This is an optimization exercise on Yosys and OpenROAD, whose aim is small area, not a production implementation.
At most, simulation tests tie the RTL to the original design; equivalence was not proved.
Not every run is shown, and edits may drop behaviour that the tests do not exercise.
Only the layout flow was run in runs 5 to 8; the RTL was not checked for function there.
Power is estimated from default activity; no workload was simulated. The flow treats the clock pin as an ideal source, which a real chip does not have.

[flow/config.mk]
export PLATFORM = sky130hd
export DESIGN_NAME = jt6295
export DESIGN_NICKNAME = jt6295
export VERILOG_FILES = /design/flow/design.v
export SDC_FILE = /design/flow/constraint.sdc
export NUM_CORES = 4
export LEC_CHECK = 0
export CAP_MARGIN = 20
export CORE_MARGIN = 2
export CORE_UTILIZATION = 40
export SLEW_MARGIN = 20
[flow/constraint.sdc]
create_clock -name core_clock -period 10.0 [get_ports {clk}]
set_input_delay 2.0000 -clock core_clock [delete_from_list [all_inputs] [get_ports {clk}]]
set_output_delay 2.0000 -clock core_clock [all_outputs]
set_load 0.01 [all_outputs]
[flow/design.v]
module jt6295_sh_rst #(parameter WIDTH=5, STAGES=32, RSTVAL=1'b0 )
(
	input					rst,	
	input 					clk,
	input					clk_en  ,
	input		[WIDTH-1:0]	din,
   	output		[WIDTH-1:0]	drop
);
reg [STAGES-1:0] bits[WIDTH-1:0];
genvar i;
generate
	for (i=0; i < WIDTH; i=i+1) begin: bit_shifter
		always @(posedge clk, posedge rst) 
			if( rst ) begin
				bits[i] <= {STAGES{RSTVAL}};
			end else if(clk_en) begin
				bits[i] <= {bits[i][STAGES-2:0], din[i]};
			end
		assign drop[i] = bits[i][STAGES-1];
	end
endgenerate
endmodule
module jt6295_timing(
    input       rst,
    input       clk,
    input       cen,
    input       ss,
    output reg  cen_sr,    
    output reg  cen_sr4,   
    output reg  cen_sr4b,  
    output reg  cen_sr32,
    output reg  cen_48k    
);
localparam [7:0] N48=8'd6, D48=8'd125;
reg  [2:0] base;
reg  [5:0] cnt;
wire [2:0] lim = ss ? 3'h3 : 3'h4;
reg  [7:0] cnt48;
wire       over48 = cnt48>=D48;
always @(posedge clk) begin
    if( rst ) begin
        cnt48   <= 8'd0;
        cen_48k <= 1'b0;
    end else begin
        if(cen) cnt48 <= over48 ? cnt48-(D48-N48) : cnt48+N48;
        cen_48k <= over48 && cen;
    end
end
always @(posedge clk) begin
    if( rst ) begin
        base <= 3'd0;
        cnt  <= 6'd0;
    end
    cen_sr4 <= 1'd0;
    cen_sr4b<= 1'd0;
    cen_sr  <= 1'd0;
    cen_sr32<= 1'b0;
    if( cen && !rst ) begin
        base    <= (base==lim) ? 3'd0 : base+3'd1;
        if(base==3'd0) cnt <= (cnt==6'd32) ? 6'd0 : cnt+6'd1;
        cen_sr32<= !cnt[5] && base==3'd0;
        cen_sr4 <= !cnt[5] && cnt[2:0] == 3'b000 && base == 3'd0;
        cen_sr4b<= !cnt[5] && cnt[2:0] == 3'b100 && base == 3'd0;
        cen_sr  <= {cnt,base} == 9'd0;
    end
end
endmodule
module jt6295_rom(
    input             rst,
    input             clk,
    input             cen4,
    input             cen32,
    input      [17:0] adpcm_addr,
    input      [17:0] ctrl_addr,
    output reg [ 7:0] adpcm_dout,
    output reg [ 7:0] ctrl_dout,
    output reg        ctrl_ok,
    output reg [17:0] rom_addr,
    input      [ 7:0] rom_data,
    input             rom_ok
);
reg [7:0] st;
reg [1:0] wait2;
always @(posedge clk) begin
    if( rst ) st <= 8'h0;
    else if(cen4 ) st <= 8'h80;
    else if(cen32) st <= { st[6:0], st[7] };
end
wire new_addr = rom_addr != ctrl_addr;
always @(posedge clk) begin
    case(st)
        8'b1,8'b10: begin
            rom_addr   <= adpcm_addr;
            adpcm_dout <= rom_data;
            ctrl_ok    <= 1'b0;
            wait2      <= 2'b0;
        end
        default: begin
            rom_addr   <= ctrl_addr;
            if(wait2==2'b11 && !new_addr) begin
                ctrl_ok   <= rom_ok;
                ctrl_dout <= rom_data;
            end else ctrl_ok <= 1'b0;
            if( new_addr )
                wait2 <= 2'b0;
            else
                wait2 <= {wait2[0],1'b1};
        end
    endcase
    if( rst ) begin
        ctrl_ok <= 1'b0;
        wait2   <= 2'b0;
    end
end
endmodule
module jt6295_ctrl(
    input                  rst,
    input                  clk,
    input                  cen4,
    input                  cen1,
    input                  wrn,
    input      [ 7:0]      din,
    output reg [17:0]      start_addr,
    output reg [17:0]      stop_addr,
    output reg [ 3:0]      att,
    output     [ 9:0]      rom_addr,
    input      [ 7:0]      rom_data,
    input                  rom_ok,
    output reg [ 3:0]      start,
    output reg [ 3:0]      stop,
    input      [ 3:0]      busy,
    input      [ 3:0]      ack,
    input                  zero
);
reg  last_wrn;
wire negedge_wrn  = !wrn && last_wrn;
reg [6:0] phrase;
reg       push, pull;
reg [3:0] ch, new_att;
reg       cmd;
always @(posedge clk) begin
    last_wrn <= wrn;
end
reg stop_clr;
always @(posedge clk) begin
    if( rst ) begin
        cmd      <= 1'b0;
        stop     <= 4'd0;
        ch       <= 4'd0;
        pull     <= 1'b1;
        phrase   <= 7'd0;
        new_att  <= 0;
    end else begin
        if( cen4 ) begin
            stop <= stop & busy;
        end
        if( push ) pull <= 1'b0;
        if( negedge_wrn  ) begin  
            if( cmd ) begin  
                ch      <= din[7:4];
                new_att <= din[3:0];
                cmd     <= 1'b0;
                pull    <= 1'b1;
            end
            else if( din[7] ) begin  
                phrase <= din[6:0];
                cmd    <= 1'b1;  
                stop   <= 4'd0;
            end else begin  
                stop   <= din[6:3];
            end
        end
    end
end
reg [17:0] new_start;
reg [17:8] new_stop;
reg [ 2:0] st, addr_lsb;
reg        wrom;
assign rom_addr = { phrase, addr_lsb };
always @(posedge clk) begin
    if( rst ) begin
        st         <= 7;
        att        <= 0;
        start_addr <= 0;
        stop_addr  <= 0;
        start      <= 0;
        push       <= 0;
        addr_lsb   <= 0;
    end else begin
        if( st!=7 ) begin
            wrom <= 0;
            if( !wrom && rom_ok ) begin
                st       <= st+3'd1;
                addr_lsb <= st;
                wrom     <= 1;
            end
        end
        case( st )
            7: begin
                start    <= start & ~ack;
                addr_lsb <= 0;
                if(pull) begin
                    st       <= 0;
                    wrom     <= 1;
                    push     <= 1;
                end
            end
            0:;
            1: new_start[17:16] <= rom_data[1:0];
            2: new_start[15: 8] <= rom_data;
            3: new_start[ 7: 0] <= rom_data;
            4: new_stop [17:16] <= rom_data[1:0];
            5: new_stop [15: 8] <= rom_data;
            6: begin
                start       <= ch;
                start_addr  <= new_start;
                stop_addr   <= {new_stop[17:8], rom_data} ;
                att         <= new_att;
                push        <= 0;
            end
        endcase
    end
end
endmodule
module jt6295_serial(
    input               rst,
    input               clk,
    input               cen,
    input               cen4,
    input      [17:0]   start_addr,
    input      [17:0]   stop_addr,
    input      [ 3:0]   att,
    input      [ 3:0]   start,
    input      [ 3:0]   stop,
    output reg [ 3:0]   busy,
    output reg [ 3:0]   ack,
    output              zero,
    output     [17:0]   rom_addr,
    input      [ 7:0]   rom_data,
    output reg          pipe_en,
    output reg [ 3:0]   pipe_att,
    output reg [ 3:0]   pipe_data
);
localparam CSRW = 18+19+4+1;
reg  [ 3:0] ch;
wire [ 3:0] att_in, att_out;
wire [18:0] cnt, cnt_next, cnt_in;
wire [17:0] ch_end, stop_in, stop_out;
wire        update;
wire        over, busy_in, busy_out, cont;
reg         up_start, up_stop;
always @(posedge clk, posedge rst) begin
    if(rst)
        ch <= 4'b1;
    else begin
        if(cen4) ch <= { ch[2:0], ch[3]  };
    end
end
always @(*) begin
    case( ch )
        4'b0001: { up_start, up_stop } = { start[0], stop[0] };
        4'b0010: { up_start, up_stop } = { start[1], stop[1] };
        4'b0100: { up_start, up_stop } = { start[2], stop[2] };
        4'b1000: { up_start, up_stop } = { start[3], stop[3] };
        default: { up_start, up_stop } = 2'b00;
    endcase
end
always @(posedge clk, posedge rst ) begin
    if( rst ) begin
        busy <= 4'd0;
        ack  <= 4'd0;
    end else begin
        case( ch )
            4'b0001: busy[0] <= busy_in;
            4'b0010: busy[1] <= busy_in;
            4'b0100: busy[2] <= busy_in;
            4'b1000: busy[3] <= busy_in;
            default: busy    <= 4'd0;
        endcase
        if( cen4 ) begin
            case( ch )
                4'b0001: ack <= up_start ? ch : 4'b0;
                4'b0010: ack <= up_start ? ch : 4'b0;
                4'b0100: ack <= up_start ? ch : 4'b0;
                4'b1000: ack <= up_start ? ch : 4'b0;
                default: ack <= 4'd0;
            endcase
        end
    end
end
assign zero     = ch[0];
assign update   = up_start | up_stop;
assign cont     = busy_out & ~over;
assign cnt_next = cont      ? cnt+19'd1 : cnt;
assign stop_in  = up_start  ? stop_addr : stop_out;
assign cnt_in   = up_start  ? {start_addr, 1'b0} : cnt_next;
assign att_in   = up_start  ? att : att_out;
assign busy_in  = update    ? (up_start & ~up_stop) : cont;
wire [CSRW-1:0] csr_in, csr_out;
assign csr_in = { stop_in, cnt_in, att_in, busy_in };
assign {stop_out, cnt, att_out, busy_out } = csr_out;
assign rom_addr = cnt[18:1];
assign over     = rom_addr >= stop_out;
jt6295_sh_rst #(.WIDTH(CSRW), .STAGES(4) ) u_cnt(
    .rst    ( rst       ),
    .clk    ( clk       ),
    .clk_en ( cen4      ),
    .din    ( csr_in    ),
    .drop   ( csr_out   )
);
always @(posedge clk, posedge rst) begin
    if(rst) begin
        pipe_data<= 4'd0;
        pipe_en  <= 1'b0;
        pipe_att <= 4'd0;
    end else if(cen4) begin
        pipe_data <= !cnt[0] ? rom_data[7:4] : rom_data[3:0];
        pipe_att  <= att_out;
        pipe_en   <= busy_out;
    end
end
endmodule
module jt6295_adpcm(
    input                    rst,
    input                    clk,
    input                    cen,
    input                    en,
    input             [ 3:0] att,
    input             [ 3:0] data,
    output reg signed [11:0] sound
);
reg [10:0] lut_I;
always @(*) begin
    case( delta_idx_I )
        6'd0: lut_I = 11'd16;
        6'd1: lut_I = 11'd17;
        6'd2: lut_I = 11'd19;
        6'd3: lut_I = 11'd21;
        6'd4: lut_I = 11'd23;
        6'd5: lut_I = 11'd25;
        6'd6: lut_I = 11'd28;
        6'd7: lut_I = 11'd31;
        6'd8: lut_I = 11'd34;
        6'd9: lut_I = 11'd37;
        6'd10: lut_I = 11'd41;
        6'd11: lut_I = 11'd45;
        6'd12: lut_I = 11'd50;
        6'd13: lut_I = 11'd55;
        6'd14: lut_I = 11'd60;
        6'd15: lut_I = 11'd66;
        6'd16: lut_I = 11'd73;
        6'd17: lut_I = 11'd80;
        6'd18: lut_I = 11'd88;
        6'd19: lut_I = 11'd97;
        6'd20: lut_I = 11'd107;
        6'd21: lut_I = 11'd118;
        6'd22: lut_I = 11'd130;
        6'd23: lut_I = 11'd143;
        6'd24: lut_I = 11'd157;
        6'd25: lut_I = 11'd173;
        6'd26: lut_I = 11'd190;
        6'd27: lut_I = 11'd209;
        6'd28: lut_I = 11'd230;
        6'd29: lut_I = 11'd253;
        6'd30: lut_I = 11'd279;
        6'd31: lut_I = 11'd307;
        6'd32: lut_I = 11'd337;
        6'd33: lut_I = 11'd371;
        6'd34: lut_I = 11'd408;
        6'd35: lut_I = 11'd449;
        6'd36: lut_I = 11'd494;
        6'd37: lut_I = 11'd544;
        6'd38: lut_I = 11'd598;
        6'd39: lut_I = 11'd658;
        6'd40: lut_I = 11'd724;
        6'd41: lut_I = 11'd796;
        6'd42: lut_I = 11'd876;
        6'd43: lut_I = 11'd963;
        6'd44: lut_I = 11'd1060;
        6'd45: lut_I = 11'd1166;
        6'd46: lut_I = 11'd1282;
        6'd47: lut_I = 11'd1411;
        6'd48: lut_I = 11'd1552;
        default: lut_I = 11'd0;
    endcase
end
reg [ 5:0] idx_inc_II;
reg [ 5:0] delta_idx_I,delta_idx_II, delta_idx_III, delta_idx_IV;
reg [ 2:0] factor_II, factor_III;
reg        factor_IV;
reg        sign_II, sign_III, sign_IV, sign_V;
reg [11:0] dn_II, qn_II, dn_III, qn_III, dn_IV, qn_IV, qn_V;
always @(posedge clk, posedge rst ) begin
    if(rst) begin
        idx_inc_II    <= 6'd0;
        delta_idx_I   <= 6'd0;
        delta_idx_II  <= 6'd0;
        delta_idx_III <= 6'd0;
        delta_idx_IV  <= 6'd0;
        factor_II  <= 3'd0;
        factor_III <= 0;
        factor_IV  <= 1'd0;
        { sign_II, sign_III, sign_IV, sign_V } <=4'd0;
        dn_II   <= 12'd0;
        qn_II   <= 12'd0;
        dn_III  <= 12'd0;
        qn_III  <= 12'd0;
        dn_IV   <= 12'd0;
        qn_IV   <= 12'd0;
        qn_V    <= 12'd0;
    end else if(cen) begin
        case( data[1:0] )
            2'd0: idx_inc_II <= 6'd2;
            2'd1: idx_inc_II <= 6'd4;
            2'd2: idx_inc_II <= 6'd6;
            2'd3: idx_inc_II <= 6'd8;
        endcase
        sign_II      <= data[3];
        delta_idx_II <= en ? delta_idx_I : 6'd0;
        factor_II    <= en ? data[2:0] : 3'd0;
        qn_II        <= { 1'd0, lut_I>>3};    
        dn_II        <= { 1'b0, lut_I };      
        sign_III      <= sign_II;
        delta_idx_III <= factor_II[2] ? (delta_idx_II+idx_inc_II) : (delta_idx_II-6'd1);
        qn_III        <= factor_II[2] ? qn_II + dn_II : qn_II;
        dn_III        <= dn_II>>1;
        factor_III    <= factor_II;
        sign_IV      <= sign_III;
        qn_IV        <= factor_III[1] ? qn_III + dn_III : qn_III;
        dn_IV        <= dn_III>>1;
        factor_IV    <= factor_III[0];
        delta_idx_IV <=  delta_idx_III>6'd48 ?
            (factor_III[2] ? 6'd48 : 6'd0) :
            delta_idx_III;
        sign_V      <= sign_IV;
        qn_V        <= factor_IV ? qn_IV + dn_IV : qn_IV;
        delta_idx_I <= delta_idx_IV;
    end
end
wire en_V;
jt6295_sh_rst #(.WIDTH(1), .STAGES(4) ) u_enable
(
    .rst    ( rst       ),
    .clk    ( clk       ),
    .clk_en ( cen       ),
    .din    ( en        ),
    .drop   ( en_V      )
);
wire [3:0] att_V;
jt6295_sh_rst #(.WIDTH(4), .STAGES(4) ) u_att
(
    .rst    ( rst       ),
    .clk    ( clk       ),
    .clk_en ( cen       ),
    .din    ( att       ),
    .drop   ( att_V     )
);
wire signed [11:0] snd_out;
reg  signed [11:0] snd_V, snd_VI;
reg  signed [12:0] unlim_V;
reg  signed [ 6:0] gain_V;
always @(*) begin
    case( att_V )
        4'd0: gain_V = 7'd32;
        4'd1: gain_V = 7'd22;
        4'd2: gain_V = 7'd16;
        4'd3: gain_V = 7'd11;
        4'd4: gain_V = 7'd8;
        4'd5: gain_V = 7'd6;
        4'd6: gain_V = 7'd4;
        4'd7: gain_V = 7'd3;
        4'd8: gain_V = 7'd2;
        4'd9: gain_V = 7'd0;
        4'd10: gain_V = 7'd0;
        4'd11: gain_V = 7'd0;
        4'd12: gain_V = 7'd0;
        4'd13: gain_V = 7'd0;
        4'd14: gain_V = 7'd0;
        4'd15: gain_V = 7'd0;
    endcase
end
reg  signed [ 6:0] gain_VI;  
reg                ov_V;
wire signed [16:0] mul_VI = snd_VI * gain_VI;  
always @(*) begin
    unlim_V =  sign_V ? { snd_out[11], snd_out } - qn_V :
                        { snd_out[11], snd_out } + qn_V;
    ov_V  = &{snd_out[11],sign_V,~unlim_V[11]}|&{~snd_out[11],~sign_V,unlim_V[11]};  
    if( ^unlim_V[12:11] ) ov_V=1;
    snd_V = !en_V ? 12'd0 :
             ov_V ? {unlim_V[12],{11{~unlim_V[12]}}} : unlim_V[11:0];  
end
always @(posedge clk, posedge rst) begin
    if(rst) begin
        snd_VI  <= 12'd0;
        gain_VI <= 7'd0;
        sound   <= 12'd0;
    end else if(cen) begin
        snd_VI  <= snd_V;
        gain_VI <= gain_V;
        sound   <= mul_VI[16:5];
    end
end
jt6295_sh_rst #(.WIDTH(12), .STAGES(4) ) u_sound(
    .rst    ( rst       ),
    .clk    ( clk       ),
    .clk_en ( cen       ),
    .din    ( snd_V     ),
    .drop   ( snd_out   )
);
endmodule
module jt6295_acc(
    input                rst,
    input                clk,
    input                cen,
    input                cen4,
    input  signed [11:0] sound_in,
    output signed [13:0] sound_out,
    output               sample
);
/*verilator lint_off WIDTH*/
parameter INTERPOL=0;  
reg signed [13:0] acc, sum;
always @(posedge clk, posedge rst) begin
    if( rst ) begin
        acc <= 14'd0;
    end else if(cen4) begin
        acc <= cen ? sound_in : acc + sound_in;
    end
end
always @(posedge clk, posedge rst) begin
    if( rst ) begin
        sum <= 14'd0;
    end else if(cen) begin
        sum <= acc;
    end
end
assign sound_out = sum;
assign sample    = cen;
/*verilator lint_on WIDTH*/
endmodule
module jt6295(
    input                  rst,
    input                  clk,
    input                  cen  ,
    input                  ss,         
    input                  wrn,   
    input         [ 7:0]   din,
    output        [ 7:0]   dout,
    output        [17:0]   rom_addr,
    input         [ 7:0]   rom_data,
    input                  rom_ok,
    output signed [13:0]   sound,
    output                 sample    
);
parameter INTERPOL=0;  
parameter SAMPLE=0;    
wire        cen_sr;   
wire        cen_sr4, cen_sr4b;  
wire        cen_sr32,  
            cen_48k,   
            cen_eff;   
wire [ 3:0] busy, ack, start, stop;
wire [17:0] start_addr, stop_addr ,
            ch_addr;
wire [ 9:0] ctrl_addr;
wire [ 7:0] ch_data, ctrl_data;
wire [ 3:0] data0, data1, data2, data3, pipe_data;
wire [ 3:0] att, pipe_att;
wire        ctrl_ok, ctrl_cs, zero;
wire        pipe_en;
wire signed [11:0] pipe_snd;
assign dout   = { 4'hf, busy | start };
assign sample = SAMPLE==0 ? cen_48k : cen_eff;
jt6295_timing u_timing(
    .rst        ( rst       ),
    .clk        ( clk       ),
    .cen        ( cen       ),
    .ss         ( ss        ),
    .cen_sr     ( cen_sr    ),
    .cen_sr4    ( cen_sr4   ),
    .cen_sr4b   ( cen_sr4b  ),
    .cen_sr32   ( cen_sr32  ),
    .cen_48k    ( cen_48k   )
);
jt6295_rom u_rom(
    .rst        ( rst           ),
    .clk        ( clk           ),
    .cen4       ( cen_sr4       ),
    .cen32      ( cen_sr32      ),
    .adpcm_addr ( ch_addr       ),
    .ctrl_addr  ( { 8'd0, ctrl_addr } ),
    .adpcm_dout ( ch_data       ),
    .ctrl_dout  ( ctrl_data     ),
    .ctrl_ok    ( ctrl_ok       ),
    .rom_addr   ( rom_addr      ),
    .rom_data   ( rom_data      ),
    .rom_ok     ( rom_ok        )
);
jt6295_ctrl u_ctrl(
    .rst        ( rst           ),
    .clk        ( clk           ),
    .cen1       ( cen_sr        ),
    .cen4       ( cen_sr4       ),
    .wrn        ( wrn           ),
    .din        ( din           ),
    .start_addr ( start_addr    ),
    .stop_addr  ( stop_addr     ),
    .att        ( att           ),
    .rom_addr   ( ctrl_addr     ),
    .rom_data   ( ctrl_data     ),
    .rom_ok     ( ctrl_ok       ),
    .start      ( start         ),
    .stop       ( stop          ),
    .busy       ( busy          ),
    .ack        ( ack           ),
    .zero       ( zero          )
);
jt6295_serial u_serial(
    .rst        ( rst           ),
    .clk        ( clk           ),
    .cen        ( cen_sr        ),
    .cen4       ( cen_sr4       ),
    .start_addr ( start_addr    ),
    .stop_addr  ( stop_addr     ),
    .att        ( att           ),
    .start      ( start         ),
    .stop       ( stop          ),
    .busy       ( busy          ),
    .ack        ( ack           ),
    .zero       ( zero          ),
    .rom_addr   ( ch_addr       ),
    .rom_data   ( ch_data       ),
    .pipe_en    ( pipe_en       ),
    .pipe_att   ( pipe_att      ),
    .pipe_data  ( pipe_data     )
);
jt6295_adpcm u_adpcm(
    .rst        ( rst           ),
    .clk        ( clk           ),
    .cen        ( cen_sr4       ),
    .en         ( pipe_en       ),
    .att        ( pipe_att      ),
    .data       ( pipe_data     ),
    .sound      ( pipe_snd      )
);
jt6295_acc #(.INTERPOL(INTERPOL)) u_acc(
    .rst        ( rst           ),
    .clk        ( clk           ),
    .cen        ( cen_sr        ),
    .cen4       ( cen_sr4       ),
    .sound_in   ( pipe_snd      ),
    .sound_out  ( sound         ),
    .sample     ( cen_eff       )
);
endmodule
[flow/run.sh]
#!/bin/bash
# synth_recipe.tcl (not shown) runs the flow's synth.tcl, then flattens the netlist and writes it again
# the make line also repeats each setting of config.mk as NAME=value (left out here)
make -C /OpenROAD-flow-scripts/flow DESIGN_CONFIG=/design/flow/config.mk WORK_HOME=/design/flow/orfs CLKGATE_MAP_FILE= SYNTH_SCRIPT=/design/flow/synth_recipe.tcl finish
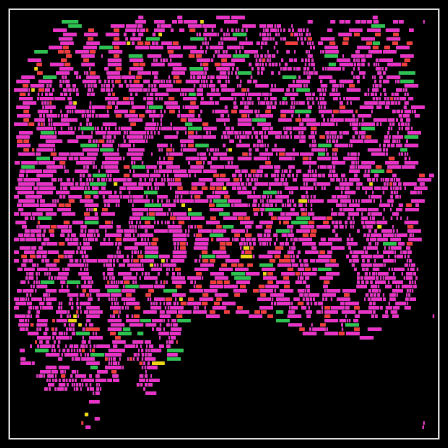
run_1/drive_strength.png
color	size	cells	share	most used
red	drive 2	267	9.4%	mux2_2
magenta	drive 1 or less	2,453	87%	dfrtp_1
yellow	drive 3 to 4	26	0.92%	buf_4
green	drive 6 and up	86	3.0%	clkbuf_16

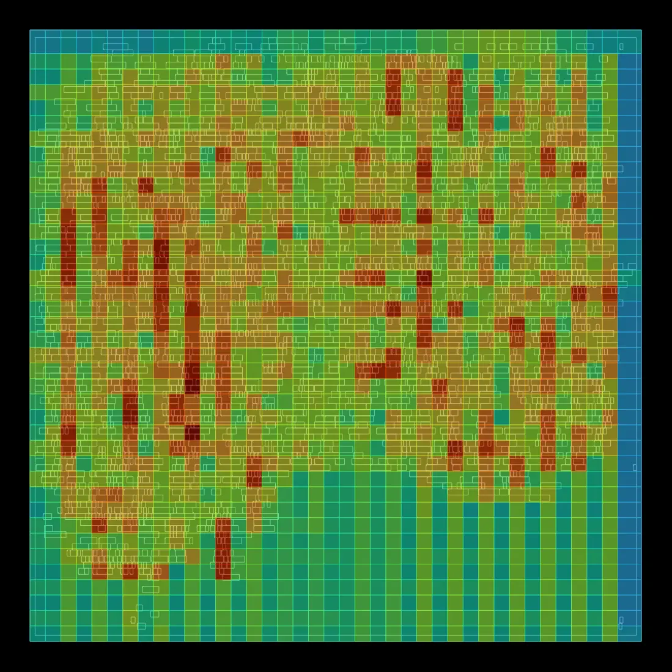
run_1/final_congestion.png
post-layout util: 45.37%
GR Util met1: 23.43%
met2 GRT Util: 29.82%
post-DR wirelength/cell: 16.93 um
GRT Total Usage: 17.51%

==> results.cfg, run 1 <==
[min_path]
holdCritPathClass = flop to flop
holdPathEnd = u_rom.wait2[1]
hold_path_depth = 2
min-delay-start = u_rom.wait2[0]

[power_and_ir_drop]
ir_drop_mv = 0.1449
p_int_mw = 5.128

[die]
initial_core_util_pct = 40.41
dieArea_sq_um = 74380
std_cell_rows = 98

[logic_synthesis]
ys_seq_area_share_pct = 48.57
yosysWarnings = 14
ys_types = 87
syn_inst = 2780
synth.area.mux_share_pct = 10.43
ys_ff_latch = 575
synth-compound-area-share_pct = 11.56

[final_layout]
nNetsFinal = 2987
top_regs = u_serial.u_cnt.bits (168), u_adpcm.u_sound.bits (48)
mostFrequentLayoutCells = 406 x dfrtp_1, 296 x nand2_1, 220 x mux2_2
syn_to_final_growth_pct = 12.28

[critical_path]
endpoint = u_adpcm.sound[9]
r2r_setup_slack_ns = 4.74

[cts]
clk_pin_slew_ns = 0.06
clock_path_buffers = 3
cts_tree = built
clk-insertion-delay-late_ns = 0.63
cts_hold_buf = 0
htree_levels = 2

[sta]
min_period_ns = 5.261
finalSetupViolations = 0

[job]
max_cap_violations = 0

[outcome]
run_status = no timing/DRC/antenna violations

[place]
dp_cells = 3668
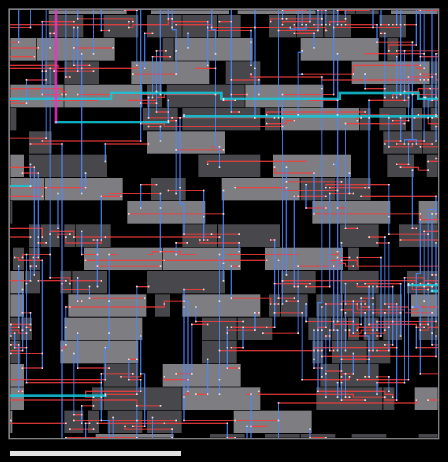
run_1/zoom.png
The bar under the picture is 20 um long. Window x 111 to 161, y 111 to 161 um. Cells in gray, sequential cells in the stronger gray; small squares are vias.
color	layer
cyan	met3
magenta	met4
blue	met2
red	met1
netlist names of flops here include	u_adpcm.u_sound.bits (7), u_serial.u_cnt.bits (7), u_adpcm.u_enable.bits (4)
cells with their middle in the window	107
sequential cells in the window	25
most frequent	dfrtp_1 (25), mux2_2 (20), nand2_1 (9)

run 1: area by class of cell:
type | count | share of cell area (%)
inverter | 170 | 1.991
tap | 950 | 3.665
timing repair buffer | 77 | 2.330
multi-input combinational | 1896 | 42.12
clock inverter | 33 | 1.400
clock buffer | 81 | 5.216
sequential | 575 | 43.28
run 1: power groups by stage:
stage               Combinational [mW]  Sequential [mW]  Clock (mW)
floorplan                         1.56             3.08           0
global placement                  1.89             3.23           0
detailed placement                1.95             3.24           0
CTS                               1.96             3.21        2.47
global route                      2.22             3.27        2.56
finish                            1.94             3.20        2.40
run 1: through the flow:
step	util, %	hold slack [ns]	power (mW)	worst slack, ns	area, sq um
floorplan	-	0.4148	4.641	0.3080	28900
global placement	42.37	0.4194	5.117	4.698	30290
detailed placement	42.37	0.4260	5.194	4.694	30290
CTS	45.37	0.4395	7.636	4.711	32430
global route	45.37	0.4749	8.049	4.381	32430
finish	45.37	0.4399	7.550	4.739	32430
run 1: layer usage:
metal,GRT usage (%),wire (um),vias to the layer above,part of all wire [%]
met5,0,0,-,0
met4,4.728,1331,0,2.1
met3,2.293,2500,91,3.9
met2,29.82,30840,387,48
met1,23.43,29360,9904,46
li1,-,-,9635,-
## Run 2: files that changed since run 1, shown whole
==> flow/design.v <==
module jt6295_timing(
    input            rst,
    input            clk,
    input            cen,
    input            ss,
    output           cen_sr,      
    output           cen_sr4,     
    output           adpcm_slot,  
    output     [1:0] ch,          
    output reg       cen_48k
);
localparam [7:0] N48=8'd6, D48=8'd125;
reg  [2:0] base;
reg  [5:0] cnt;
reg        cen32;
wire [2:0] lim = ss ? 3'h3 : 3'h4;
reg  [7:0] cnt48;
wire       over48 = cnt48>=D48;
always @(posedge clk) begin
    if( rst ) begin
        cnt48   <= 8'd0;
        cen_48k <= 1'b0;
    end else begin
        if(cen) cnt48 <= over48 ? cnt48-(D48-N48) : cnt48+N48;
        cen_48k <= over48 && cen;
    end
end
always @(posedge clk) begin
    if( rst ) begin
        base  <= 3'd0;
        cnt   <= 6'd0;
        cen32 <= 1'b0;
    end else begin
        cen32 <= cen && !cnt[5] && base==3'd0;
        if( cen ) begin
            base <= (base==lim) ? 3'd0 : base+3'd1;
            if(base==3'd0) cnt <= (cnt==6'd32) ? 6'd0 : cnt+6'd1;
        end
    end
end
wire [4:0] q  = cnt[4:0] - {4'd0, cen32};
wire [4:0] qc = q + 5'd7;
assign cen_sr4    = cen32 && cnt[2:0]==3'd1;
assign cen_sr     = cen32 && cnt[4:0]==5'd1;
assign adpcm_slot = q[2:1]==2'b01;
assign ch         = qc[4:3];
endmodule
module jt6295_rom(
    input             rst,
    input             clk,
    input             adpcm_slot,
    input             nib_sel,
    input      [17:0] adpcm_addr,
    input      [ 9:0] ctrl_addr,
    output reg [ 3:0] adpcm_nib,
    output reg [ 7:0] ctrl_dout,
    output reg        ctrl_ok,
    output     [17:0] rom_addr,
    input      [ 7:0] rom_data,
    input             rom_ok
);
reg       slot_d;
reg [9:0] caddr_d;
reg [1:0] wait2;
assign rom_addr = slot_d ? adpcm_addr : { 8'd0, caddr_d };
wire new_addr = rom_addr != { 8'd0, ctrl_addr };
always @(posedge clk) begin
    slot_d  <= adpcm_slot;
    caddr_d <= ctrl_addr;
    if( adpcm_slot ) begin
        adpcm_nib <= nib_sel ? rom_data[3:0] : rom_data[7:4];
        ctrl_ok   <= 1'b0;
        wait2     <= 2'b0;
    end else begin
        if(wait2==2'b11 && !new_addr) begin
            ctrl_ok   <= rom_ok;
            ctrl_dout <= rom_data;
        end else ctrl_ok <= 1'b0;
        if( new_addr )
            wait2 <= 2'b0;
        else
            wait2 <= {wait2[0],1'b1};
    end
    if( rst ) begin
        ctrl_ok <= 1'b0;
        wait2   <= 2'b0;
    end
end
endmodule
module jt6295_ctrl(
    input                  rst,
    input                  clk,
    input                  cen4,
    input                  wrn,
    input      [ 7:0]      din,
    output reg [17:0]      start_addr,
    output reg [17:0]      stop_addr,
    output reg [ 3:0]      att,
    output     [ 9:0]      rom_addr,
    input      [ 7:0]      rom_data,
    input                  rom_ok,
    output reg [ 3:0]      start,
    output reg [ 3:0]      stop,
    input      [ 3:0]      busy,
    input      [ 3:0]      ack
);
reg  last_wrn;
wire negedge_wrn  = !wrn && last_wrn;
reg [6:0] phrase;
reg       push, pull;
reg [3:0] ch, new_att;
reg       cmd;
always @(posedge clk) begin
    last_wrn <= wrn;
end
always @(posedge clk) begin
    if( rst ) begin
        cmd      <= 1'b0;
        stop     <= 4'd0;
        ch       <= 4'd0;
        pull     <= 1'b1;
        phrase   <= 7'd0;
    end else begin
        if( cen4 ) begin
            stop <= stop & busy;
        end
        if( push ) pull <= 1'b0;
        if( negedge_wrn  ) begin  
            if( cmd ) begin  
                ch      <= din[7:4];
                cmd     <= 1'b0;
                pull    <= 1'b1;
            end
            else if( din[7] ) begin  
                phrase <= din[6:0];
                cmd    <= 1'b1;  
                stop   <= 4'd0;
            end else begin  
                stop   <= din[6:3];
            end
        end
    end
end
always @(posedge clk) begin
    if( negedge_wrn && cmd ) new_att <= din[3:0];
end
reg [17:0] new_start;
reg [17:8] new_stop;
reg [ 2:0] st, addr_lsb;
reg        wrom;
assign rom_addr = { phrase, addr_lsb };
always @(posedge clk) begin
    if( rst ) begin
        st         <= 7;
        start      <= 0;
        push       <= 0;
        addr_lsb   <= 0;
    end else begin
        if( st!=7 ) begin
            wrom <= 0;
            if( !wrom && rom_ok ) begin
                st       <= st+3'd1;
                addr_lsb <= st;
                wrom     <= 1;
            end
        end
        case( st )
            7: begin
                start    <= start & ~ack;
                addr_lsb <= 0;
                if(pull) begin
                    st       <= 0;
                    wrom     <= 1;
                    push     <= 1;
                end
            end
            6: begin
                start       <= ch;
                push        <= 0;
            end
            default:;
        endcase
    end
end
always @(posedge clk) begin
    case( st )
        1: new_start[17:16] <= rom_data[1:0];
        2: new_start[15: 8] <= rom_data;
        3: new_start[ 7: 0] <= rom_data;
        4: new_stop [17:16] <= rom_data[1:0];
        5: new_stop [15: 8] <= rom_data;
        6: begin
            start_addr  <= new_start;
            stop_addr   <= {new_stop[17:8], rom_data} ;
            att         <= new_att;
        end
        default:;
    endcase
end
endmodule
module jt6295_serial(
    input               rst,
    input               clk,
    input               cen4,
    input      [ 1:0]   ch,
    input      [17:0]   start_addr,
    input      [17:0]   stop_addr,
    input      [ 3:0]   att,
    input      [ 3:0]   start,
    input      [ 3:0]   stop,
    output reg [ 3:0]   busy,
    output reg          ack,
    output     [17:0]   rom_addr,
    output              nib_sel,
    input      [ 3:0]   rom_nib,
    output reg          pipe_en,
    output reg [ 3:0]   pipe_att,
    output reg [ 3:0]   pipe_data
);
reg  [75:0] cnt_sh;
reg  [71:0] stop_sh;
reg  [15:0] att_sh;
reg  [ 3:0] busy_sh;
wire [18:0] cnt      = cnt_sh[75:57];
wire [17:0] stop_out = stop_sh[71:54];
wire [ 3:0] att_out  = att_sh[15:12];
wire        busy_out = busy_sh[3];
wire        up_start = start[ch];
wire        up_stop  = stop[ch];
wire        update   = up_start | up_stop;
wire        over     = rom_addr >= stop_out;
wire        cont     = busy_out & ~over;
wire [18:0] cnt_next = cont      ? cnt+19'd1 : cnt;
wire [17:0] stop_in  = up_start  ? stop_addr : stop_out;
wire [18:0] cnt_in   = up_start  ? {start_addr, 1'b0} : cnt_next;
wire [ 3:0] att_in   = up_start  ? att : att_out;
wire        busy_in  = update    ? (up_start & ~up_stop) : cont;
assign rom_addr = cnt[18:1];
assign nib_sel  = cnt[0];
always @(posedge clk, posedge rst) begin
    if( rst ) begin
        busy <= 4'd0;
    end else begin
        busy[ch] <= busy_in;
    end
end
always @(posedge clk, posedge rst) begin
    if( rst ) begin
        cnt_sh  <= 76'd0;
        busy_sh <= 4'd0;
        ack     <= 1'b0;
        pipe_en <= 1'b0;
    end else if( cen4 ) begin
        cnt_sh  <= { cnt_sh[56:0], cnt_in };
        busy_sh <= { busy_sh[2:0], busy_in };
        ack     <= up_start;
        pipe_en <= busy_out;
    end
end
always @(posedge clk) begin
    if( cen4 ) begin
        stop_sh   <= { stop_sh[53:0], stop_in };
        att_sh    <= { att_sh[11:0], att_in };
        pipe_data <= rom_nib;
        pipe_att  <= att_out;
    end
end
endmodule
module jt6295_adpcm(
    input                    rst,
    input                    clk,
    input                    cen,
    input                    en,
    input             [ 3:0] att,
    input             [ 3:0] data,
    output reg signed [11:0] sound
);
reg        in_en;
reg  [3:0] in_data, in_att;
reg [23:0] idx_sh;
reg [47:0] snd_sh;
reg [15:0] att_sh;
wire [ 5:0] idx     = idx_sh[23:18];
wire [11:0] snd_old = snd_sh[47:36];
wire [11:0] snd_mul = snd_sh[47:36];
wire [ 3:0] att_mul = att_sh[15:12];
reg [10:0] lut;
always @(*) begin
    case( idx )
        6'd0: lut = 11'd16;
        6'd1: lut = 11'd17;
        6'd2: lut = 11'd19;
        6'd3: lut = 11'd21;
        6'd4: lut = 11'd23;
        6'd5: lut = 11'd25;
        6'd6: lut = 11'd28;
        6'd7: lut = 11'd31;
        6'd8: lut = 11'd34;
        6'd9: lut = 11'd37;
        6'd10: lut = 11'd41;
        6'd11: lut = 11'd45;
        6'd12: lut = 11'd50;
        6'd13: lut = 11'd55;
        6'd14: lut = 11'd60;
        6'd15: lut = 11'd66;
        6'd16: lut = 11'd73;
        6'd17: lut = 11'd80;
        6'd18: lut = 11'd88;
        6'd19: lut = 11'd97;
        6'd20: lut = 11'd107;
        6'd21: lut = 11'd118;
        6'd22: lut = 11'd130;
        6'd23: lut = 11'd143;
        6'd24: lut = 11'd157;
        6'd25: lut = 11'd173;
        6'd26: lut = 11'd190;
        6'd27: lut = 11'd209;
        6'd28: lut = 11'd230;
        6'd29: lut = 11'd253;
        6'd30: lut = 11'd279;
        6'd31: lut = 11'd307;
        6'd32: lut = 11'd337;
        6'd33: lut = 11'd371;
        6'd34: lut = 11'd408;
        6'd35: lut = 11'd449;
        6'd36: lut = 11'd494;
        6'd37: lut = 11'd544;
        6'd38: lut = 11'd598;
        6'd39: lut = 11'd658;
        6'd40: lut = 11'd724;
        6'd41: lut = 11'd796;
        6'd42: lut = 11'd876;
        6'd43: lut = 11'd963;
        6'd44: lut = 11'd1060;
        6'd45: lut = 11'd1166;
        6'd46: lut = 11'd1282;
        6'd47: lut = 11'd1411;
        6'd48: lut = 11'd1552;
        default: lut = 11'd0;
    endcase
end
wire [2:0] factor = in_en ? in_data[2:0] : 3'd0;
wire [5:0] idx_en = in_en ? idx : 6'd0;
wire [5:0] idx_inc = { 3'd0, in_data[1:0], 1'b0 } + 6'd2;
wire [5:0] idx_sum = factor[2] ? idx_en + idx_inc : idx_en - 6'd1;
wire [5:0] idx_new = idx_sum > 6'd48 ? (factor[2] ? 6'd48 : 6'd0) : idx_sum;
wire [11:0] step = { 1'b0, lut };
wire [11:0] qn = (step>>3) + (in_data[2] ? step : 12'd0)
               + (in_data[1] ? step>>1 : 12'd0) + (in_data[0] ? step>>2 : 12'd0);
reg  [12:0] unlim;
reg         ov;
reg  [11:0] snd_new;
always @(*) begin
    unlim = in_data[3] ? { snd_old[11], snd_old } - { 1'b0, qn } :
                         { snd_old[11], snd_old } + { 1'b0, qn };
    ov = &{snd_old[11],in_data[3],~unlim[11]}|&{~snd_old[11],~in_data[3],unlim[11]};
    if( ^unlim[12:11] ) ov=1;
    snd_new = !in_en ? 12'd0 :
              ov ? {unlim[12],{11{~unlim[12]}}} : unlim[11:0];  
end
wire signed [16:0] s1 = { {5{snd_mul[11]}}, snd_mul };
reg  signed [16:0] prod;
always @(*) begin
    case( att_mul )
        4'd0: prod = s1<<5;
        4'd1: prod = (s1<<4) + (s1<<2) + (s1<<1);
        4'd2: prod = s1<<4;
        4'd3: prod = (s1<<3) + (s1<<1) + s1;
        4'd4: prod = s1<<3;
        4'd5: prod = (s1<<2) + (s1<<1);
        4'd6: prod = s1<<2;
        4'd7: prod = (s1<<1) + s1;
        4'd8: prod = s1<<1;
        default: prod = 17'd0;
    endcase
end
always @(posedge clk, posedge rst) begin
    if(rst) begin
        in_en  <= 1'b0;
        snd_sh <= 48'd0;
        sound  <= 12'd0;
    end else if(cen) begin
        in_en  <= en;
        snd_sh <= { snd_sh[35:0], snd_new };
        sound  <= prod[16:5];
    end
end
always @(posedge clk) begin
    if(cen) begin
        in_data <= data;
        in_att  <= att;
        idx_sh  <= { idx_sh[17:0], idx_new };
        att_sh  <= { att_sh[11:0], in_att };
    end
end
endmodule
module jt6295_acc(
    input                rst,
    input                clk,
    input                cen,
    input                cen4,
    input  signed [11:0] sound_in,
    output signed [13:0] sound_out
);
reg signed [13:0] acc, sum;
always @(posedge clk, posedge rst) begin
    if( rst ) begin
        acc <= 14'd0;
    end else if(cen4) begin
        acc <= cen ? sound_in : acc + sound_in;
    end
end
always @(posedge clk, posedge rst) begin
    if( rst ) begin
        sum <= 14'd0;
    end else if(cen) begin
        sum <= acc;
    end
end
assign sound_out = sum;
endmodule
module jt6295(
    input                  rst,
    input                  clk,
    input                  cen  ,
    input                  ss,         
    input                  wrn,   
    input         [ 7:0]   din,
    output        [ 7:0]   dout,
    output        [17:0]   rom_addr,
    input         [ 7:0]   rom_data,
    input                  rom_ok,
    output signed [13:0]   sound,
    output                 sample    
);
wire        cen_sr, cen_sr4, cen_48k, adpcm_slot;
wire [ 1:0] ch;
wire [ 3:0] busy, start, stop;
reg  [ 3:0] ack;
wire        ack_bit;
wire [17:0] start_addr, stop_addr, ch_addr;
wire [ 9:0] ctrl_addr;
wire [ 7:0] ctrl_data;
wire [ 3:0] ch_nib, pipe_data;
wire [ 3:0] att, pipe_att;
wire        ctrl_ok, nib_sel;
wire        pipe_en;
wire signed [11:0] pipe_snd;
assign dout   = { 4'hf, busy | start };
assign sample = cen_48k;
always @(*) begin
    case( ch )
        2'd0: ack = { ack_bit, 3'd0 };
        2'd1: ack = { 3'd0, ack_bit };
        2'd2: ack = { 2'd0, ack_bit, 1'd0 };
        2'd3: ack = { 1'd0, ack_bit, 2'd0 };
    endcase
end
jt6295_timing u_timing(
    .rst        ( rst       ),
    .clk        ( clk       ),
    .cen        ( cen       ),
    .ss         ( ss        ),
    .cen_sr     ( cen_sr    ),
    .cen_sr4    ( cen_sr4   ),
    .adpcm_slot ( adpcm_slot),
    .ch         ( ch        ),
    .cen_48k    ( cen_48k   )
);
jt6295_rom u_rom(
    .rst        ( rst           ),
    .clk        ( clk           ),
    .adpcm_slot ( adpcm_slot    ),
    .nib_sel    ( nib_sel       ),
    .adpcm_addr ( ch_addr       ),
    .ctrl_addr  ( ctrl_addr     ),
    .adpcm_nib  ( ch_nib        ),
    .ctrl_dout  ( ctrl_data     ),
    .ctrl_ok    ( ctrl_ok       ),
    .rom_addr   ( rom_addr      ),
    .rom_data   ( rom_data      ),
    .rom_ok     ( rom_ok        )
);
jt6295_ctrl u_ctrl(
    .rst        ( rst           ),
    .clk        ( clk           ),
    .cen4       ( cen_sr4       ),
    .wrn        ( wrn           ),
    .din        ( din           ),
    .start_addr ( start_addr    ),
    .stop_addr  ( stop_addr     ),
    .att        ( att           ),
    .rom_addr   ( ctrl_addr     ),
    .rom_data   ( ctrl_data     ),
    .rom_ok     ( ctrl_ok       ),
    .start      ( start         ),
    .stop       ( stop          ),
    .busy       ( busy          ),
    .ack        ( ack           )
);
jt6295_serial u_serial(
    .rst        ( rst           ),
    .clk        ( clk           ),
    .cen4       ( cen_sr4       ),
    .ch         ( ch            ),
    .start_addr ( start_addr    ),
    .stop_addr  ( stop_addr     ),
    .att        ( att           ),
    .start      ( start         ),
    .stop       ( stop          ),
    .busy       ( busy          ),
    .ack        ( ack_bit       ),
    .rom_addr   ( ch_addr       ),
    .nib_sel    ( nib_sel       ),
    .rom_nib    ( ch_nib        ),
    .pipe_en    ( pipe_en       ),
    .pipe_att   ( pipe_att      ),
    .pipe_data  ( pipe_data     )
);
jt6295_adpcm u_adpcm(
    .rst        ( rst           ),
    .clk        ( clk           ),
    .cen        ( cen_sr4       ),
    .en         ( pipe_en       ),
    .att        ( pipe_att      ),
    .data       ( pipe_data     ),
    .sound      ( pipe_snd      )
);
jt6295_acc u_acc(
    .rst        ( rst           ),
    .clk        ( clk           ),
    .cen        ( cen_sr        ),
    .cen4       ( cen_sr4       ),
    .sound_in   ( pipe_snd      ),
    .sound_out  ( sound         )
);
endmodule
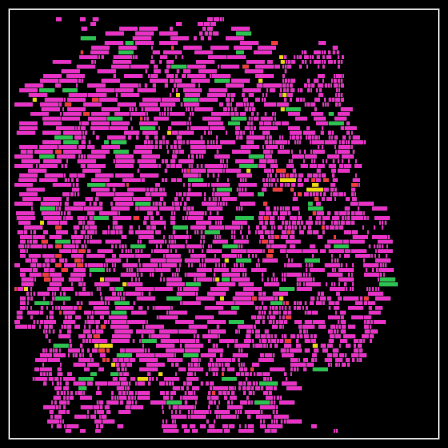
run_2/drive_strength.png
design area: 26,510 sq um
count of non-CTS buffers in the layout: 76
setup ws final: 3.073 ns
Area Growth Syn to Fin: 13.12%

==> run 2 against run 1 <==
Net effect:
- total power fell by 36%
- largest power group unchanged
- flip-flop and latch count decreased by 98
- global-route usage decreased by 0.65 points
- clock power shrank 19%
- maximum frequency shrank 24%
- count of clock-buffer cells in the layout fell by 9
- critical endpoint is now u_adpcm.snd_sh[10]
- area after synthesis shrank 19%
- critical path depth increased by 5
==> results.cfg, run 2 <==
[outcome]
run_status = no timing/DRC/antenna violations

[logic_synthesis]
synth-compound-area-share_pct = 11.60
syn_inst = 2254
yosysWarnings = 7
ys_ff_latch = 477
ys_types = 82
ys_seq_area_share_pct = 54.26

[cts]
cts_tree = built
clk_pin_slew_ns = 0.06
clk-insertion-delay-late_ns = 0.60
htree_levels = 2
clock_path_buffers = 3

[power_and_ir_drop]
ir_drop_mv = 0.1254
pg_clk_mw = 1.95
p_seq_mw = 2.32

[routing]
route.top_layer_used = met5
wl_met3_mm = 1.997

[final_layout]
nNetsFinal = 2452
top_regs = u_serial.cnt_sh (76), u_serial.stop_sh (72), u_adpcm.snd_sh (48)
mostFrequentLayoutCells = 524 x nand2_1, 229 x edfxtp_1, 175 x dfrtp_1

[sta]
finalSetupViolations = 0
min_period_ns = 6.927

[place]
dp_slack_ns = 3.134
place_area_sq_um = 24760
dp_cells = 3000

[min_path]
holdCritPathClass = flop to flop

[die]
initial_core_util_pct = 40.54
std_cell_rows = 88
dieArea_sq_um = 60540

[grt]
use_met3_pct = 2.691

[job]
max_cap_violations = 0
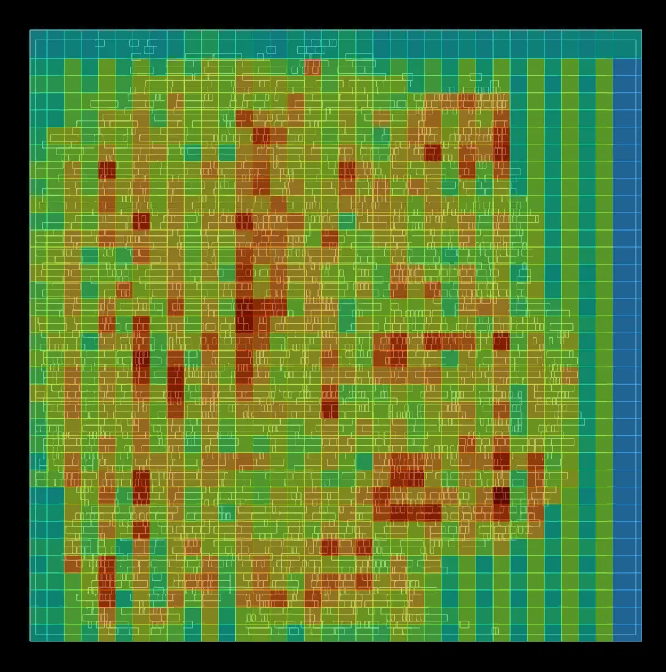
run_2/final_congestion.png
GRT Total Usage: 16.86%
GRT busiest layer: met2
post-DR wirelength/cell: 16.38 um
met2 GRT Util: 27.23%

[run 2: cell types whose count changed after synthesis, sizes merged, moves of 73 or more]
cell / before / now
a21oi: 183 / 87
dfrtp: 406 / 175
edfxtp: 48 / 229
mux2: 222 / 21
nand2: 297 / 524
nor2: 180 / 107
[run 2: final cells by class]
type	instances	area [sq um]	share of cell area (%)
flip-flops and latches	477	12720	47.97
multi-input cells	1578	9981	37.65
clock buffers	72	1425	5.376
well taps	765	957.2	3.611
repair buffers	76	710.7	2.681
inverters	104	405.4	1.529
clock inverters	23	314.1	1.185
[run 2: final timing paths]
check / start / to / slack [ns] / depth (start not counted)
worst max-delay path: u_adpcm.in_data[2] / u_adpcm.snd_sh[10] / 3.07 / 23
worst min-delay path: u_ctrl.phrase[5] / u_rom.caddr_d[8] / 0.38 / 0
worst max register to register: u_adpcm.in_data[2] / u_adpcm.snd_sh[10] / 3.07 / 23
worst min register to register: u_ctrl.phrase[5] / u_rom.caddr_d[8] / 0.38 / 0
max in group asynchronous: rst / u_adpcm.snd_sh[37] / 6.74 / 4
min in group asynchronous: rst / u_serial.busy[0] / 1.86 / 3
==> run 3, diff against run 2 <==
--- a/flow/design.v
+++ b/flow/design.v
@@ -5,23 +5,45 @@
     input            ss,
     output           cen_sr,      
     output           cen_sr4,     
+    output reg       cen32,       
+    output     [2:0] slot,        
     output           adpcm_slot,  
     output     [1:0] ch,          
     output reg       cen_48k
 );
 localparam [7:0] N48=8'd6, D48=8'd125;
+function [19:0] radd(input [19:0] a, input [19:0] b, input ci);
+    integer i;
+    reg c;
+    begin
+        c = ci;
+        for( i=0; i<20; i=i+1 ) begin
+            radd[i] = a[i]^b[i]^c;
+            c = (a[i]&b[i]) | (c&(a[i]^b[i]));
+        end
+    end
+endfunction
+function rge(input [19:0] a, input [19:0] b);
+    integer i;
+    reg c;
+    begin
+        c = 1'b1;
+        for( i=0; i<20; i=i+1 )
+            c = (a[i]&~b[i]) | (c&~(a[i]^b[i]));
+        rge = c;
+    end
+endfunction
 reg  [2:0] base;
 reg  [5:0] cnt;
-reg        cen32;
 wire [2:0] lim = ss ? 3'h3 : 3'h4;
 reg  [7:0] cnt48;
-wire       over48 = cnt48>=D48;
+wire       over48 = rge( cnt48, D48 );
 always @(posedge clk) begin
     if( rst ) begin
         cnt48   <= 8'd0;
         cen_48k <= 1'b0;
     end else begin
-        if(cen) cnt48 <= over48 ? cnt48-(D48-N48) : cnt48+N48;
+        if(cen) cnt48 <= radd( cnt48, over48 ? 8'd137 : N48, 1'b0 );
         cen_48k <= over48 && cen;
     end
 end
@@ -33,17 +55,18 @@
     end else begin
         cen32 <= cen && !cnt[5] && base==3'd0;
         if( cen ) begin
-            base <= (base==lim) ? 3'd0 : base+3'd1;
-            if(base==3'd0) cnt <= (cnt==6'd32) ? 6'd0 : cnt+6'd1;
+            base <= (base==lim) ? 3'd0 : radd( base, 3'd0, 1'b1 );
+            if(base==3'd0) cnt <= (cnt==6'd32) ? 6'd0 : radd( cnt, 6'd0, 1'b1 );
         end
     end
 end
-wire [4:0] q  = cnt[4:0] - {4'd0, cen32};
-wire [4:0] qc = q + 5'd7;
+wire [4:0] q  = radd( cnt[4:0], {5{cen32}}, 1'b0 );
+wire [4:0] qc = radd( q, 5'd7, 1'b0 );
 assign cen_sr4    = cen32 && cnt[2:0]==3'd1;
 assign cen_sr     = cen32 && cnt[4:0]==5'd1;
 assign adpcm_slot = q[2:1]==2'b01;
 assign ch         = qc[4:3];
+assign slot       = cnt[2:0];
 endmodule
 module jt6295_rom(
     input             rst,
@@ -217,6 +240,27 @@
     output reg [ 3:0]   pipe_att,
     output reg [ 3:0]   pipe_data
 );
+function [19:0] radd(input [19:0] a, input [19:0] b, input ci);
+    integer i;
+    reg c;
+    begin
+        c = ci;
+        for( i=0; i<20; i=i+1 ) begin
+            radd[i] = a[i]^b[i]^c;
+            c = (a[i]&b[i]) | (c&(a[i]^b[i]));
+        end
+    end
+endfunction
+function rge(input [19:0] a, input [19:0] b);
+    integer i;
+    reg c;
+    begin
+        c = 1'b1;
+        for( i=0; i<20; i=i+1 )
+            c = (a[i]&~b[i]) | (c&~(a[i]^b[i]));
+        rge = c;
+    end
+endfunction
 reg  [75:0] cnt_sh;
 reg  [71:0] stop_sh;
 reg  [15:0] att_sh;
@@ -228,9 +272,9 @@
 wire        up_start = start[ch];
 wire        up_stop  = stop[ch];
 wire        update   = up_start | up_stop;
-wire        over     = rom_addr >= stop_out;
+wire        over     = rge( rom_addr, stop_out );
 wire        cont     = busy_out & ~over;
-wire [18:0] cnt_next = cont      ? cnt+19'd1 : cnt;
+wire [18:0] cnt_next = radd( cnt, 20'd0, cont );
 wire [17:0] stop_in  = up_start  ? stop_addr : stop_out;
 wire [18:0] cnt_in   = up_start  ? {start_addr, 1'b0} : cnt_next;
 wire [ 3:0] att_in   = up_start  ? att : att_out;
@@ -270,11 +314,34 @@
     input                    rst,
     input                    clk,
     input                    cen,
+    input                    cen32,
+    input             [ 2:0] slot,
     input                    en,
     input             [ 3:0] att,
     input             [ 3:0] data,
     output reg signed [11:0] sound
 );
+function [19:0] radd(input [19:0] a, input [19:0] b, input ci);
+    integer i;
+    reg c;
+    begin
+        c = ci;
+        for( i=0; i<20; i=i+1 ) begin
+            radd[i] = a[i]^b[i]^c;
+            c = (a[i]&b[i]) | (c&(a[i]^b[i]));
+        end
+    end
+endfunction
+function rge(input [19:0] a, input [19:0] b);
+    integer i;
+    reg c;
+    begin
+        c = 1'b1;
+        for( i=0; i<20; i=i+1 )
+            c = (a[i]&~b[i]) | (c&~(a[i]^b[i]));
+        rge = c;
+    end
+endfunction
 reg        in_en;
 reg  [3:0] in_data, in_att;
 reg [23:0] idx_sh;
@@ -282,8 +349,8 @@
 reg [15:0] att_sh;
 wire [ 5:0] idx     = idx_sh[23:18];
 wire [11:0] snd_old = snd_sh[47:36];
-wire [11:0] snd_mul = snd_sh[47:36];
 wire [ 3:0] att_mul = att_sh[15:12];
+wire [11:0] snd_mul = snd_sh[47:36];
 reg [10:0] lut;
 always @(*) begin
     case( idx )
@@ -342,37 +409,33 @@
 wire [2:0] factor = in_en ? in_data[2:0] : 3'd0;
 wire [5:0] idx_en = in_en ? idx : 6'd0;
 wire [5:0] idx_inc = { 3'd0, in_data[1:0], 1'b0 } + 6'd2;
-wire [5:0] idx_sum = factor[2] ? idx_en + idx_inc : idx_en - 6'd1;
-wire [5:0] idx_new = idx_sum > 6'd48 ? (factor[2] ? 6'd48 : 6'd0) : idx_sum;
+wire [5:0] idx_sum = radd( idx_en, factor[2] ? idx_inc : 6'h3f, 1'b0 );
+wire [5:0] idx_new = rge( idx_sum, 6'd49 ) ? (factor[2] ? 6'd48 : 6'd0) : idx_sum;
 wire [11:0] step = { 1'b0, lut };
-wire [11:0] qn = (step>>3) + (in_data[2] ? step : 12'd0)
-               + (in_data[1] ? step>>1 : 12'd0) + (in_data[0] ? step>>2 : 12'd0);
+wire [11:0] qa = radd( step>>3, in_data[2] ? step : 12'd0, 1'b0 );
+wire [11:0] qb = radd( qa, in_data[1] ? step>>1 : 12'd0, 1'b0 );
+wire [11:0] qn = radd( qb, in_data[0] ? step>>2 : 12'd0, 1'b0 );
 reg  [12:0] unlim;
 reg         ov;
 reg  [11:0] snd_new;
 always @(*) begin
-    unlim = in_data[3] ? { snd_old[11], snd_old } - { 1'b0, qn } :
-                         { snd_old[11], snd_old } + { 1'b0, qn };
+    unlim = radd( { snd_old[11], snd_old }, { 1'b0, qn } ^ {13{in_data[3]}}, in_data[3] );
     ov = &{snd_old[11],in_data[3],~unlim[11]}|&{~snd_old[11],~in_data[3],unlim[11]};
     if( ^unlim[12:11] ) ov=1;
     snd_new = !in_en ? 12'd0 :
               ov ? {unlim[12],{11{~unlim[12]}}} : unlim[11:0];  
 end
-wire signed [16:0] s1 = { {5{snd_mul[11]}}, snd_mul };
-reg  signed [16:0] prod;
-always @(*) begin
-    case( att_mul )
-        4'd0: prod = s1<<5;
-        4'd1: prod = (s1<<4) + (s1<<2) + (s1<<1);
-        4'd2: prod = s1<<4;
-        4'd3: prod = (s1<<3) + (s1<<1) + s1;
-        4'd4: prod = s1<<3;
-        4'd5: prod = (s1<<2) + (s1<<1);
-        4'd6: prod = s1<<2;
-        4'd7: prod = (s1<<1) + s1;
-        4'd8: prod = s1<<1;
-        default: prod = 17'd0;
-    endcase
+wire [16:0] s1   = { {5{snd_mul[11]}}, snd_mul };
+wire [16:0] s3   = radd( s1, s1<<1, 1'b0 );
+wire [16:0] m11  = radd( s3, !att_mul[2] ? s1<<3 : 17'd0, 1'b0 );
+wire        pow2 = !att_mul[0];
+wire        mute = att_mul>4'd8;
+wire [11:0] load = mute ? 12'd0 : pow2 ? snd_mul : m11[15:4];
+wire [ 2:0] sh_load = pow2 ? att_mul[3:1] : { 2'b0, att_mul[1] };
+reg  [ 2:0] sh;
+wire        do_shift = cen32 && slot>=3'd2 && (slot-3'd2) < sh;
+always @(posedge clk) begin
+    if( cen ) sh <= sh_load;
 end
 always @(posedge clk, posedge rst) begin
     if(rst) begin
@@ -382,7 +445,9 @@
     end else if(cen) begin
         in_en  <= en;
         snd_sh <= { snd_sh[35:0], snd_new };
-        sound  <= prod[16:5];
+        sound  <= load;
+    end else if( do_shift ) begin
+        sound  <= { sound[11], sound[11:1] };
     end
 end
 always @(posedge clk) begin
@@ -402,12 +467,34 @@
     input  signed [11:0] sound_in,
     output signed [13:0] sound_out
 );
+function [19:0] radd(input [19:0] a, input [19:0] b, input ci);
+    integer i;
+    reg c;
+    begin
+        c = ci;
+        for( i=0; i<20; i=i+1 ) begin
+            radd[i] = a[i]^b[i]^c;
+            c = (a[i]&b[i]) | (c&(a[i]^b[i]));
+        end
+    end
+endfunction
+function rge(input [19:0] a, input [19:0] b);
+    integer i;
+    reg c;
+    begin
+        c = 1'b1;
+        for( i=0; i<20; i=i+1 )
+            c = (a[i]&~b[i]) | (c&~(a[i]^b[i]));
+        rge = c;
+    end
+endfunction
 reg signed [13:0] acc, sum;
+wire [13:0] acc_sum = radd( acc, { {2{sound_in[11]}}, sound_in }, 1'b0 );
 always @(posedge clk, posedge rst) begin
     if( rst ) begin
         acc <= 14'd0;
     end else if(cen4) begin
-        acc <= cen ? sound_in : acc + sound_in;
+        acc <= cen ? { {2{sound_in[11]}}, sound_in } : acc_sum;
     end
 end
 always @(posedge clk, posedge rst) begin
@@ -433,7 +520,8 @@
     output signed [13:0]   sound,
     output                 sample    
 );
-wire        cen_sr, cen_sr4, cen_48k, adpcm_slot;
+wire        cen_sr, cen_sr4, cen_sr32, cen_48k, adpcm_slot;
+wire [ 2:0] slot;
 wire [ 1:0] ch;
 wire [ 3:0] busy, start, stop;
 reg  [ 3:0] ack;
@@ -463,6 +551,8 @@
     .ss         ( ss        ),
     .cen_sr     ( cen_sr    ),
     .cen_sr4    ( cen_sr4   ),
+    .cen32      ( cen_sr32  ),
+    .slot       ( slot      ),
     .adpcm_slot ( adpcm_slot),
     .ch         ( ch        ),
     .cen_48k    ( cen_48k   )
@@ -521,6 +611,8 @@
     .rst        ( rst           ),
     .clk        ( clk           ),
     .cen        ( cen_sr4       ),
+    .cen32      ( cen_sr32      ),
+    .slot       ( slot          ),
     .en         ( pipe_en       ),
     .att        ( pipe_att      ),
     .data       ( pipe_data     ),
--- a/flow/config.mk
+++ b/flow/config.mk
@@ -8,4 +8,5 @@
 export CAP_MARGIN = 20
 export CORE_MARGIN = 2
 export CORE_UTILIZATION = 40
+export CTS_BUF_LIST = sky130_fd_sc_hd__clkbuf_4
 export SLEW_MARGIN = 20
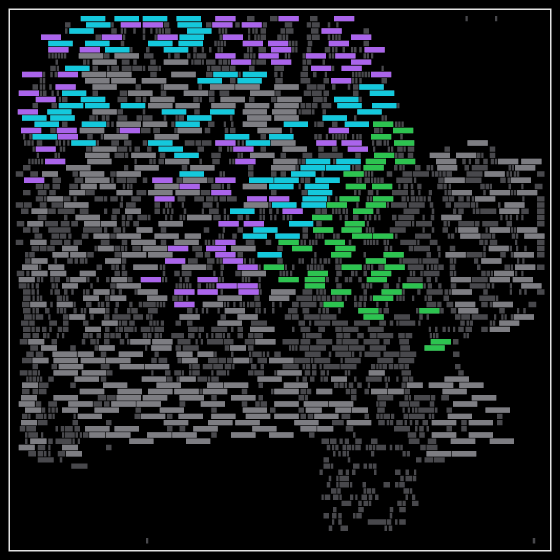
run_3/registers.png
color	signal	flops
green	u_adpcm.snd_sh	48
cyan	u_serial.stop_sh	72
purple	u_serial.cnt_sh	76

==> run 3 against run 2 <==
Net effect:
- highest routed layer is now met4
- sequential power grew 3%
- critical path type unchanged
- combinational power increased by 1%
- clock power down 14%
- register-to-register slack worse by 1.7 ns
==> results.cfg, run 3 <==
[critical_path]
crit_start = u_adpcm.in_data[2]
crit_cells = 24
r2r_end = u_adpcm.snd_sh[0]
endpoint = u_adpcm.snd_sh[0]
worst-r2r-cell-count = 24
reg2reg_from = u_adpcm.in_data[2]
cp.arrival_ns = 9.36
r2r_setup_slack_ns = 1.35

[logic_synthesis]
synthSimpleGateAreaFrac_pct = 12.91
synth.area.mux_share_pct = 3.413
synth_top_area_share_pct = 32.27
ys_ff_latch = 480
syn_area_sq_um = 21590
synth-compound-area-share_pct = 7.394
syn_inst = 1851
synth_top_family_by_area = simple AND/OR/NAND/NOR gates
synth_top_area_cell = edfxtp_1
ys_types = 66
yosysWarnings = 7
ys_seq_area_share_pct = 59.32
synth_common_cells = 455 x nand2_1, 232 x edfxtp_1, 175 x dfrtp_1

[cts]
htree_levels = 3
cts_tree = built
clk-insertion-delay-late_ns = 0.87
cts_hold_buf = 0
clk_pin_slew_ns = 0.06

[routing]
viasPerCell = 4.911
routedWlPerCell_um = 15.63
drt_iter0_drc = 1004

[die]
dieArea_sq_um = 55850
std_cell_rows = 85
initial_core_util_pct = 40.28

[min_path]
min-delay-start = u_ctrl.phrase[1]
hold_path_depth = 0
holdCritPathClass = flop to flop

[outcome]
run_status = no timing/DRC/antenna violations

[grt]
track_usage_pct = 15.85
grt_max_degree = 207

[sta]
holdWs_ns = 0.3799
setup_ws_ns = 1.354
finalSetupViolations = 0
min_period_ns = 8.646

[job]
max_cap_violations = 0

[final_layout]
fin_util_pct = 45.51
nNetsFinal = 2139
mostFrequentLayoutCells = 455 x nand2_1, 232 x edfxtp_1, 195 x clkbuf_4
top_register = u_serial.cnt_sh
syn_to_final_growth_pct = 12.98

[place]
dp_slack_ns = 1.271
place_area_sq_um = 22790
dp_cells = 2535

[power_and_ir_drop]
total_power_mw = 4.663
ir_drop_mv = 0.1152
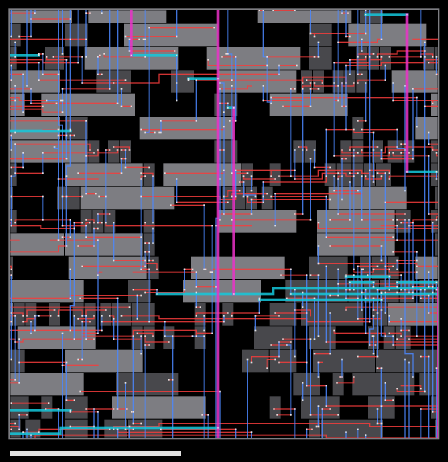
run_3/zoom.png
The bar under the picture is 20 um long. Window x 93 to 143, y 93 to 143 um. Cells in gray, sequential cells in the stronger gray; small squares are vias.
color	layer
blue	met2
magenta	met4
red	met1
cyan	met3
netlist names of flops here include	u_adpcm.snd_sh (10), u_serial.cnt_sh (9), u_serial.stop_sh (5)
most frequent	nand2_1 (52), dfrtp_1 (22), clkbuf_4 (13)
sequential cells in the window	33
cells with their middle in the window	140

run 3: changes by cell type after synthesis, moves of 19 or more:
cell	before	now
xnor2_1	52	11
xor2_1	41	20
nor3_1	32	10
or3_1	23	4
a221o_1	20	1
ha_1	113	80
o21ai_0	130	108
nor2_1	107	73
a21oi_1	87	62
nand2_1	524	455
fa_1	29	77
run 3: layout make-up:
type | count | area [sq um]
fill | 4996 | 29210
tap | 696 | 870.8
multi-input combinational | 1181 | 8006
timing repair buffer | 71 | 685.7
antenna | 2 | 5.005
clock buffer | 195 | 1464
sequential | 480 | 12810
clock inverter | 25 | 138.9
inverter | 107 | 416.7
run 3: where the power goes:
part           switching [mW]  internal [mW]
registers               0.119           2.27
logic                   0.346          0.249
clock network           0.778          0.905
run 3: metal layers:
metal | global-route usage, % | up-vias | part of all wire [%]
met2 | 24.44 | 258 | 46
met1 | 22.44 | 6664 | 49
met4 | 4.641 | 0 | 1.5
met5 | 0 | - | 0
met3 | 3.628 | 59 | 4.2
li1 | - | 6560 | -
==> run 4, diff against run 3 <==
--- a/flow/config.mk
+++ b/flow/config.mk
@@ -8,5 +8,4 @@
 export CAP_MARGIN = 20
 export CORE_MARGIN = 2
 export CORE_UTILIZATION = 40
-export CTS_BUF_LIST = sky130_fd_sc_hd__clkbuf_4
 export SLEW_MARGIN = 20
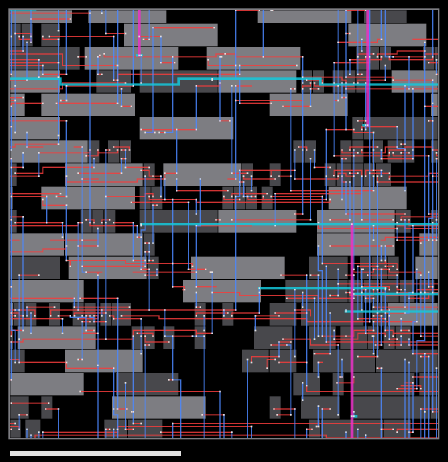
run_4/zoom.png
The bar under the picture is 20 um long. Window x 93 to 143, y 93 to 143 um. Cells in gray, sequential cells in the stronger gray; small squares are vias.
color	layer
blue	met2
magenta	met4
cyan	met3
red	met1
netlist names of flops here include	u_adpcm.snd_sh (10), u_serial.cnt_sh (9), u_serial.stop_sh (5)
sequential cells in the window	33
cells with their middle in the window	136
most frequent	nand2_1 (52), dfrtp_1 (22), edfxtp_1 (11)

==> run 4 against run 3 <==
Net effect:
- worst hold slack better by 0.0077 ns
- first-iteration DRC count is 7.6% lower
- sequential share of layout area is 0.097 points lower
- utilization is 0.084 points higher
- critical path depth stayed put
- critical path type unchanged
- critical endpoint is now u_adpcm.snd_sh[6]
- area after synthesis stayed put
- still clean on timing, DRC and antenna
- total power is 3.4% higher
- non-clock buffer count stayed put
- maximum frequency is 0.42% lower
==> results.cfg, run 4 <==
[outcome]
run_status = no timing/DRC/antenna violations

[final_layout]
top_regs = u_serial.cnt_sh (76), u_serial.stop_sh (72), u_adpcm.snd_sh (48)
fin_util_pct = 45.60
postLayoutCellArea_sq_um = 24440
syn_to_final_growth_pct = 13.19
top_register = u_serial.cnt_sh
largest_register_ffs = 76
mostFrequentLayoutCells = 455 x nand2_1, 232 x edfxtp_1, 175 x dfrtp_1
nNetsFinal = 2069
diodes = 0

[place]
place_area_sq_um = 22790
dp_slack_ns = 1.271
dp_cells = 2535

[critical_path]
worst-r2r-cell-count = 24
reg2reg_from = u_adpcm.in_data[2]
cp.arrival_ns = 9.17
r2r_end = u_adpcm.snd_sh[6]
crit_cells = 24
crit_start = u_adpcm.in_data[2]
endpoint = u_adpcm.snd_sh[6]
r2r_setup_slack_ns = 1.32

[die]
initial_core_util_pct = 40.28
dieArea_sq_um = 55850

[power_and_ir_drop]
p_switching_mw = 1.248
comb_power_share_pct = 12.3
pwr-share-clk_pct = 38.2
p_seq_mw = 2.39
swShare_pct = 25.87
pg_comb_mw = 0.595
pg_clk_mw = 1.84
total_power_mw = 4.824
ir_drop_mv = 0.1349
seq_power_share_pct = 49.5

[cts]
cts_made_buffers = 49
cts_tree = built
htree_levels = 2
clock_path_buffers = 3
root_buffer = clkbuf_16
cts_hold_buf = 0
clk_pin_slew_ns = 0.06
clk-insertion-delay-late_ns = 0.59

[min_path]
holdPathEnd = u_rom.caddr_d[0]
min-delay-start = u_ctrl.addr_lsb[0]
holdCritPathClass = flop to flop

[logic_synthesis]
synth_common_cells = 455 x nand2_1, 232 x edfxtp_1, 175 x dfrtp_1
syn_inst = 1851
syn_area_sq_um = 21590
ys_ff_latch = 480
ys_types = 66

[sta]
relSlewSlack_pct = 26.80
finalSetupViolations = 0
holdWs_ns = 0.3876
min_period_ns = 8.683

[routing]
dr.pass1.iters = 6
routedWlPerCell_um = 16.23
viasPerCell = 4.964
drt_iter0_drc = 928

[grt]
grt_max_degree = 207
track_usage_pct = 15.58
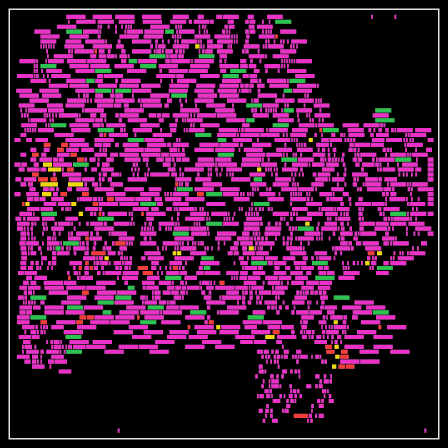
run_4/drive_strength.png
color	size	cells	share	most used
magenta	drive 1 or less	1,786	93%	nand2_1
green	drive 6 and up	68	3.5%	clkbuf_16
red	drive 2	52	2.7%	mux2_2
yellow	drive 3 to 4	24	1.2%	buf_4

-- run 4: cells by family (layout without fill, tap and decap cells) --
| logic type | Yosys count | after routing | synth area share, % |
|---|---|---|---|
| muxes | 66 | 66 | 3.413 |
| adders and majority gates | 157 | 157 | 11.77 |
| other | 1 | 4 | 0.01737 |
| DFF | 480 | 480 | 59.32 |
| xor gates and xnor gates | 34 | 34 | 1.483 |
| and+or+nand+nor | 655 | 655 | 12.91 |
| buffers and inverters | 193 | 269 | 3.691 |
| AOI/OAI and AO/OA | 265 | 265 | 7.394 |
-- run 4: routing by layer --
| layer | routed length (um) | vias to the layer above | track usage [%] |
|---|---|---|---|
| met4 | 739 | 0 | 4.219 |
| li1 | - | 6342 | - |
| met1 | 20780 | 6415 | 22.82 |
| met3 | 1687 | 50 | 2.294 |
| met2 | 19430 | 229 | 24.27 |
| met5 | 0 | - | 0 |
-- run 4: area by class of cell --
type                            instances  area [sq um]
Inverter                              107         416.7
Timing Repair Buffer                   71         685.7
Clock buffer                           70          1471
Multi-Input combinational cell       1181          8006
Tap cell                              696         870.8
Clock inverter                         21         181.4
Sequential cell                       480         12810
Fill cell                            4889         29160
==> run 5, diff against run 4 <==
--- a/flow/design.v
+++ b/flow/design.v
@@ -290,18 +290,20 @@
 end
 always @(posedge clk, posedge rst) begin
     if( rst ) begin
-        cnt_sh  <= 76'd0;
-        busy_sh <= 4'd0;
         ack     <= 1'b0;
         pipe_en <= 1'b0;
     end else if( cen4 ) begin
-        cnt_sh  <= { cnt_sh[56:0], cnt_in };
-        busy_sh <= { busy_sh[2:0], busy_in };
         ack     <= up_start;
         pipe_en <= busy_out;
     end
 end
 always @(posedge clk) begin
+    if( cen4 || rst ) begin
+        cnt_sh  <= { cnt_sh[56:0], rst ? 19'd0 : cnt_in };
+        busy_sh <= { busy_sh[2:0], busy_in & ~rst };
+    end
+end
+always @(posedge clk) begin
     if( cen4 ) begin
         stop_sh   <= { stop_sh[53:0], stop_in };
         att_sh    <= { att_sh[11:0], att_in };
@@ -403,7 +405,7 @@
         6'd46: lut = 11'd1282;
         6'd47: lut = 11'd1411;
         6'd48: lut = 11'd1552;
-        default: lut = 11'd0;
+        default: lut = 11'bx;  
     endcase
 end
 wire [2:0] factor = in_en ? in_data[2:0] : 3'd0;
@@ -422,7 +424,7 @@
     unlim = radd( { snd_old[11], snd_old }, { 1'b0, qn } ^ {13{in_data[3]}}, in_data[3] );
     ov = &{snd_old[11],in_data[3],~unlim[11]}|&{~snd_old[11],~in_data[3],unlim[11]};
     if( ^unlim[12:11] ) ov=1;
-    snd_new = !in_en ? 12'd0 :
+    snd_new = (!in_en || rst) ? 12'd0 :
               ov ? {unlim[12],{11{~unlim[12]}}} : unlim[11:0];  
 end
 wire [16:0] s1   = { {5{snd_mul[11]}}, snd_mul };
@@ -437,14 +439,15 @@
 always @(posedge clk) begin
     if( cen ) sh <= sh_load;
 end
+always @(posedge clk) begin
+    if( cen || rst ) snd_sh <= { snd_sh[35:0], snd_new };
+end
 always @(posedge clk, posedge rst) begin
     if(rst) begin
         in_en  <= 1'b0;
-        snd_sh <= 48'd0;
         sound  <= 12'd0;
     end else if(cen) begin
         in_en  <= en;
-        snd_sh <= { snd_sh[35:0], snd_new };
         sound  <= load;
     end else if( do_shift ) begin
         sound  <= { sound[11], sound[11:1] };
--- a/flow/config.mk
+++ b/flow/config.mk
@@ -8,4 +8,6 @@
 export CAP_MARGIN = 20
 export CORE_MARGIN = 2
 export CORE_UTILIZATION = 40
+export CTS_CLUSTER_DIAMETER = 150
+export CTS_CLUSTER_SIZE = 30
 export SLEW_MARGIN = 20
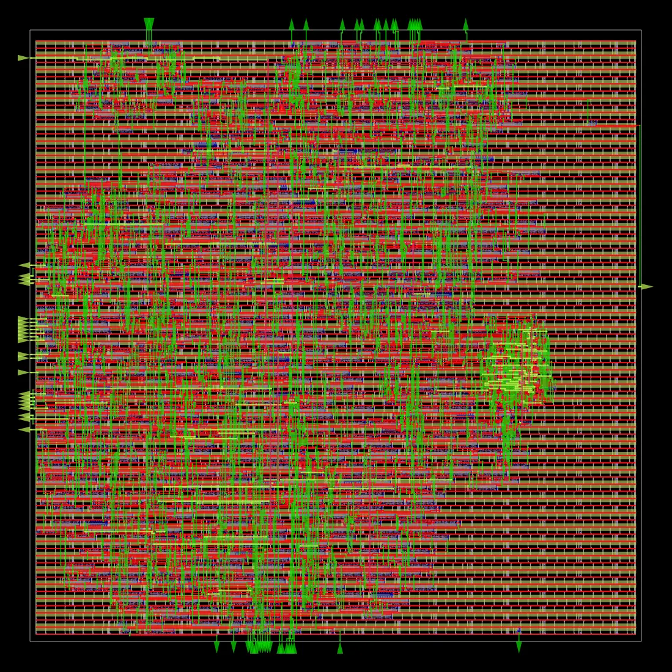
run_5/final_routing.png
Met2 Wirelength: 17.73 mm
WL final: 37.61 mm
DR WL met3: 1.201 mm

==> run 5 against run 4 <==
Net effect:
- first-iteration DRC count down 1.7%
- non-clock buffer count down 3
- via count down 13%
- clock power down 49%
- critical path depth unchanged
- largest cell class unchanged
- still clean
- global-route usage down 1.4 points
- die area down 3.1%
- maximum frequency down 1.3%
- worst hold slack worse by 0.0011 ns
==> results.cfg, run 5 <==
[min_path]
holdCritPathClass = flop to flop

[logic_synthesis]
synth_top_family_by_area = adder cells
ys_ff_latch = 480
yosys.area_share.adder_pct = 12.22
yosysWarnings = 7
synthSimpleGateAreaFrac_pct = 8.704
synth_xor_area_share_pct = 1.549
ys_seq_area_share_pct = 64.30
ys_types = 65
synth_top_area_share_pct = 51.69
synth_common_cells = 360 x edfxtp_1, 213 x nand2_1, 108 x inv_1

[final_layout]
fin_util_pct = 44.13
syn_to_final_growth_pct = 8.674
nNetsFinal = 1749
postLayoutCellArea_sq_um = 22730
top_register = u_serial.cnt_sh

[cts]
root_buffer = clkbuf_16
cts_made_buffers = 19
htree_levels = 1
cts_hold_buf = 0
clk-insertion-delay-late_ns = 0.55

[sta]
holdWs_ns = 0.3865
min_period_ns = 8.793
setup_ws_ns = 1.207
relSlewSlack_pct = 31.01

[critical_path]
r2r_end = u_adpcm.snd_sh[0]
crit_cells = 24
cp.arrival_ns = 9.11
reg2reg_from = u_adpcm.in_data[2]
crit_start = u_adpcm.in_data[2]

[outcome]
run_status = no timing/DRC/antenna violations

[place]
dp_slack_ns = 1.090
dp_cells = 2228

[routing]
viasPerCell = 4.991
drt_iter0_drc = 912
dr.pass1.iters = 5

[power_and_ir_drop]
total_power_mw = 4.154

[grt]
grt_max_degree = 87
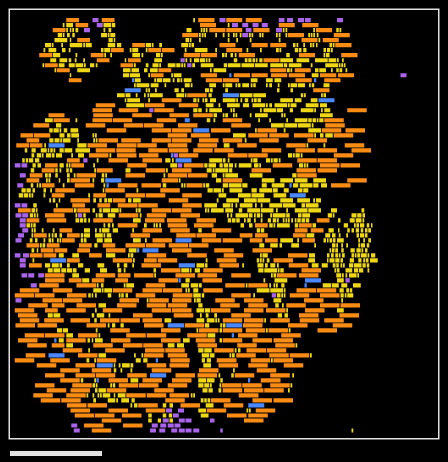
run_5/cell_classes.png
The bar under the picture is 50 um long.
color	class	cells	share of their area
purple	other buffers and delay cells	68	3.0%
yellow	all other logic	1,000	33%
orange	flip-flops	480	61%
blue	clock drivers and dummy loads	34	2.5%

==> run 5: cell types whose count changed in the layout (fill, tap and decap cells not counted), sizes merged, moves of 17 or more <==
cell,previous run,this run
nand2,455,213
dfrtp,175,47
edfxtp,232,360
o21ai,109,67
clkbuf,70,33
clkinv,17,0
==> run 5: cell type report <==
class,instances,area (sq um)
Tap cell,680,850.8
Sequential cell,480,13450
Timing Repair Buffer,68,650.6
Clock inverter,1,8.758
Fill cell,4719,28780
Clock buffer,33,528.0
Multi-Input combinational cell,891,6829
Inverter,109,414.1
==> run 5: power by group <==
| part | total [mW] | internal (mW) | leakage (nW) | switching [mW] |
|---|---|---|---|---|
| combinational | 0.729 | 0.307 | 3.71 | 0.422 |
| clock | 0.945 | 0.369 | 0.255 | 0.575 |
| sequential | 2.48 | 2.37 | 4.63 | 0.111 |
==> run 5: metal layers <==
metal / vias to the layer above / global-route usage, % / share of wire, %
met5: - / 0 / 0
met1: 5645 / 20.80 / 48
met2: 180 / 23.14 / 47
li1: 5430 / - / -
met3: 35 / 1.373 / 3.2
met4: 0 / 2.727 / 1.2
==> run 6, diff against run 5 <==
--- a/flow/config.mk
+++ b/flow/config.mk
@@ -9,5 +9,5 @@
 export CORE_MARGIN = 2
 export CORE_UTILIZATION = 40
 export CTS_CLUSTER_DIAMETER = 150
-export CTS_CLUSTER_SIZE = 30
+export CTS_CLUSTER_SIZE = 25
 export SLEW_MARGIN = 20
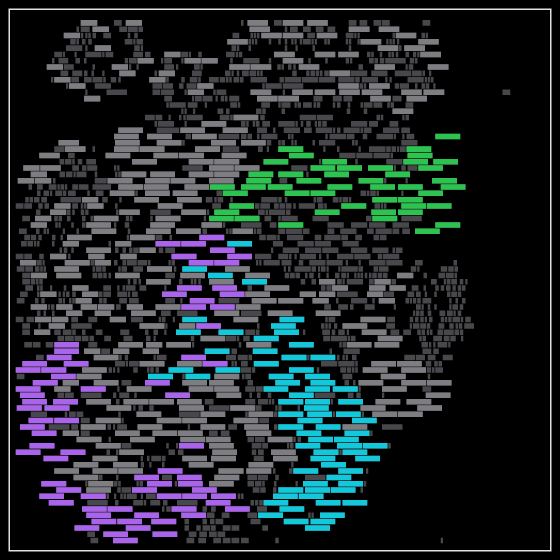
run_6/registers.png
color	signal	flops
green	u_adpcm.snd_sh	48
cyan	u_serial.stop_sh	72
purple	u_serial.cnt_sh	76
not colored	284

==> run 6 against run 5 <==
Net effect:
- cell area increased by 0.63%
- critical path depth unchanged
- area after synthesis unchanged
- die area unchanged
- sequential power about the same
- wire length increased by 0.33%
- worst setup slack got worse by 0.028 ns
- largest power group unchanged
==> results.cfg, run 6 <==
[power_and_ir_drop]
total_power_mw = 4.274
seq_power_share_pct = 58.0
p_int_mw = 3.125
pwr-share-clk_pct = 24.9
ir_drop_mv = 0.1329

[final_layout]
seq_share_pct = 58.80
buffers = 68
dominant_cells = flip-flops and latches
multi_input_area_sq_um = 6829
nNetsFinal = 1753
buf_share_pct = 2.845
mostFrequentLayoutCells = 360 x edfxtp_1, 212 x nand2_1, 107 x inv_1
syn_to_final_growth_pct = 9.356
diodes = 0
fillers = 4709
num-nonclk-inverters = 109
multi_input_area_share_pct = 29.86

[routing]
routedWlPerCell_um = 16.62
viasPerCell = 4.974
drt_iter0_drc = 775

[die]
dieArea_sq_um = 54130
initial_core_util_pct = 40.60
std_cell_rows = 83
tap_cells = 680

[min_path]
holdCritPathClass = flop to flop
holdPathEnd = u_rom.caddr_d[5]
min-delay-start = u_ctrl.phrase[2]

[critical_path]
reg2reg_from = u_adpcm.in_data[2]
cp.arrival_ns = 9.16
crit_start = u_adpcm.in_data[2]

[logic_synthesis]
synth_top_area_cell = edfxtp_1
syn_area_sq_um = 20920
ys_ff_latch = 480
yosysWarnings = 7

[place]
place_area_sq_um = 22190

[grt]
grt_max_degree = 87

[job]
max_cap_violations = 0

[outcome]
run_status = no timing/DRC/antenna violations

[sta]
holdWs_ns = 0.3894

[cts]
clk-insertion-delay-late_ns = 0.58
root_buffer = clkbuf_16
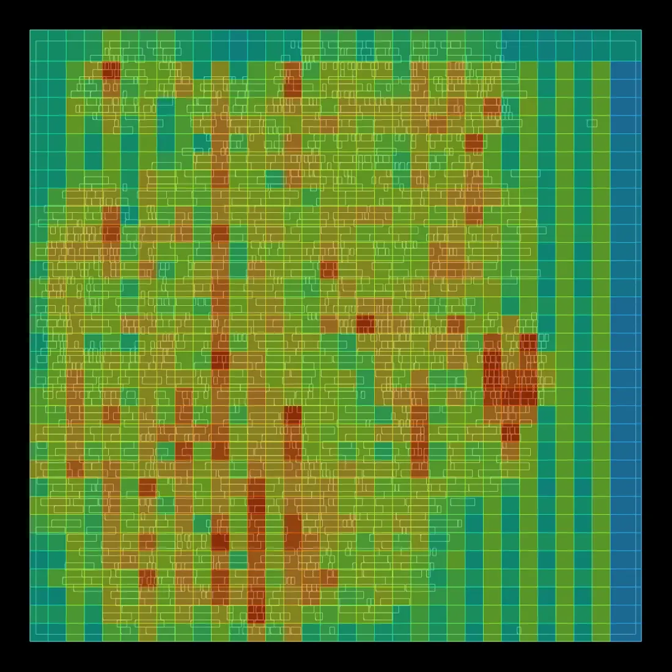
run_6/final_congestion.png
GRT Total Usage: 14.26%
GR Util met1: 20.88%

-- run 6: cell counts after synthesis --
Identical to the previous run, type by type.
-- run 6: cells by family (layout without fill, tap and decap cells) --
logic type / count (synthesis) / after routing / synth area share [%]
DFF: 480 / 480 / 64.30
and+or+nand+nor: 405 / 405 / 8.704
AOI/OAI and AO/OA: 224 / 224 / 6.611
buffers and inverters: 170 / 219 / 3.201
adders and majority gates: 158 / 158 / 12.22
muxes: 66 / 66 / 3.404
xor gates and xnor gates: 34 / 34 / 1.549
other: 1 / 4 / 0.01793
-- run 6: power groups by stage --
| stage | registers (mW) | clock network [mW] | logic (mW) |
|---|---|---|---|
| floorplan | 2.48 | 0 | 0.547 |
| global placement | 2.52 | 0 | 0.722 |
| detailed placement | 2.53 | 0 | 0.741 |
| CTS | 2.48 | 1.11 | 0.746 |
| global route | 2.50 | 1.17 | 0.843 |
| finish | 2.48 | 1.06 | 0.729 |
-- run 6: per-layer routing --
layer	vias up	routed length (um)	track usage [%]
li1	5438	-	-
met1	5637	18280	20.88
met2	182	17700	23.16
met3	33	1252	1.495
met4	0	502	2.846
met5	-	0	0
==> run 7, diff against run 6 <==
==> flow/flow/run.sh (new file) <==
#!/bin/bash
# Standard layout, with the smallest buffer on the ports.
set -euo pipefail
bash standard.sh "BUFFER_PORTS_ARGS=-buffer_cell sky130_fd_sc_hd__buf_1" finish > standard.log 2>&1
==> flow/standard.sh (new file) <==
#!/bin/bash
# synth_recipe.tcl (not shown) runs the flow's synth.tcl, then flattens the netlist and writes it again
# the make line also repeats each setting of config.mk as NAME=value (left out here)
make -C /OpenROAD-flow-scripts/flow DESIGN_CONFIG=/design/flow/config.mk WORK_HOME=/design/flow/orfs CLKGATE_MAP_FILE= SYNTH_SCRIPT=/design/flow/synth_recipe.tcl "${@:-finish}"
removed: flow/run.sh
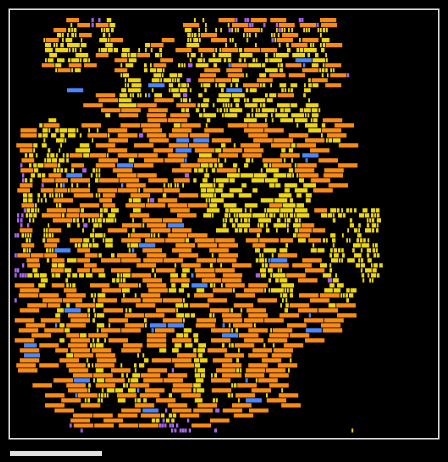
run_7/cell_classes.png
The bar under the picture is 50 um long.
color	class	cells	share of their area
orange	flip-flops	480	62%
blue	clock drivers and dummy loads	42	3.1%
yellow	all other logic	1,000	33%
purple	other buffers and delay cells	69	1.4%

==> run 7 against run 6 <==
Net effect:
- utilization fell by 0.67 points
- first-iteration DRC count increased by 16%
- non-clock buffer count grew 1
- sequential share of layout area grew 0.90 points
- area after synthesis unchanged
- synthesized cell count is the same
- maximum frequency rose by 0.22%
- combinational power shrank 3.6%
- wire length increased by 0.91%
- largest power group unchanged
==> results.cfg, run 7 <==
[outcome]
run_status = no timing/DRC/antenna violations

[grt]
track_usage_pct = 14.20
use_met3_pct = 1.507
grt_use_met1_pct = 21.07
grt_busiest_layer = met2
grtUsageMet2_pct = 22.60

[place]
place_area_sq_um = 21840
dp_slack_ns = 1.149

[logic_synthesis]
syn_inst = 1538
synth_top_area_cell = edfxtp_1
ys_ff_latch = 480
ys_types = 65
synth_common_cells = 360 x edfxtp_1, 213 x nand2_1, 108 x inv_1

[final_layout]
mostFrequentLayoutCells = 360 x edfxtp_1, 212 x nand2_1, 107 x inv_1
multi_input_cells = 891
multi_input_area_share_pct = 30.33
multi_input_area_sq_um = 6833
top_register = u_serial.cnt_sh
buf_share_pct = 1.339
buffers = 69
syn_to_final_growth_pct = 7.705
top_regs = u_serial.cnt_sh (76), u_serial.stop_sh (72), u_adpcm.snd_sh (48)
n_clock_buffer = 40

[critical_path]
r2r_setup_slack_ns = 1.20
cp.arrival_ns = 9.14

[cts]
clk-insertion-delay-late_ns = 0.58
cts_made_buffers = 23
root_buffer = clkbuf_16
cts_hold_buf = 0

[job]
max_cap_violations = 0

[sta]
min_period_ns = 8.802

[die]
dieArea_sq_um = 54130
initial_core_util_pct = 40.60

[routing]
routedWlPerCell_um = 16.77
drt_iter0_drc = 902
route.top_layer_used = met4

[power_and_ir_drop]
ir_drop_mv = 0.1539
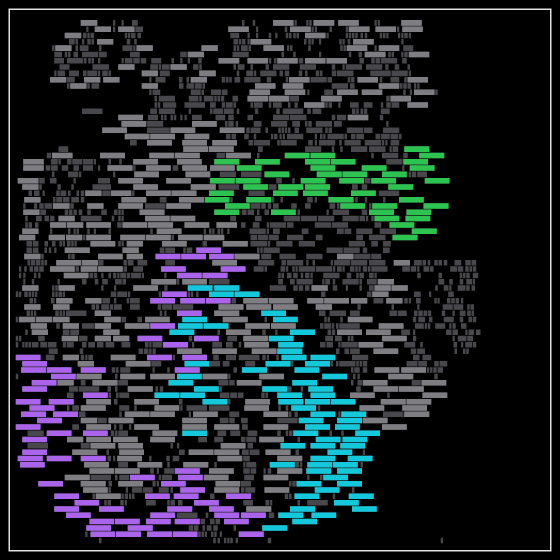
run_7/registers.png
color	signal	flops
green	u_adpcm.snd_sh	48
cyan	u_serial.stop_sh	72
purple	u_serial.cnt_sh	76

## run 7: changes by cell type in the layout (fill, tap and decap cells not counted), sizes merged
cell and delta:
clkbuf +1, buf +57, clkdlybuf4s50 -57
## run 7: final timing paths
path                                     from                 end  cells past startpoint
min                          u_ctrl.phrase[0]    u_rom.caddr_d[3]                      0
max                        u_adpcm.in_data[2]  u_adpcm.snd_sh[10]                     24
min reg2reg                  u_ctrl.phrase[0]    u_rom.caddr_d[3]                      0
min in group asynchronous                 rst    u_serial.busy[2]                      4
max in group asynchronous                 rst        u_acc.acc[0]                      4
max reg2reg                u_adpcm.in_data[2]  u_adpcm.snd_sh[10]                     24
## run 7: logic make-up after synthesis
| logic type | synth area share (%) |
|---|---|
| adders and majority gates | 12.22 |
| muxes | 3.404 |
| buffers and inverters | 3.201 |
| DFF | 64.30 |
| AOI/OAI and AO/OA | 6.611 |
| and+or+nand+nor | 8.704 |
| other | 0.01793 |
| xor gates and xnor gates | 1.549 |
## run 7: where the power goes
part / internal (mW) / switching [mW] / total (mW)
combinational: 0.278 / 0.424 / 0.703
clock: 0.450 / 0.622 / 1.07
sequential: 2.37 / 0.110 / 2.48
==> run 8, diff against run 7 <==
==> flow/flow/run.sh (replaced) <==
#!/bin/bash
# Standard layout, with the smallest buffer on the ports and no dummy clock loads.
set -euo pipefail
bash standard.sh "BUFFER_PORTS_ARGS=-buffer_cell sky130_fd_sc_hd__buf_1" \
  "CTS_ARGS=-sink_clustering_enable -repair_clock_nets -dont_use_dummy_load -sink_clustering_size 30 -sink_clustering_max_diameter 150" \
  finish > standard.log 2>&1
--- a/flow/config.mk
+++ b/flow/config.mk
@@ -9,5 +9,5 @@
 export CORE_MARGIN = 2
 export CORE_UTILIZATION = 40
 export CTS_CLUSTER_DIAMETER = 150
-export CTS_CLUSTER_SIZE = 25
+export CTS_CLUSTER_SIZE = 30
 export SLEW_MARGIN = 20
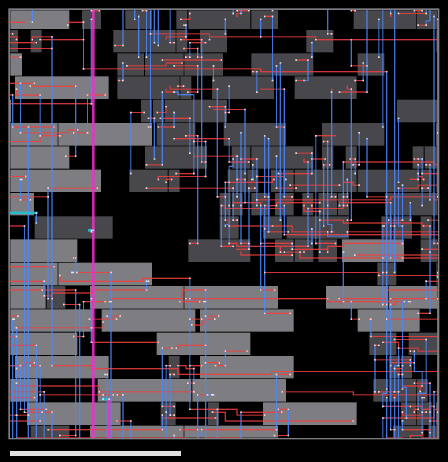
run_8/zoom.png
The bar under the picture is 20 um long. Window x 91 to 141, y 91 to 141 um. Cells in gray, sequential cells in the stronger gray; small squares are vias.
color	layer
magenta	met4
blue	met2
cyan	met3
red	met1
netlist names of flops here include	u_serial.stop_sh (7), u_adpcm.in_data (4), u_serial.pipe_data (4)
sequential cells in the window	28
cells with their middle in the window	106
most frequent	edfxtp_1 (24), fa_1 (18), inv_1 (16)

==> run 8 against run 7 <==
Net effect:
- via count fell by 0.51%
- die area did not move
- worst setup slack got worse by 0.014 ns
- total power fell by 3.7%
- cell area fell by 0.91%
- combinational power barely moved
- count of clock-buffer cells in the layout fell by 21
- first-iteration DRC count fell by 3.1%
- global-route usage fell by 0.073 points
- sequential share of layout area rose by 0.55 points
- sequential power barely moved
- critical path type unchanged
- largest cell class unchanged
- largest power group unchanged
==> results.cfg, run 8 <==
[sta]
relSlewSlack_pct = 30.13
setup_ws_ns = 1.184
holdWs_ns = 0.3871
finalSetupViolations = 0

[routing]
drt_iter0_drc = 874
wirelength_mm = 37.92
wl_met2_mm = 17.73
wl_met3_mm = 1.184
routedWlPerCell_um = 16.87
dr.pass1.iters = 5

[job]
max_cap_violations = 0

[cts]
clk-insertion-delay-late_ns = 0.56
cts_hold_buf = 0
clk_pin_slew_ns = 0.12
cts_made_buffers = 19
cts_tree = built
root_buffer = clkbuf_16

[power_and_ir_drop]
p_seq_mw = 2.48
seq_power_share_pct = 60.5
p_int_mw = 2.993
pwr-share-clk_pct = 22.3
ir_drop_mv = 0.1263
total_power_mw = 4.097

[logic_synthesis]
synth_top_area_share_pct = 51.69
ys_ff_latch = 480
synth_common_cells = 360 x edfxtp_1, 213 x nand2_1, 108 x inv_1
syn_area_sq_um = 20920
yosysWarnings = 7

[final_layout]
fillers = 4769
fin_util_pct = 43.34
mostFrequentLayoutCells = 360 x edfxtp_1, 212 x nand2_1, 107 x inv_1
largest_register_ffs = 76

[place]
dp_cells = 2229
place_area_sq_um = 21840
dp_slack_ns = 1.149

[outcome]
run_status = no timing/DRC/antenna violations

[critical_path]
r2r_end = u_adpcm.snd_sh[6]
reg2reg_from = u_adpcm.in_data[2]
endpoint = u_adpcm.snd_sh[6]
cp.arrival_ns = 9.12
crit_start = u_adpcm.in_data[2]

[die]
initial_core_util_pct = 40.60
dieArea_sq_um = 54130

[grt]
grt_use_met1_pct = 20.66
grt_max_degree = 88
track_usage_pct = 14.13
use_met3_pct = 1.360

[min_path]
min-delay-start = u_ctrl.phrase[0]
holdCritPathClass = flop to flop
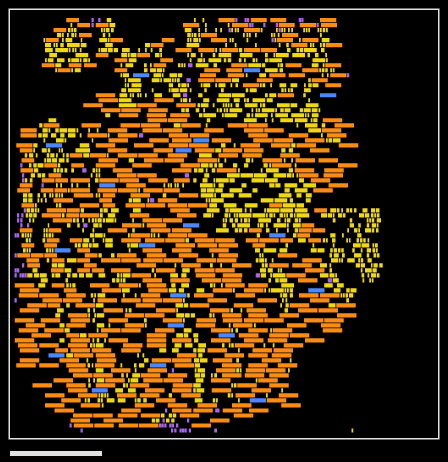
run_8/cell_classes.png
The bar under the picture is 50 um long.
color	class	cells	share of their area
purple	other buffers and delay cells	69	1.4%
orange	flip-flops	480	63%
blue	cells driving clock nets	19	2.2%
yellow	all other logic	1,000	34%

-- run 8: cell counts after synthesis --
Identical to the previous run, type by type.
-- run 8: area by class of cell --
| cell class | instances | area [sq um] | share of cell area (%) |
|---|---|---|---|
| timing repair buffer | 69 | 301.5 | 1.351 |
| inverter | 109 | 414.1 | 1.855 |
| clock buffer | 19 | 475.5 | 2.130 |
| sequential | 480 | 13450 | 60.24 |
| multi-input combinational | 891 | 6833 | 30.61 |
| tap | 680 | 850.8 | 3.811 |
-- run 8: cell families (layout without fill, tap and decap cells) --
| group | count (synthesis) | count (layout) | synth area share (%) |
|---|---|---|---|
| buf+inv | 170 | 197 | 3.201 |
| flops | 480 | 480 | 64.30 |
| fa+ha+maj | 158 | 158 | 12.22 |
| compound gates | 224 | 224 | 6.611 |
| other cells | 1 | 4 | 0.01793 |
| simple gates | 405 | 405 | 8.704 |
| xor+xnor | 34 | 34 | 1.549 |
| mux | 66 | 66 | 3.404 |
-- run 8: worst max-delay path: cells and delay by family, from the launching register on --
family          cells  cell delay (ns)
fa+ha+maj          15             6.13
flops               1             0.70
mux                 1             0.69
simple gates        3             0.46
compound gates      1             0.20
buf+inv             3             0.19
xor+xnor            1             0.16
==> run 9, diff against run 8 <==
--- a/flow/design.v
+++ b/flow/design.v
@@ -405,7 +405,7 @@
         6'd46: lut = 11'd1282;
         6'd47: lut = 11'd1411;
         6'd48: lut = 11'd1552;
-        default: lut = 11'bx;  
+        default: lut = 11'd1552;  
     endcase
 end
 wire [2:0] factor = in_en ? in_data[2:0] : 3'd0;
==> flow/flow/run.sh (replaced) <==
#!/bin/bash
# The standard layout, with two changes: the smallest buffer on the ports
# (buf_1), and a clock tree with larger sink clusters and no dummy loads.
set -euo pipefail
bash standard.sh "BUFFER_PORTS_ARGS=-buffer_cell sky130_fd_sc_hd__buf_1" \
  "CTS_ARGS=-sink_clustering_enable -repair_clock_nets -dont_use_dummy_load -sink_clustering_size 27 -sink_clustering_max_diameter 150" \
  finish > standard.log 2>&1
--- a/flow/config.mk
+++ b/flow/config.mk
@@ -8,6 +8,4 @@
 export CAP_MARGIN = 20
 export CORE_MARGIN = 2
 export CORE_UTILIZATION = 40
-export CTS_CLUSTER_DIAMETER = 150
-export CTS_CLUSTER_SIZE = 30
 export SLEW_MARGIN = 20
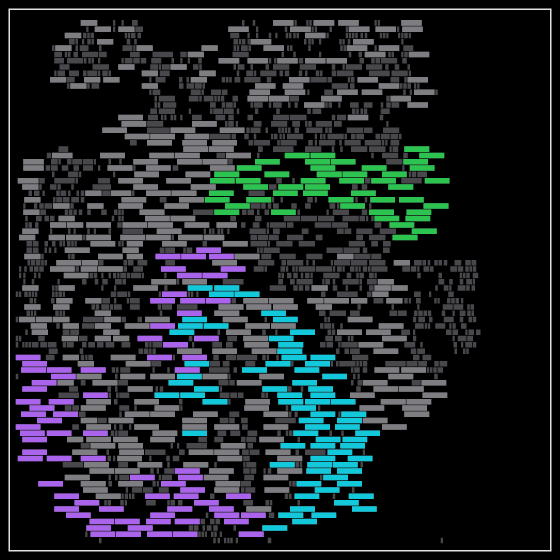
run_9/registers.png
P_seq: 2.48 mW
post-layout util: 43.43%
Storage cell area: 13,450 sq um

==> run 9 against run 8 <==
Net effect:
- area after synthesis did not move
- synthesized cell count did not move
- non-clock buffer count did not move
- still clean on timing, DRC and antenna
- maximum frequency barely moved
- worst setup slack got worse by 0.0015 ns
- sequential share of layout area fell by 0.13 points
==> results.cfg, run 9 <==
[critical_path]
path_delay_family = adder cells
cp.arrival_ns = 9.12

[die]
dieArea_sq_um = 54130

[power_and_ir_drop]
pwr-share-clk_pct = 23.1
comb_power_share_pct = 17.0
p_int_mw = 3.027

[final_layout]
buffers = 69
seq_share_pct = 60.11
clk_share_pct = 2.349
mostFrequentLayoutCells = 360 x edfxtp_1, 212 x nand2_1, 107 x inv_1
postLayoutCellArea_sq_um = 22370
top_regs = u_serial.cnt_sh (76), u_serial.stop_sh (72), u_adpcm.snd_sh (48)
dominant_cells = flip-flops and latches
diodes = 0
largest_register_ffs = 76
nNetsFinal = 1752
num-nonclk-inverters = 109

[routing]
viasPerCell = 5.039
dr.pass1.iters = 5

[logic_synthesis]
syn_inst = 1538
synth_top_area_cell = edfxtp_1
synth_top_family_by_area = adder cells
yosysWarnings = 7
ys_types = 65
yosys.area_share.adder_pct = 12.22

[cts]
htree_levels = 1
clk_pin_slew_ns = 0.10
clk-insertion-delay-late_ns = 0.56

[place]
place_area_sq_um = 21840

[outcome]
run_status = no timing/DRC/antenna violations
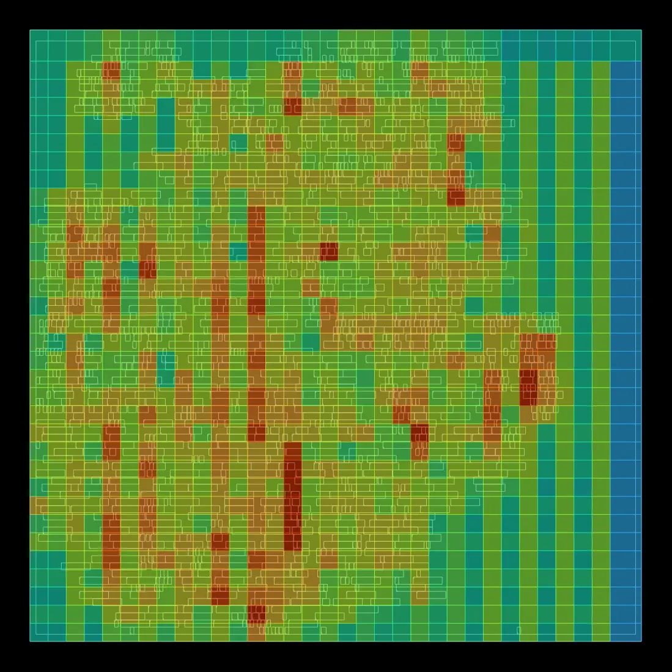
run_9/final_congestion.png
GRT Total Usage: 14.18%
post-DR wirelength/cell: 16.85 um

## run 9: cell counts after synthesis
Identical to the previous run, type by type.
## run 9: path summary, 6_finish.rpt
path,end,depth (start not counted),startpoint,slack [ns]
worst max-delay path,u_adpcm.snd_sh[6],24,u_adpcm.in_data[2],1.18
max in group asynchronous,u_acc.acc[0],4,rst,7.43
worst max register to register,u_adpcm.snd_sh[6],24,u_adpcm.in_data[2],1.18
worst min register to register,u_rom.caddr_d[3],0,u_ctrl.phrase[0],0.39
worst min-delay path,u_rom.caddr_d[3],0,u_ctrl.phrase[0],0.39
min in group asynchronous,u_serial.busy[2],4,rst,2.08
## run 9: layer usage
layer  GRT usage [%]  wire length, um  up-vias
met5               0                0        -
met4           3.244              601        0
met3           1.373             1076       39
met2           22.71            17840      148
met1           20.93            18390     5723
li1                -                -     5428
## run 9: power by group through the flow
stage / clock (mW) / combinational [mW] / sequential (mW)
2_1_floorplan: 0 / 0.547 / 2.48
3_3_place_gp: 0 / 0.694 / 2.52
3_5_place_dp: 0 / 0.715 / 2.52
4_1_cts: 0.995 / 0.719 / 2.48
5_1_grt: 1.05 / 0.813 / 2.50
6_report: 0.954 / 0.704 / 2.48
==> run 10, diff against run 9 <==
--- a/flow/design.v
+++ b/flow/design.v
@@ -11,7 +11,6 @@
     output     [1:0] ch,          
     output reg       cen_48k
 );
-localparam [7:0] N48=8'd6, D48=8'd125;
 function [19:0] radd(input [19:0] a, input [19:0] b, input ci);
     integer i;
     reg c;
@@ -36,15 +35,16 @@
 reg  [2:0] base;
 reg  [5:0] cnt;
 wire [2:0] lim = ss ? 3'h3 : 3'h4;
-reg  [7:0] cnt48;
-wire       over48 = rge( cnt48, D48 );
+reg  [6:0] n48;
+wire       hit48 = n48==7'd0  || n48==7'd21 || n48==7'd42 ||
+                   n48==7'd63 || n48==7'd84 || n48==7'd105;
 always @(posedge clk) begin
     if( rst ) begin
-        cnt48   <= 8'd0;
+        n48     <= 7'd125;
         cen_48k <= 1'b0;
     end else begin
-        if(cen) cnt48 <= radd( cnt48, over48 ? 8'd137 : N48, 1'b0 );
-        cen_48k <= over48 && cen;
+        if(cen) n48 <= &n48[6:2] ? { 6'd0, n48[0] } : radd( n48, 7'd0, 1'b1 );
+        cen_48k <= hit48 && cen;
     end
 end
 always @(posedge clk) begin
@@ -431,7 +431,7 @@
 wire [16:0] s3   = radd( s1, s1<<1, 1'b0 );
 wire [16:0] m11  = radd( s3, !att_mul[2] ? s1<<3 : 17'd0, 1'b0 );
 wire        pow2 = !att_mul[0];
-wire        mute = att_mul>4'd8;
+wire        mute = att_mul>4'd8 || rst;
 wire [11:0] load = mute ? 12'd0 : pow2 ? snd_mul : m11[15:4];
 wire [ 2:0] sh_load = pow2 ? att_mul[3:1] : { 2'b0, att_mul[1] };
 reg  [ 2:0] sh;
@@ -445,9 +445,12 @@
 always @(posedge clk, posedge rst) begin
     if(rst) begin
         in_en  <= 1'b0;
-        sound  <= 12'd0;
     end else if(cen) begin
         in_en  <= en;
+    end
+end
+always @(posedge clk) begin
+    if( cen || rst ) begin
         sound  <= load;
     end else if( do_shift ) begin
         sound  <= { sound[11], sound[11:1] };
@@ -492,20 +495,13 @@
     end
 endfunction
 reg signed [13:0] acc, sum;
-wire [13:0] acc_sum = radd( acc, { {2{sound_in[11]}}, sound_in }, 1'b0 );
-always @(posedge clk, posedge rst) begin
-    if( rst ) begin
-        acc <= 14'd0;
-    end else if(cen4) begin
-        acc <= cen ? { {2{sound_in[11]}}, sound_in } : acc_sum;
-    end
+wire        restart = cen | rst;
+wire [13:0] acc_sum = radd( restart ? 14'd0 : acc, { {2{sound_in[11]}}, sound_in }, 1'b0 );
+always @(posedge clk) begin
+    if( cen4 || rst ) acc <= acc_sum;
 end
-always @(posedge clk, posedge rst) begin
-    if( rst ) begin
-        sum <= 14'd0;
-    end else if(cen) begin
-        sum <= acc;
-    end
+always @(posedge clk) begin
+    if( cen || rst ) sum <= acc;
 end
 assign sound_out = sum;
 endmodule
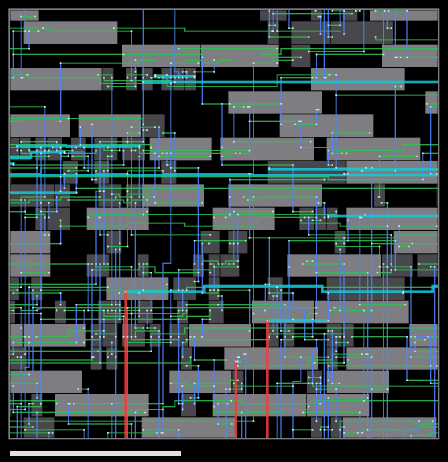
run_10/zoom.png
The bar under the picture is 20 um long. Window x 90 to 140, y 90 to 140 um. Cells in gray, sequential cells in the stronger gray; small squares are vias.
color	layer
red	met4
green	met1
cyan	met3
blue	met2
most frequent	nand2_1 (24), edfxtp_1 (20), dfxtp_1 (14)
netlist names of flops here include	u_serial.cnt_sh (5), u_serial.stop_sh (5), u_ctrl.phrase (4)
sequential cells in the window	37
cells with their middle in the window	112

==> run 10 against run 9 <==
Net effect:
- highest routed layer is now met5
- clock power shrank 0.6%
- sequential share of layout area grew 1.7 points
- wire length shrank 2.9%
- critical path depth grew 1
- cell count shrank 5.7%
- critical endpoint is now u_adpcm.snd_sh[2]
==> results.cfg, run 10 <==
[final_layout]
top_regs = u_serial.cnt_sh (76), u_serial.stop_sh (72), u_adpcm.snd_sh (48)
top_register = u_serial.cnt_sh
seq_cell_count = 479
dominant_cells = flip-flops and latches
buffers = 68
multi_input_cells = 774
postLayoutCellArea_sq_um = 22050
multi_input_area_share_pct = 28.90
regArea_sq_um = 13630
nNetsFinal = 1622
largest_register_ffs = 76
fillers = 4615
clk_share_pct = 2.383
n_clock_buffer = 21
buf_share_pct = 1.339

[sta]
min_period_ns = 8.645
relSlewSlack_pct = 37.26
holdWs_ns = 0.3578
finalSetupViolations = 0

[power_and_ir_drop]
power.group.top = sequential cells
p_int_mw = 3.067
pwr-share-clk_pct = 22.7
pg_clk_mw = 0.948
ir_drop_mv = 0.1149
pg_comb_mw = 0.717
swShare_pct = 26.56

[cts]
root_buffer = clkbuf_16
clk_pin_slew_ns = 0.10
cts_made_buffers = 21

[place]
dp_cells = 2099
dp_slack_ns = 1.263

[logic_synthesis]
ys_types = 67
synth_common_cells = 400 x edfxtp_1, 107 x nand2_1, 96 x inv_1
yosysWarnings = 7
ys_ff_latch = 479
syn_inst = 1396
synth_top_area_cell = edfxtp_1
syn_area_sq_um = 20570

[routing]
viasPerCell = 4.954
dr.pass1.iters = 5
wirelength_mm = 36.80
drt_iter0_drc = 865

[critical_path]
path_delay_family = adder cells
cp.arrival_ns = 8.97
critPathBufInv = 3

[die]
dieArea_sq_um = 53260
tap_cells = 680
std_cell_rows = 83
initial_core_util_pct = 40.26

[min_path]
holdCritPathClass = flop to flop

[outcome]
run_status = no timing/DRC/antenna violations
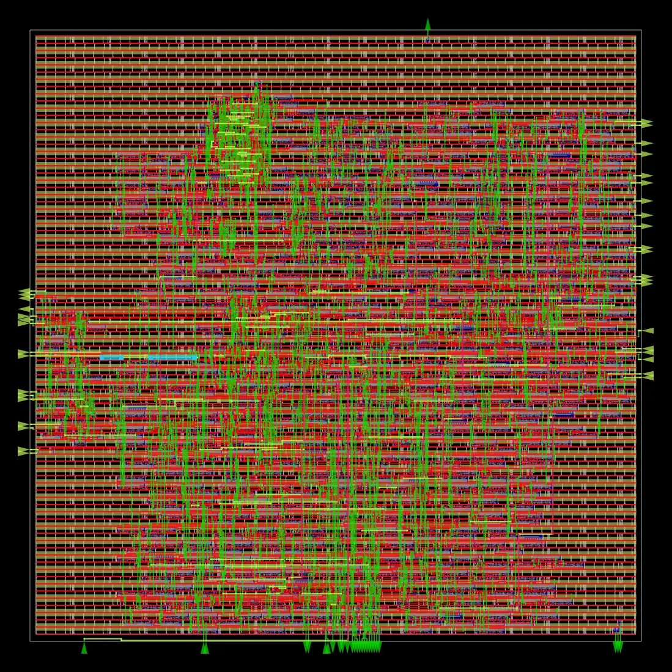
run_10/final_routing.png
Met2 Wirelength: 16.04 mm
DR vias: 10,510
post-DR wirelength/cell: 17.35 um
GRT Total Usage: 13.88%
uppermost routed layer: met5

## run 10: kinds of logic after synthesis
| family | synth area share (%) |
|---|---|
| AOI/OAI and AO/OA | 5.833 |
| xor gates and xnor gates | 1.612 |
| adders and majority gates | 12.31 |
| buffers and inverters | 2.828 |
| DFF | 66.24 |
| muxes | 3.607 |
| other | 0.01823 |
| and+or+nand+nor | 7.548 |
## run 10: worst paths after layout
check | start | end | slack [ns] | cells after the start
hold reg to reg | u_ctrl.phrase[0] | u_rom.caddr_d[3] | 0.36 | 0
setup / recovery | u_adpcm.in_data[2] | u_adpcm.snd_sh[2] | 1.36 | 25
hold / removal | u_ctrl.phrase[0] | u_rom.caddr_d[3] | 0.36 | 0
min in group asynchronous | rst | u_adpcm.in_en | 1.92 | 3
max in group asynchronous | rst | u_serial.busy[3] | 7.72 | 3
setup reg to reg | u_adpcm.in_data[2] | u_adpcm.snd_sh[2] | 1.36 | 25
## run 10: layer usage
| layer | wire length (um) | vias to the layer above | track usage, % |
|---|---|---|---|
| li1 | - | 5048 | - |
| met1 | 18440 | 5231 | 21.05 |
| met2 | 16040 | 188 | 21.09 |
| met3 | 1682 | 36 | 2.248 |
| met4 | 617 | 4 | 2.742 |
| met5 | 23 | - | 0 |
==> run 11, diff against run 10 <==
==> flow/flow/run.sh (replaced) <==
#!/bin/bash
# The standard layout, with: the smallest buffer on the ports (buf_1), a
# clock tree with larger sink clusters and no dummy loads, and power
# recovery (downsizing of gates off the critical paths) after global route.
set -euo pipefail
bash standard.sh "BUFFER_PORTS_ARGS=-buffer_cell sky130_fd_sc_hd__buf_1" \
  "CTS_ARGS=-sink_clustering_enable -repair_clock_nets -dont_use_dummy_load -sink_clustering_size 27 -sink_clustering_max_diameter 150" \
  RECOVER_POWER=100 MATCH_CELL_FOOTPRINT=0 \
  finish > standard.log 2>&1
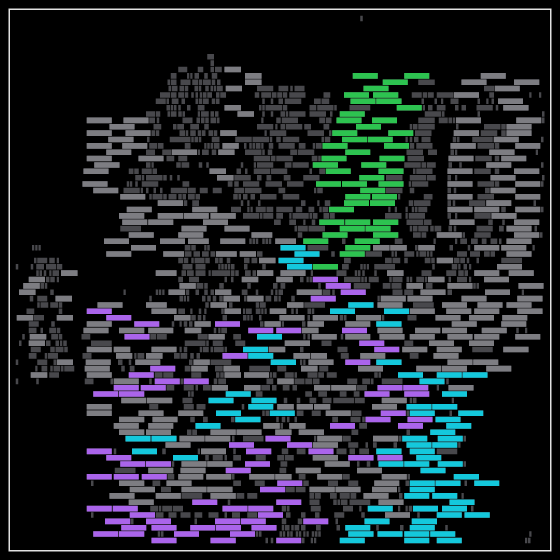
run_11/registers.png
color	signal	flops
green	u_adpcm.snd_sh	48
purple	u_serial.cnt_sh	76
cyan	u_serial.stop_sh	72

==> run 11 against run 10 <==
Net effect:
- the layout now fails its checks (capacitance limit, slew limit)
- total power is essentially flat
- clock skew grew 0.0029 ns
- register-to-register slack lost 0.03 ns
- sequential share of layout area grew 0.17 points
- global-route usage is essentially flat
- cell area shrank 0.27%
- highest routed layer unchanged
==> results.cfg, run 11 <==
[power_and_ir_drop]
ir_drop_mv = 0.1156

[die]
dieArea_sq_um = 53260
std_cell_rows = 83
tap_cells = 680
initial_core_util_pct = 40.26

[routing]
vias = 10570
wl_met3_mm = 1.326
drt-met1-wl_mm = 18.60
routedWlPerCell_um = 17.34
dr.pass1.iters = 6
drt_iter0_drc = 826
viasPerCell = 4.984

[critical_path]
worst-r2r-cell-count = 25
cp.arrival_ns = 8.99
reg2reg_from = u_adpcm.in_data[2]

[min_path]
hold_path_depth = 0
holdPathEnd = u_rom.caddr_d[7]

[final_layout]
fillers = 4627
seq_cell_count = 479
seq_share_pct = 61.96
buf_share_pct = 1.217
top_regs = u_serial.cnt_sh (76), u_serial.stop_sh (72), u_adpcm.snd_sh (48)
num-nonclk-inverters = 98
syn_to_final_growth_pct = 6.909
regArea_sq_um = 13630
multi_input_area_sq_um = 6347
postLayoutCellArea_sq_um = 21990
nNetsFinal = 1622
fin_util_pct = 43.05

[logic_synthesis]
ys_types = 67
syn_area_sq_um = 20570
synth_common_cells = 400 x edfxtp_1, 107 x nand2_1, 96 x inv_1
synth_top_area_share_pct = 58.39
synth_top_area_cell = edfxtp_1

[outcome]
run_status = failed layout checks
failed_checks = capacitance limit, slew limit

[job]
max_cap_violations = 5

[cts]
root_buffer = clkbuf_16
cts_tree = built
htree_levels = 1
cts_made_buffers = 21
cts_hold_buf = 0

[sta]
drv_slew = 363
finalSetupViolations = 0
min_period_ns = 8.670
holdWs_ns = 0.3615

[place]
dp_slack_ns = 1.269
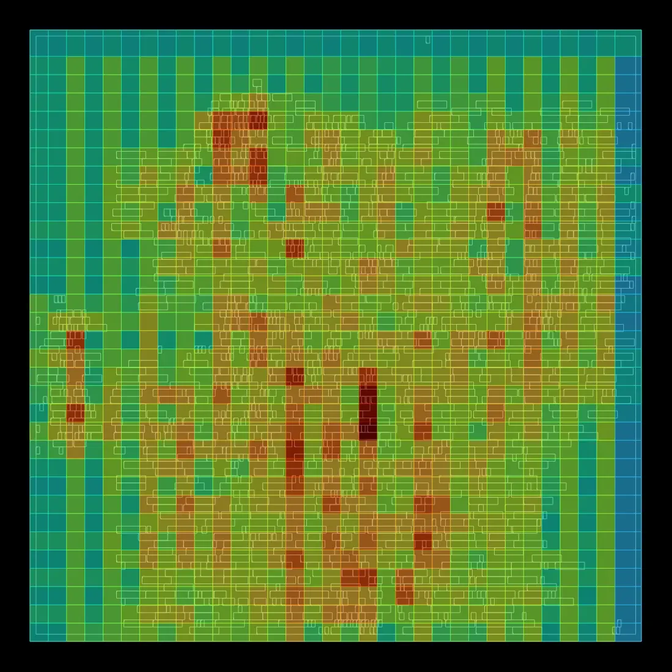
run_11/final_congestion.png
GRT Total Usage: 13.93%
met2 GRT Util: 21.38%

## run 11: where the power goes
part / internal [mW] / switching [mW]
logic: 0.273 / 0.437
clock network: 0.379 / 0.568
registers: 2.41 / 0.102
## run 11: worst max-delay path, stage by stage (launching register included)
cell      delay, ns
edfxtp_1       0.68
and2_0         0.21
ha_1           0.14
inv_1          0.05
fa_1           0.42
fa_1           0.44
fa_1           0.43
fa_1           0.43
fa_1           0.43
fa_1           0.52
inv_1          0.06
fa_1           0.43
fa_1           0.48
fa_1           0.45
fa_1           0.38
ha_1           0.31
xnor2_1        0.20
fa_1           0.21
inv_1          0.06
fa_1           0.42
fa_1           0.41
xnor2_1        0.28
nor2_1         0.07
a22oi_1        0.66
nor2_1         0.11
o21a_1         0.20
## run 11: kinds of logic (layout without fill, tap and decap cells)
group                      Yosys count  after routing  share of synthesized area (%)
AOI/OAI and AO/OA                  185            185                          5.833
xor gates and xnor gates            37             37                          1.612
adders and majority gates          158            158                          12.31
buffers and inverters              146            187                          2.828
DFF                                479            479                          66.24
muxes                               67             67                          3.607
other                                1              4                        0.01823
and+or+nand+nor                    323            323                          7.548
==> run 12, diff against run 11 <==
--- a/flow/design.v
+++ b/flow/design.v
@@ -264,11 +264,11 @@
 reg  [75:0] cnt_sh;
 reg  [71:0] stop_sh;
 reg  [15:0] att_sh;
-reg  [ 3:0] busy_sh;
+reg         bt;       
 wire [18:0] cnt      = cnt_sh[75:57];
 wire [17:0] stop_out = stop_sh[71:54];
 wire [ 3:0] att_out  = att_sh[15:12];
-wire        busy_out = busy_sh[3];
+wire        busy_out = bt;
 wire        up_start = start[ch];
 wire        up_stop  = stop[ch];
 wire        update   = up_start | up_stop;
@@ -300,9 +300,12 @@
 always @(posedge clk) begin
     if( cen4 || rst ) begin
         cnt_sh  <= { cnt_sh[56:0], rst ? 19'd0 : cnt_in };
-        busy_sh <= { busy_sh[2:0], busy_in & ~rst };
     end
 end
+wire [1:0] ch_next = ch + 2'd1;
+always @(posedge clk) begin
+    if( cen4 || rst ) bt <= busy[ch_next] & ~rst;
+end
 always @(posedge clk) begin
     if( cen4 ) begin
         stop_sh   <= { stop_sh[53:0], stop_in };
==> flow/flow/run.sh (replaced) <==
#!/bin/bash
# The standard layout, with two changes: the smallest buffer on the ports
# (buf_1), and a clock tree with larger sink clusters and no dummy loads.
set -euo pipefail
bash standard.sh "BUFFER_PORTS_ARGS=-buffer_cell sky130_fd_sc_hd__buf_1" \
  "CTS_ARGS=-sink_clustering_enable -repair_clock_nets -dont_use_dummy_load -sink_clustering_size 27 -sink_clustering_max_diameter 150" \
  finish > standard.log 2>&1
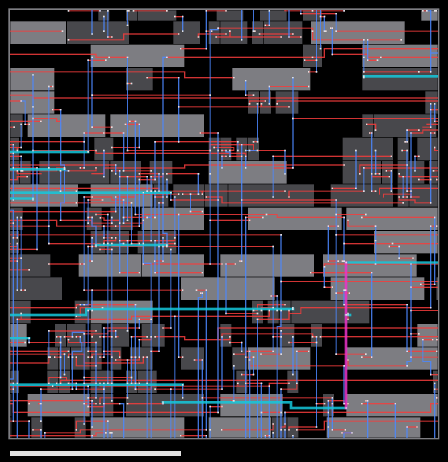
run_12/zoom.png
The bar under the picture is 20 um long. Window x 90 to 140, y 90 to 140 um. Cells in gray, sequential cells in the stronger gray; small squares are vias.

==> run 12 against run 11 <==
Net effect:
- the run now finishes clean
- critical endpoint unchanged
- total power fell by 0.54%
- critical path depth fell by 1
- non-clock buffer count fell by 1
- largest cell class unchanged
- sequential power barely moved
- utilization rose by 0.13 points
- wire length barely moved
- register-to-register slack got worse by 0.03 ns
- critical path type unchanged
- maximum frequency fell by 0.40%
- die area rose by 0.13%
- first-iteration DRC count rose by 12%
- clock skew fell by 0.0049 ns
==> results.cfg, run 12 <==
[outcome]
run_status = no timing/DRC/antenna violations

[sta]
finalSetupViolations = 0
drv_slew = 0
min_period_ns = 8.705
holdWs_ns = 0.3719
setup_ws_ns = 1.295

[critical_path]
cpMostUsedCell = fa_1
cp_cell_sequence = and2_1, ha_1, inv_1, fa_1, inv_1, fa_1, fa_1, xnor2_1, fa_1, fa_1, fa_1, fa_1, fa_1, fa_1, fa_1, fa_1, fa_1, inv_1, fa_1, fa_1, nor2b_1, mux2i_1, nor2_1, o21a_1
critPathBufInv = 3
critical_path.max_stage_delay_ns = 0.71
cp_slowest_cell = edfxtp_1
path_delay_family = adder cells

[logic_synthesis]
synth.area.mux_share_pct = 2.812
synth_xor_area_share_pct = 1.652
syn_inst = 1441
ys_ff_latch = 476
synth_top_area_cell = edfxtp_1
ys_types = 71
synth_top_family_by_area = adder cells
syn_area_sq_um = 20600
synth-compound-area-share_pct = 6.152
synth_common_cells = 397 x edfxtp_1, 163 x nand2_1, 102 x inv_1
yosys.area_share.adder_pct = 12.35
synthSimpleGateAreaFrac_pct = 8.242

[final_layout]
multi_input_area_sq_um = 6461
seq_share_pct = 61.37
dominant_cells = flip-flops and latches
seq_cell_count = 476
largest_register_ffs = 76
regArea_sq_um = 13540
top_regs = u_serial.cnt_sh (76), u_serial.stop_sh (72), u_adpcm.snd_sh (48)
syn_to_final_growth_pct = 7.076
multi_input_cells = 811

[die]
tap_cells = 680
std_cell_rows = 83
dieArea_sq_um = 53330
initial_core_util_pct = 40.32

[routing]
routedWlPerCell_um = 17.03
viasPerCell = 4.980
vias = 10750
wl_met3_mm = 1.444
dr.pass1.iters = 8
route.top_layer_used = met4
drt_iter0_drc = 923

[place]
place_area_sq_um = 21530
dp_slack_ns = 1.190
dp_cells = 2137

[power_and_ir_drop]
seq_power_share_pct = 60.1
swShare_pct = 26.50
comb_power_share_pct = 17.1

[grt]
grtUsageMet2_pct = 21.38
track_usage_pct = 13.68
grt_max_degree = 81

[cts]
clock_path_buffers = 3
clk_pin_slew_ns = 0.10
clk-insertion-delay-late_ns = 0.55
cts_made_buffers = 21
cts_tree = built
htree_levels = 1

[job]
max_cap_violations = 0
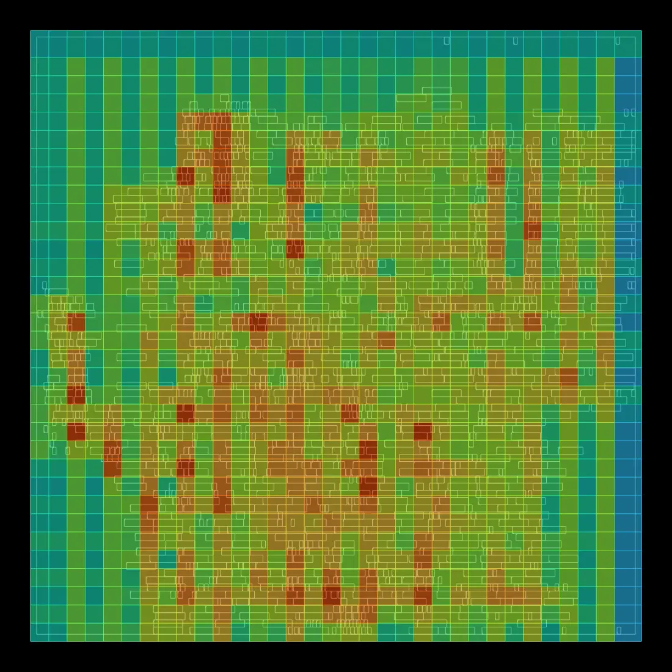
run_12/final_congestion.png
post-layout util: 43.17%
GR Util met1: 20.76%

==> run 12: cell types whose count changed in the layout (fill, tap and decap cells not counted), moves of 16 or more <==
cell,before,now
mux2_1,16,0
nor2_1,73,56
o21ai_0,50,28
nand2_1,107,163
a21oi_1,43,63
o21ai_1,0,18
==> run 12: worst paths after layout <==
| path | start | end | slack (ns) | cells after the start |
|---|---|---|---|---|
| max | u_adpcm.in_data[2] | u_adpcm.snd_sh[0] | 1.29 | 24 |
| min | u_ctrl.phrase[0] | u_rom.caddr_d[3] | 0.37 | 0 |
| max reg2reg | u_adpcm.in_data[2] | u_adpcm.snd_sh[0] | 1.29 | 24 |
| min reg2reg | u_ctrl.phrase[0] | u_rom.caddr_d[3] | 0.37 | 0 |
| max in group asynchronous | rst | u_serial.busy[0] | 7.62 | 3 |
| min in group asynchronous | rst | u_serial.pipe_en | 1.98 | 3 |
==> run 12: power by group through the flow <==
stage	registers (mW)	clock network, mW	logic, mW
finish	2.49	0.946	0.710
global route	2.52	1.04	0.821
CTS	2.49	0.982	0.725
detailed placement	2.54	0	0.715
global placement	2.53	0	0.707
floorplan	2.51	0	0.545
==> run 13, diff against run 12 <==
--- a/flow/config.mk
+++ b/flow/config.mk
@@ -5,7 +5,7 @@
 export SDC_FILE = /design/flow/constraint.sdc
 export NUM_CORES = 4
 export LEC_CHECK = 0
-export CAP_MARGIN = 20
+export CAP_MARGIN = 5
 export CORE_MARGIN = 2
 export CORE_UTILIZATION = 40
-export SLEW_MARGIN = 20
+export SLEW_MARGIN = 5
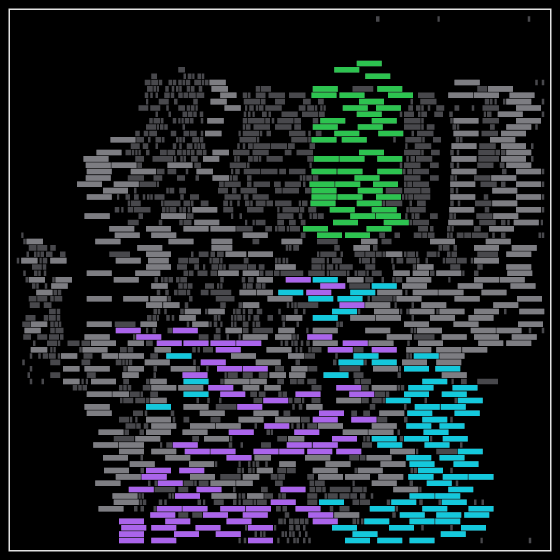
run_13/registers.png
post-layout util: 43.17%
sequential fraction of total cell area: 61.38%
P_seq: 2.49 mW

==> run 13 against run 12 <==
Net effect:
- still clean on timing, DRC and antenna
- worst setup slack gained 0.0023 ns
- utilization hardly changed
- flip-flop and latch count is the same
- die area unchanged
- cell area is essentially flat
- critical path depth stayed put
- critical path type unchanged
==> results.cfg, run 13 <==
[outcome]
run_status = no timing/DRC/antenna violations

[logic_synthesis]
synth.area.mux_share_pct = 2.812
syn_inst = 1441
ys_ff_latch = 476
ys_seq_area_share_pct = 65.72
synth_xor_area_share_pct = 1.652
synth-compound-area-share_pct = 6.152
yosysWarnings = 7

[critical_path]
worst-r2r-cell-count = 24
cpMostUsedCell = fa_1
critical_path.max_stage_delay_ns = 0.71

[place]
dp_cells = 2137

[die]
initial_core_util_pct = 40.32

[grt]
use_met3_pct = 1.495
grtUsageMet2_pct = 21.38

[final_layout]
mostFrequentLayoutCells = 397 x edfxtp_1, 163 x nand2_1, 100 x inv_1
postLayoutCellArea_sq_um = 22050
top_register = u_serial.cnt_sh

[cts]
cts_tree = built
clk-insertion-delay-late_ns = 0.55
root_buffer = clkbuf_16

[sta]
finalSetupViolations = 0
min_period_ns = 8.703

[routing]
drt_iter0_drc = 909

[job]
max_cap_violations = 0
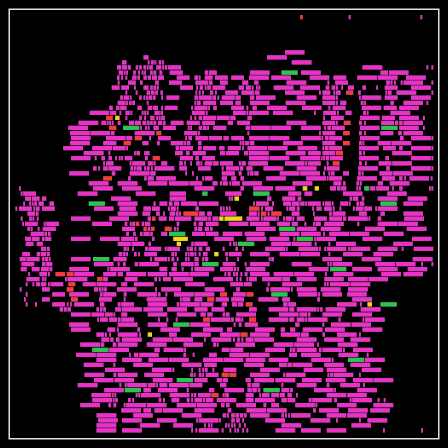
run_13/drive_strength.png
color	size	cells	share	most used
yellow	drive 3 to 4	11	0.74%	buf_4
magenta	drive 1 or less	1,405	95%	edfxtp_1
red	drive 2	39	2.6%	mux2_2
green	drive 6 and up	23	1.6%	clkbuf_16

## run 13: area by class of cell
| type | count | area (sq um) |
|---|---|---|
| clock buffer | 21 | 525.5 |
| fill | 4640 | 29040 |
| inverter | 103 | 396.6 |
| multi-input combinational | 811 | 6457 |
| sequential | 476 | 13540 |
| tap | 680 | 850.8 |
| timing repair buffer | 67 | 286.5 |
## run 13: how the worst max path moves through the flow
stage	slack, ns	cells after the start	endpoint	start
4_1_cts	1.20	24	u_adpcm.snd_sh[0]	u_adpcm.in_data[2]
6_report	1.30	24	u_adpcm.snd_sh[0]	u_adpcm.in_data[2]
2_1_floorplan	1.66	27	u_adpcm.snd_sh[0]	u_adpcm.in_data[2]
3_5_place_dp	1.19	24	u_adpcm.snd_sh[0]	u_adpcm.in_data[2]
5_1_grt	0.73	24	u_adpcm.snd_sh[0]	u_adpcm.in_data[2]
3_3_place_gp	1.36	24	u_adpcm.snd_sh[0]	u_adpcm.in_data[2]
## run 13: where the power goes
group	leakage, nW	internal (mW)	switching [mW]
registers	4.45	2.39	0.101
clock network	0.259	0.379	0.565
logic	3.37	0.279	0.431
==> run 14, diff against run 13 <==
==> flow/flow/run.sh (replaced) <==
#!/bin/bash
# The standard layout, with two changes: the smallest buffer on the ports
# (buf_1), and a clock tree with larger sink clusters and no dummy loads.
set -euo pipefail
bash standard.sh "BUFFER_PORTS_ARGS=-buffer_cell sky130_fd_sc_hd__buf_1" \
  "CTS_ARGS=-sink_clustering_enable -repair_clock_nets -dont_use_dummy_load -sink_clustering_size 33 -sink_clustering_max_diameter 60" \
  finish > standard.log 2>&1
--- a/flow/config.mk
+++ b/flow/config.mk
@@ -5,7 +5,7 @@
 export SDC_FILE = /design/flow/constraint.sdc
 export NUM_CORES = 4
 export LEC_CHECK = 0
-export CAP_MARGIN = 5
+export CAP_MARGIN = 20
 export CORE_MARGIN = 2
 export CORE_UTILIZATION = 40
-export SLEW_MARGIN = 5
+export SLEW_MARGIN = 20
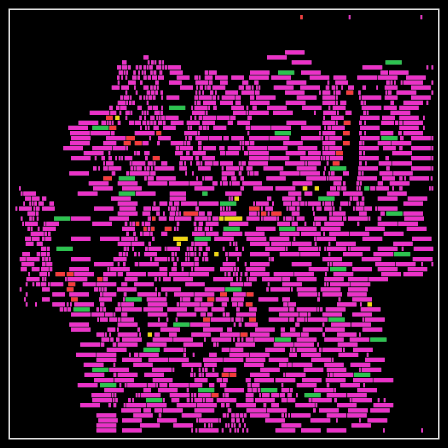
run_14/drive_strength.png
count of non-CTS buffers in the layout: 67
design area: 22,380 sq um
setup ws final: 1.303 ns
Area Growth Syn to Fin: 8.655%

==> run 14 against run 13 <==
Net effect:
- sequential power about the same
- combinational power about the same
- sequential share of layout area decreased by 0.90 points
- cell area increased by 1.5%
- largest cell class unchanged
- total power increased by 6.7%
- synthesized cell count unchanged
- utilization increased by 0.64 points
- still clean
- first-iteration DRC count decreased by 6.1%
==> results.cfg, run 14 <==
[min_path]
holdCritPathClass = flop to flop

[logic_synthesis]
yosysWarnings = 7
synthSimpleGateAreaFrac_pct = 8.242
synth_common_cells = 397 x edfxtp_1, 163 x nand2_1, 102 x inv_1
ys_seq_area_share_pct = 65.72
syn_inst = 1441
yosys.area_share.adder_pct = 12.35
ys_types = 71
synth_xor_area_share_pct = 1.652

[final_layout]
nNetsFinal = 1674
mostFrequentLayoutCells = 397 x edfxtp_1, 163 x nand2_1, 100 x inv_1
fin_util_pct = 43.81
fillers = 4609
largest_register_ffs = 76

[routing]
dr.pass1.iters = 5
vias = 10850
viasPerCell = 4.999
routedWlPerCell_um = 17.12

[sta]
min_period_ns = 8.697
holdWs_ns = 0.3605
finalSetupViolations = 0

[critical_path]
critical_path.max_stage_delay_ns = 0.69
path_delay_family = adder cells
reg2reg_from = u_adpcm.in_data[2]
critPathBufInv = 3

[cts]
htree_levels = 2
cts_hold_buf = 0
cts_made_buffers = 34
root_buffer = clkbuf_16

[power_and_ir_drop]
swShare_pct = 25.93
comb_power_share_pct = 16.1
seq_power_share_pct = 56.4

[grt]
grtUsageMet2_pct = 21.40
track_usage_pct = 13.99
use_met3_pct = 2.927
grt_max_degree = 81

[die]
initial_core_util_pct = 40.32

[outcome]
run_status = no timing/DRC/antenna violations
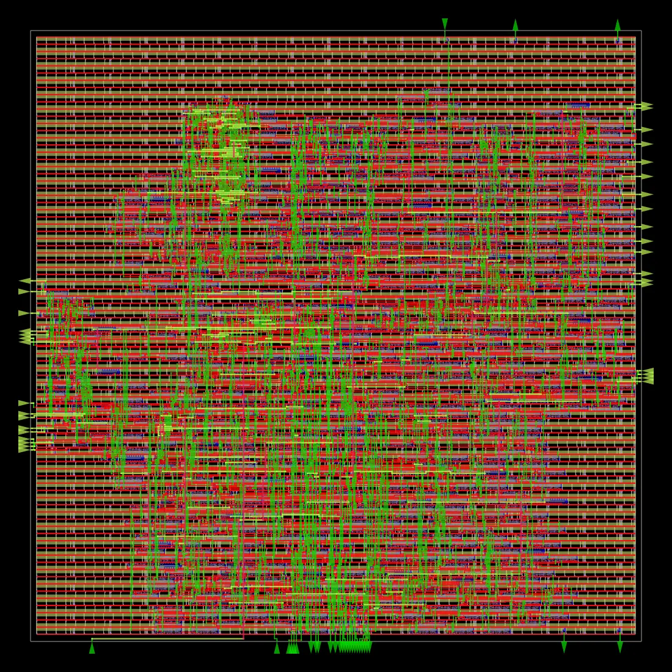
run_14/final_routing.png
DR WL met3: 1.807 mm
wl on met1: 18.29 mm
WL final: 37.16 mm

## run 14: cell counts after synthesis
No cell type changed its count.
## run 14: power by group through the flow
stage | clock, mW | sequential [mW] | combinational, mW
2_1_floorplan | 0 | 2.51 | 0.545
3_3_place_gp | 0 | 2.53 | 0.707
3_5_place_dp | 0 | 2.54 | 0.715
4_1_cts | 1.26 | 2.50 | 0.726
5_1_grt | 1.33 | 2.52 | 0.822
6_report | 1.22 | 2.50 | 0.712
## run 14: layout make-up
type	instances	area [sq um]	area share (%)
inverter	103	396.6	1.772
tap	680	850.8	3.801
sequential	476	13540	60.48
multi-input combinational	811	6461	28.87
timing repair buffer	67	286.5	1.280
clock buffer	34	850.8	3.801
## run 14: stage by stage
stage | total power [mW] | std cells | area [sq um] | worst slack (ns)
global placement | 3.238 | 2137 | 21530 | 1.357
floorplan | 3.052 | 1444 | 20610 | 1.663
finish | 4.424 | 2171 | 22380 | 1.303
CTS | 4.480 | 2171 | 22380 | 1.186
global route | 4.667 | 2171 | 22380 | 0.7196
detailed placement | 3.255 | 2137 | 21530 | 1.190

==> afterwards: timing with drivers on the ports <==
The flow's constraints put no driver on any port. The routed layouts listed below were extracted and timed again, unchanged, in two steps. Step 1: set_driving_cell puts a clkbuf_16 on clk and a buf_2 on each other input, an assumption about the parent block. Step 2, shift: input delay + t, output delay - t, t = (earliest + latest rising clock arrival at the registers) / 2. This alone moves slack from input paths to output paths. Slacks: no drivers / after step 1 / after step 2; pairs: no drivers / after step 1.
| run | t, ns | setup slack, ns | slew at the worst register clock pin (ns) |
|---|---|---|---|
| run 1 | 0.678 | 4.739 / 4.739 / 4.739 | 0.07 / 0.07 |
| run 2 | 0.643 | 3.073 / 3.073 / 3.073 | 0.06 / 0.06 |
| run 3 | 0.875 | 1.354 / 1.354 / 1.354 | 0.07 / 0.07 |
| run 4 | 0.636 | 1.317 / 1.317 / 1.317 | 0.06 / 0.06 |
| run 5 | 0.597 | 1.207 / 1.207 / 1.207 | 0.12 / 0.12 |
| run 6 | 0.626 | 1.179 / 1.179 / 1.179 | 0.11 / 0.11 |
| run 7 | 0.620 | 1.198 / 1.198 / 1.198 | 0.11 / 0.11 |
| run 8 | 0.595 | 1.184 / 1.184 / 1.184 | 0.12 / 0.12 |
| run 9 | 0.595 | 1.182 / 1.182 / 1.182 | 0.11 / 0.11 |
| run 10 | 0.592 | 1.355 / 1.355 / 1.355 | 0.10 / 0.10 |
| run 11 | 0.586 | 1.330 / 1.330 / 1.330 | 0.11 / 0.11 |
| run 12 | 0.580 | 1.295 / 1.295 / 1.295 | 0.10 / 0.10 |
| run 13 | 0.579 | 1.297 / 1.297 / 1.297 | 0.10 / 0.10 |
| run 14 | 0.596 | 1.303 / 1.303 / 1.303 | 0.10 / 0.10 |
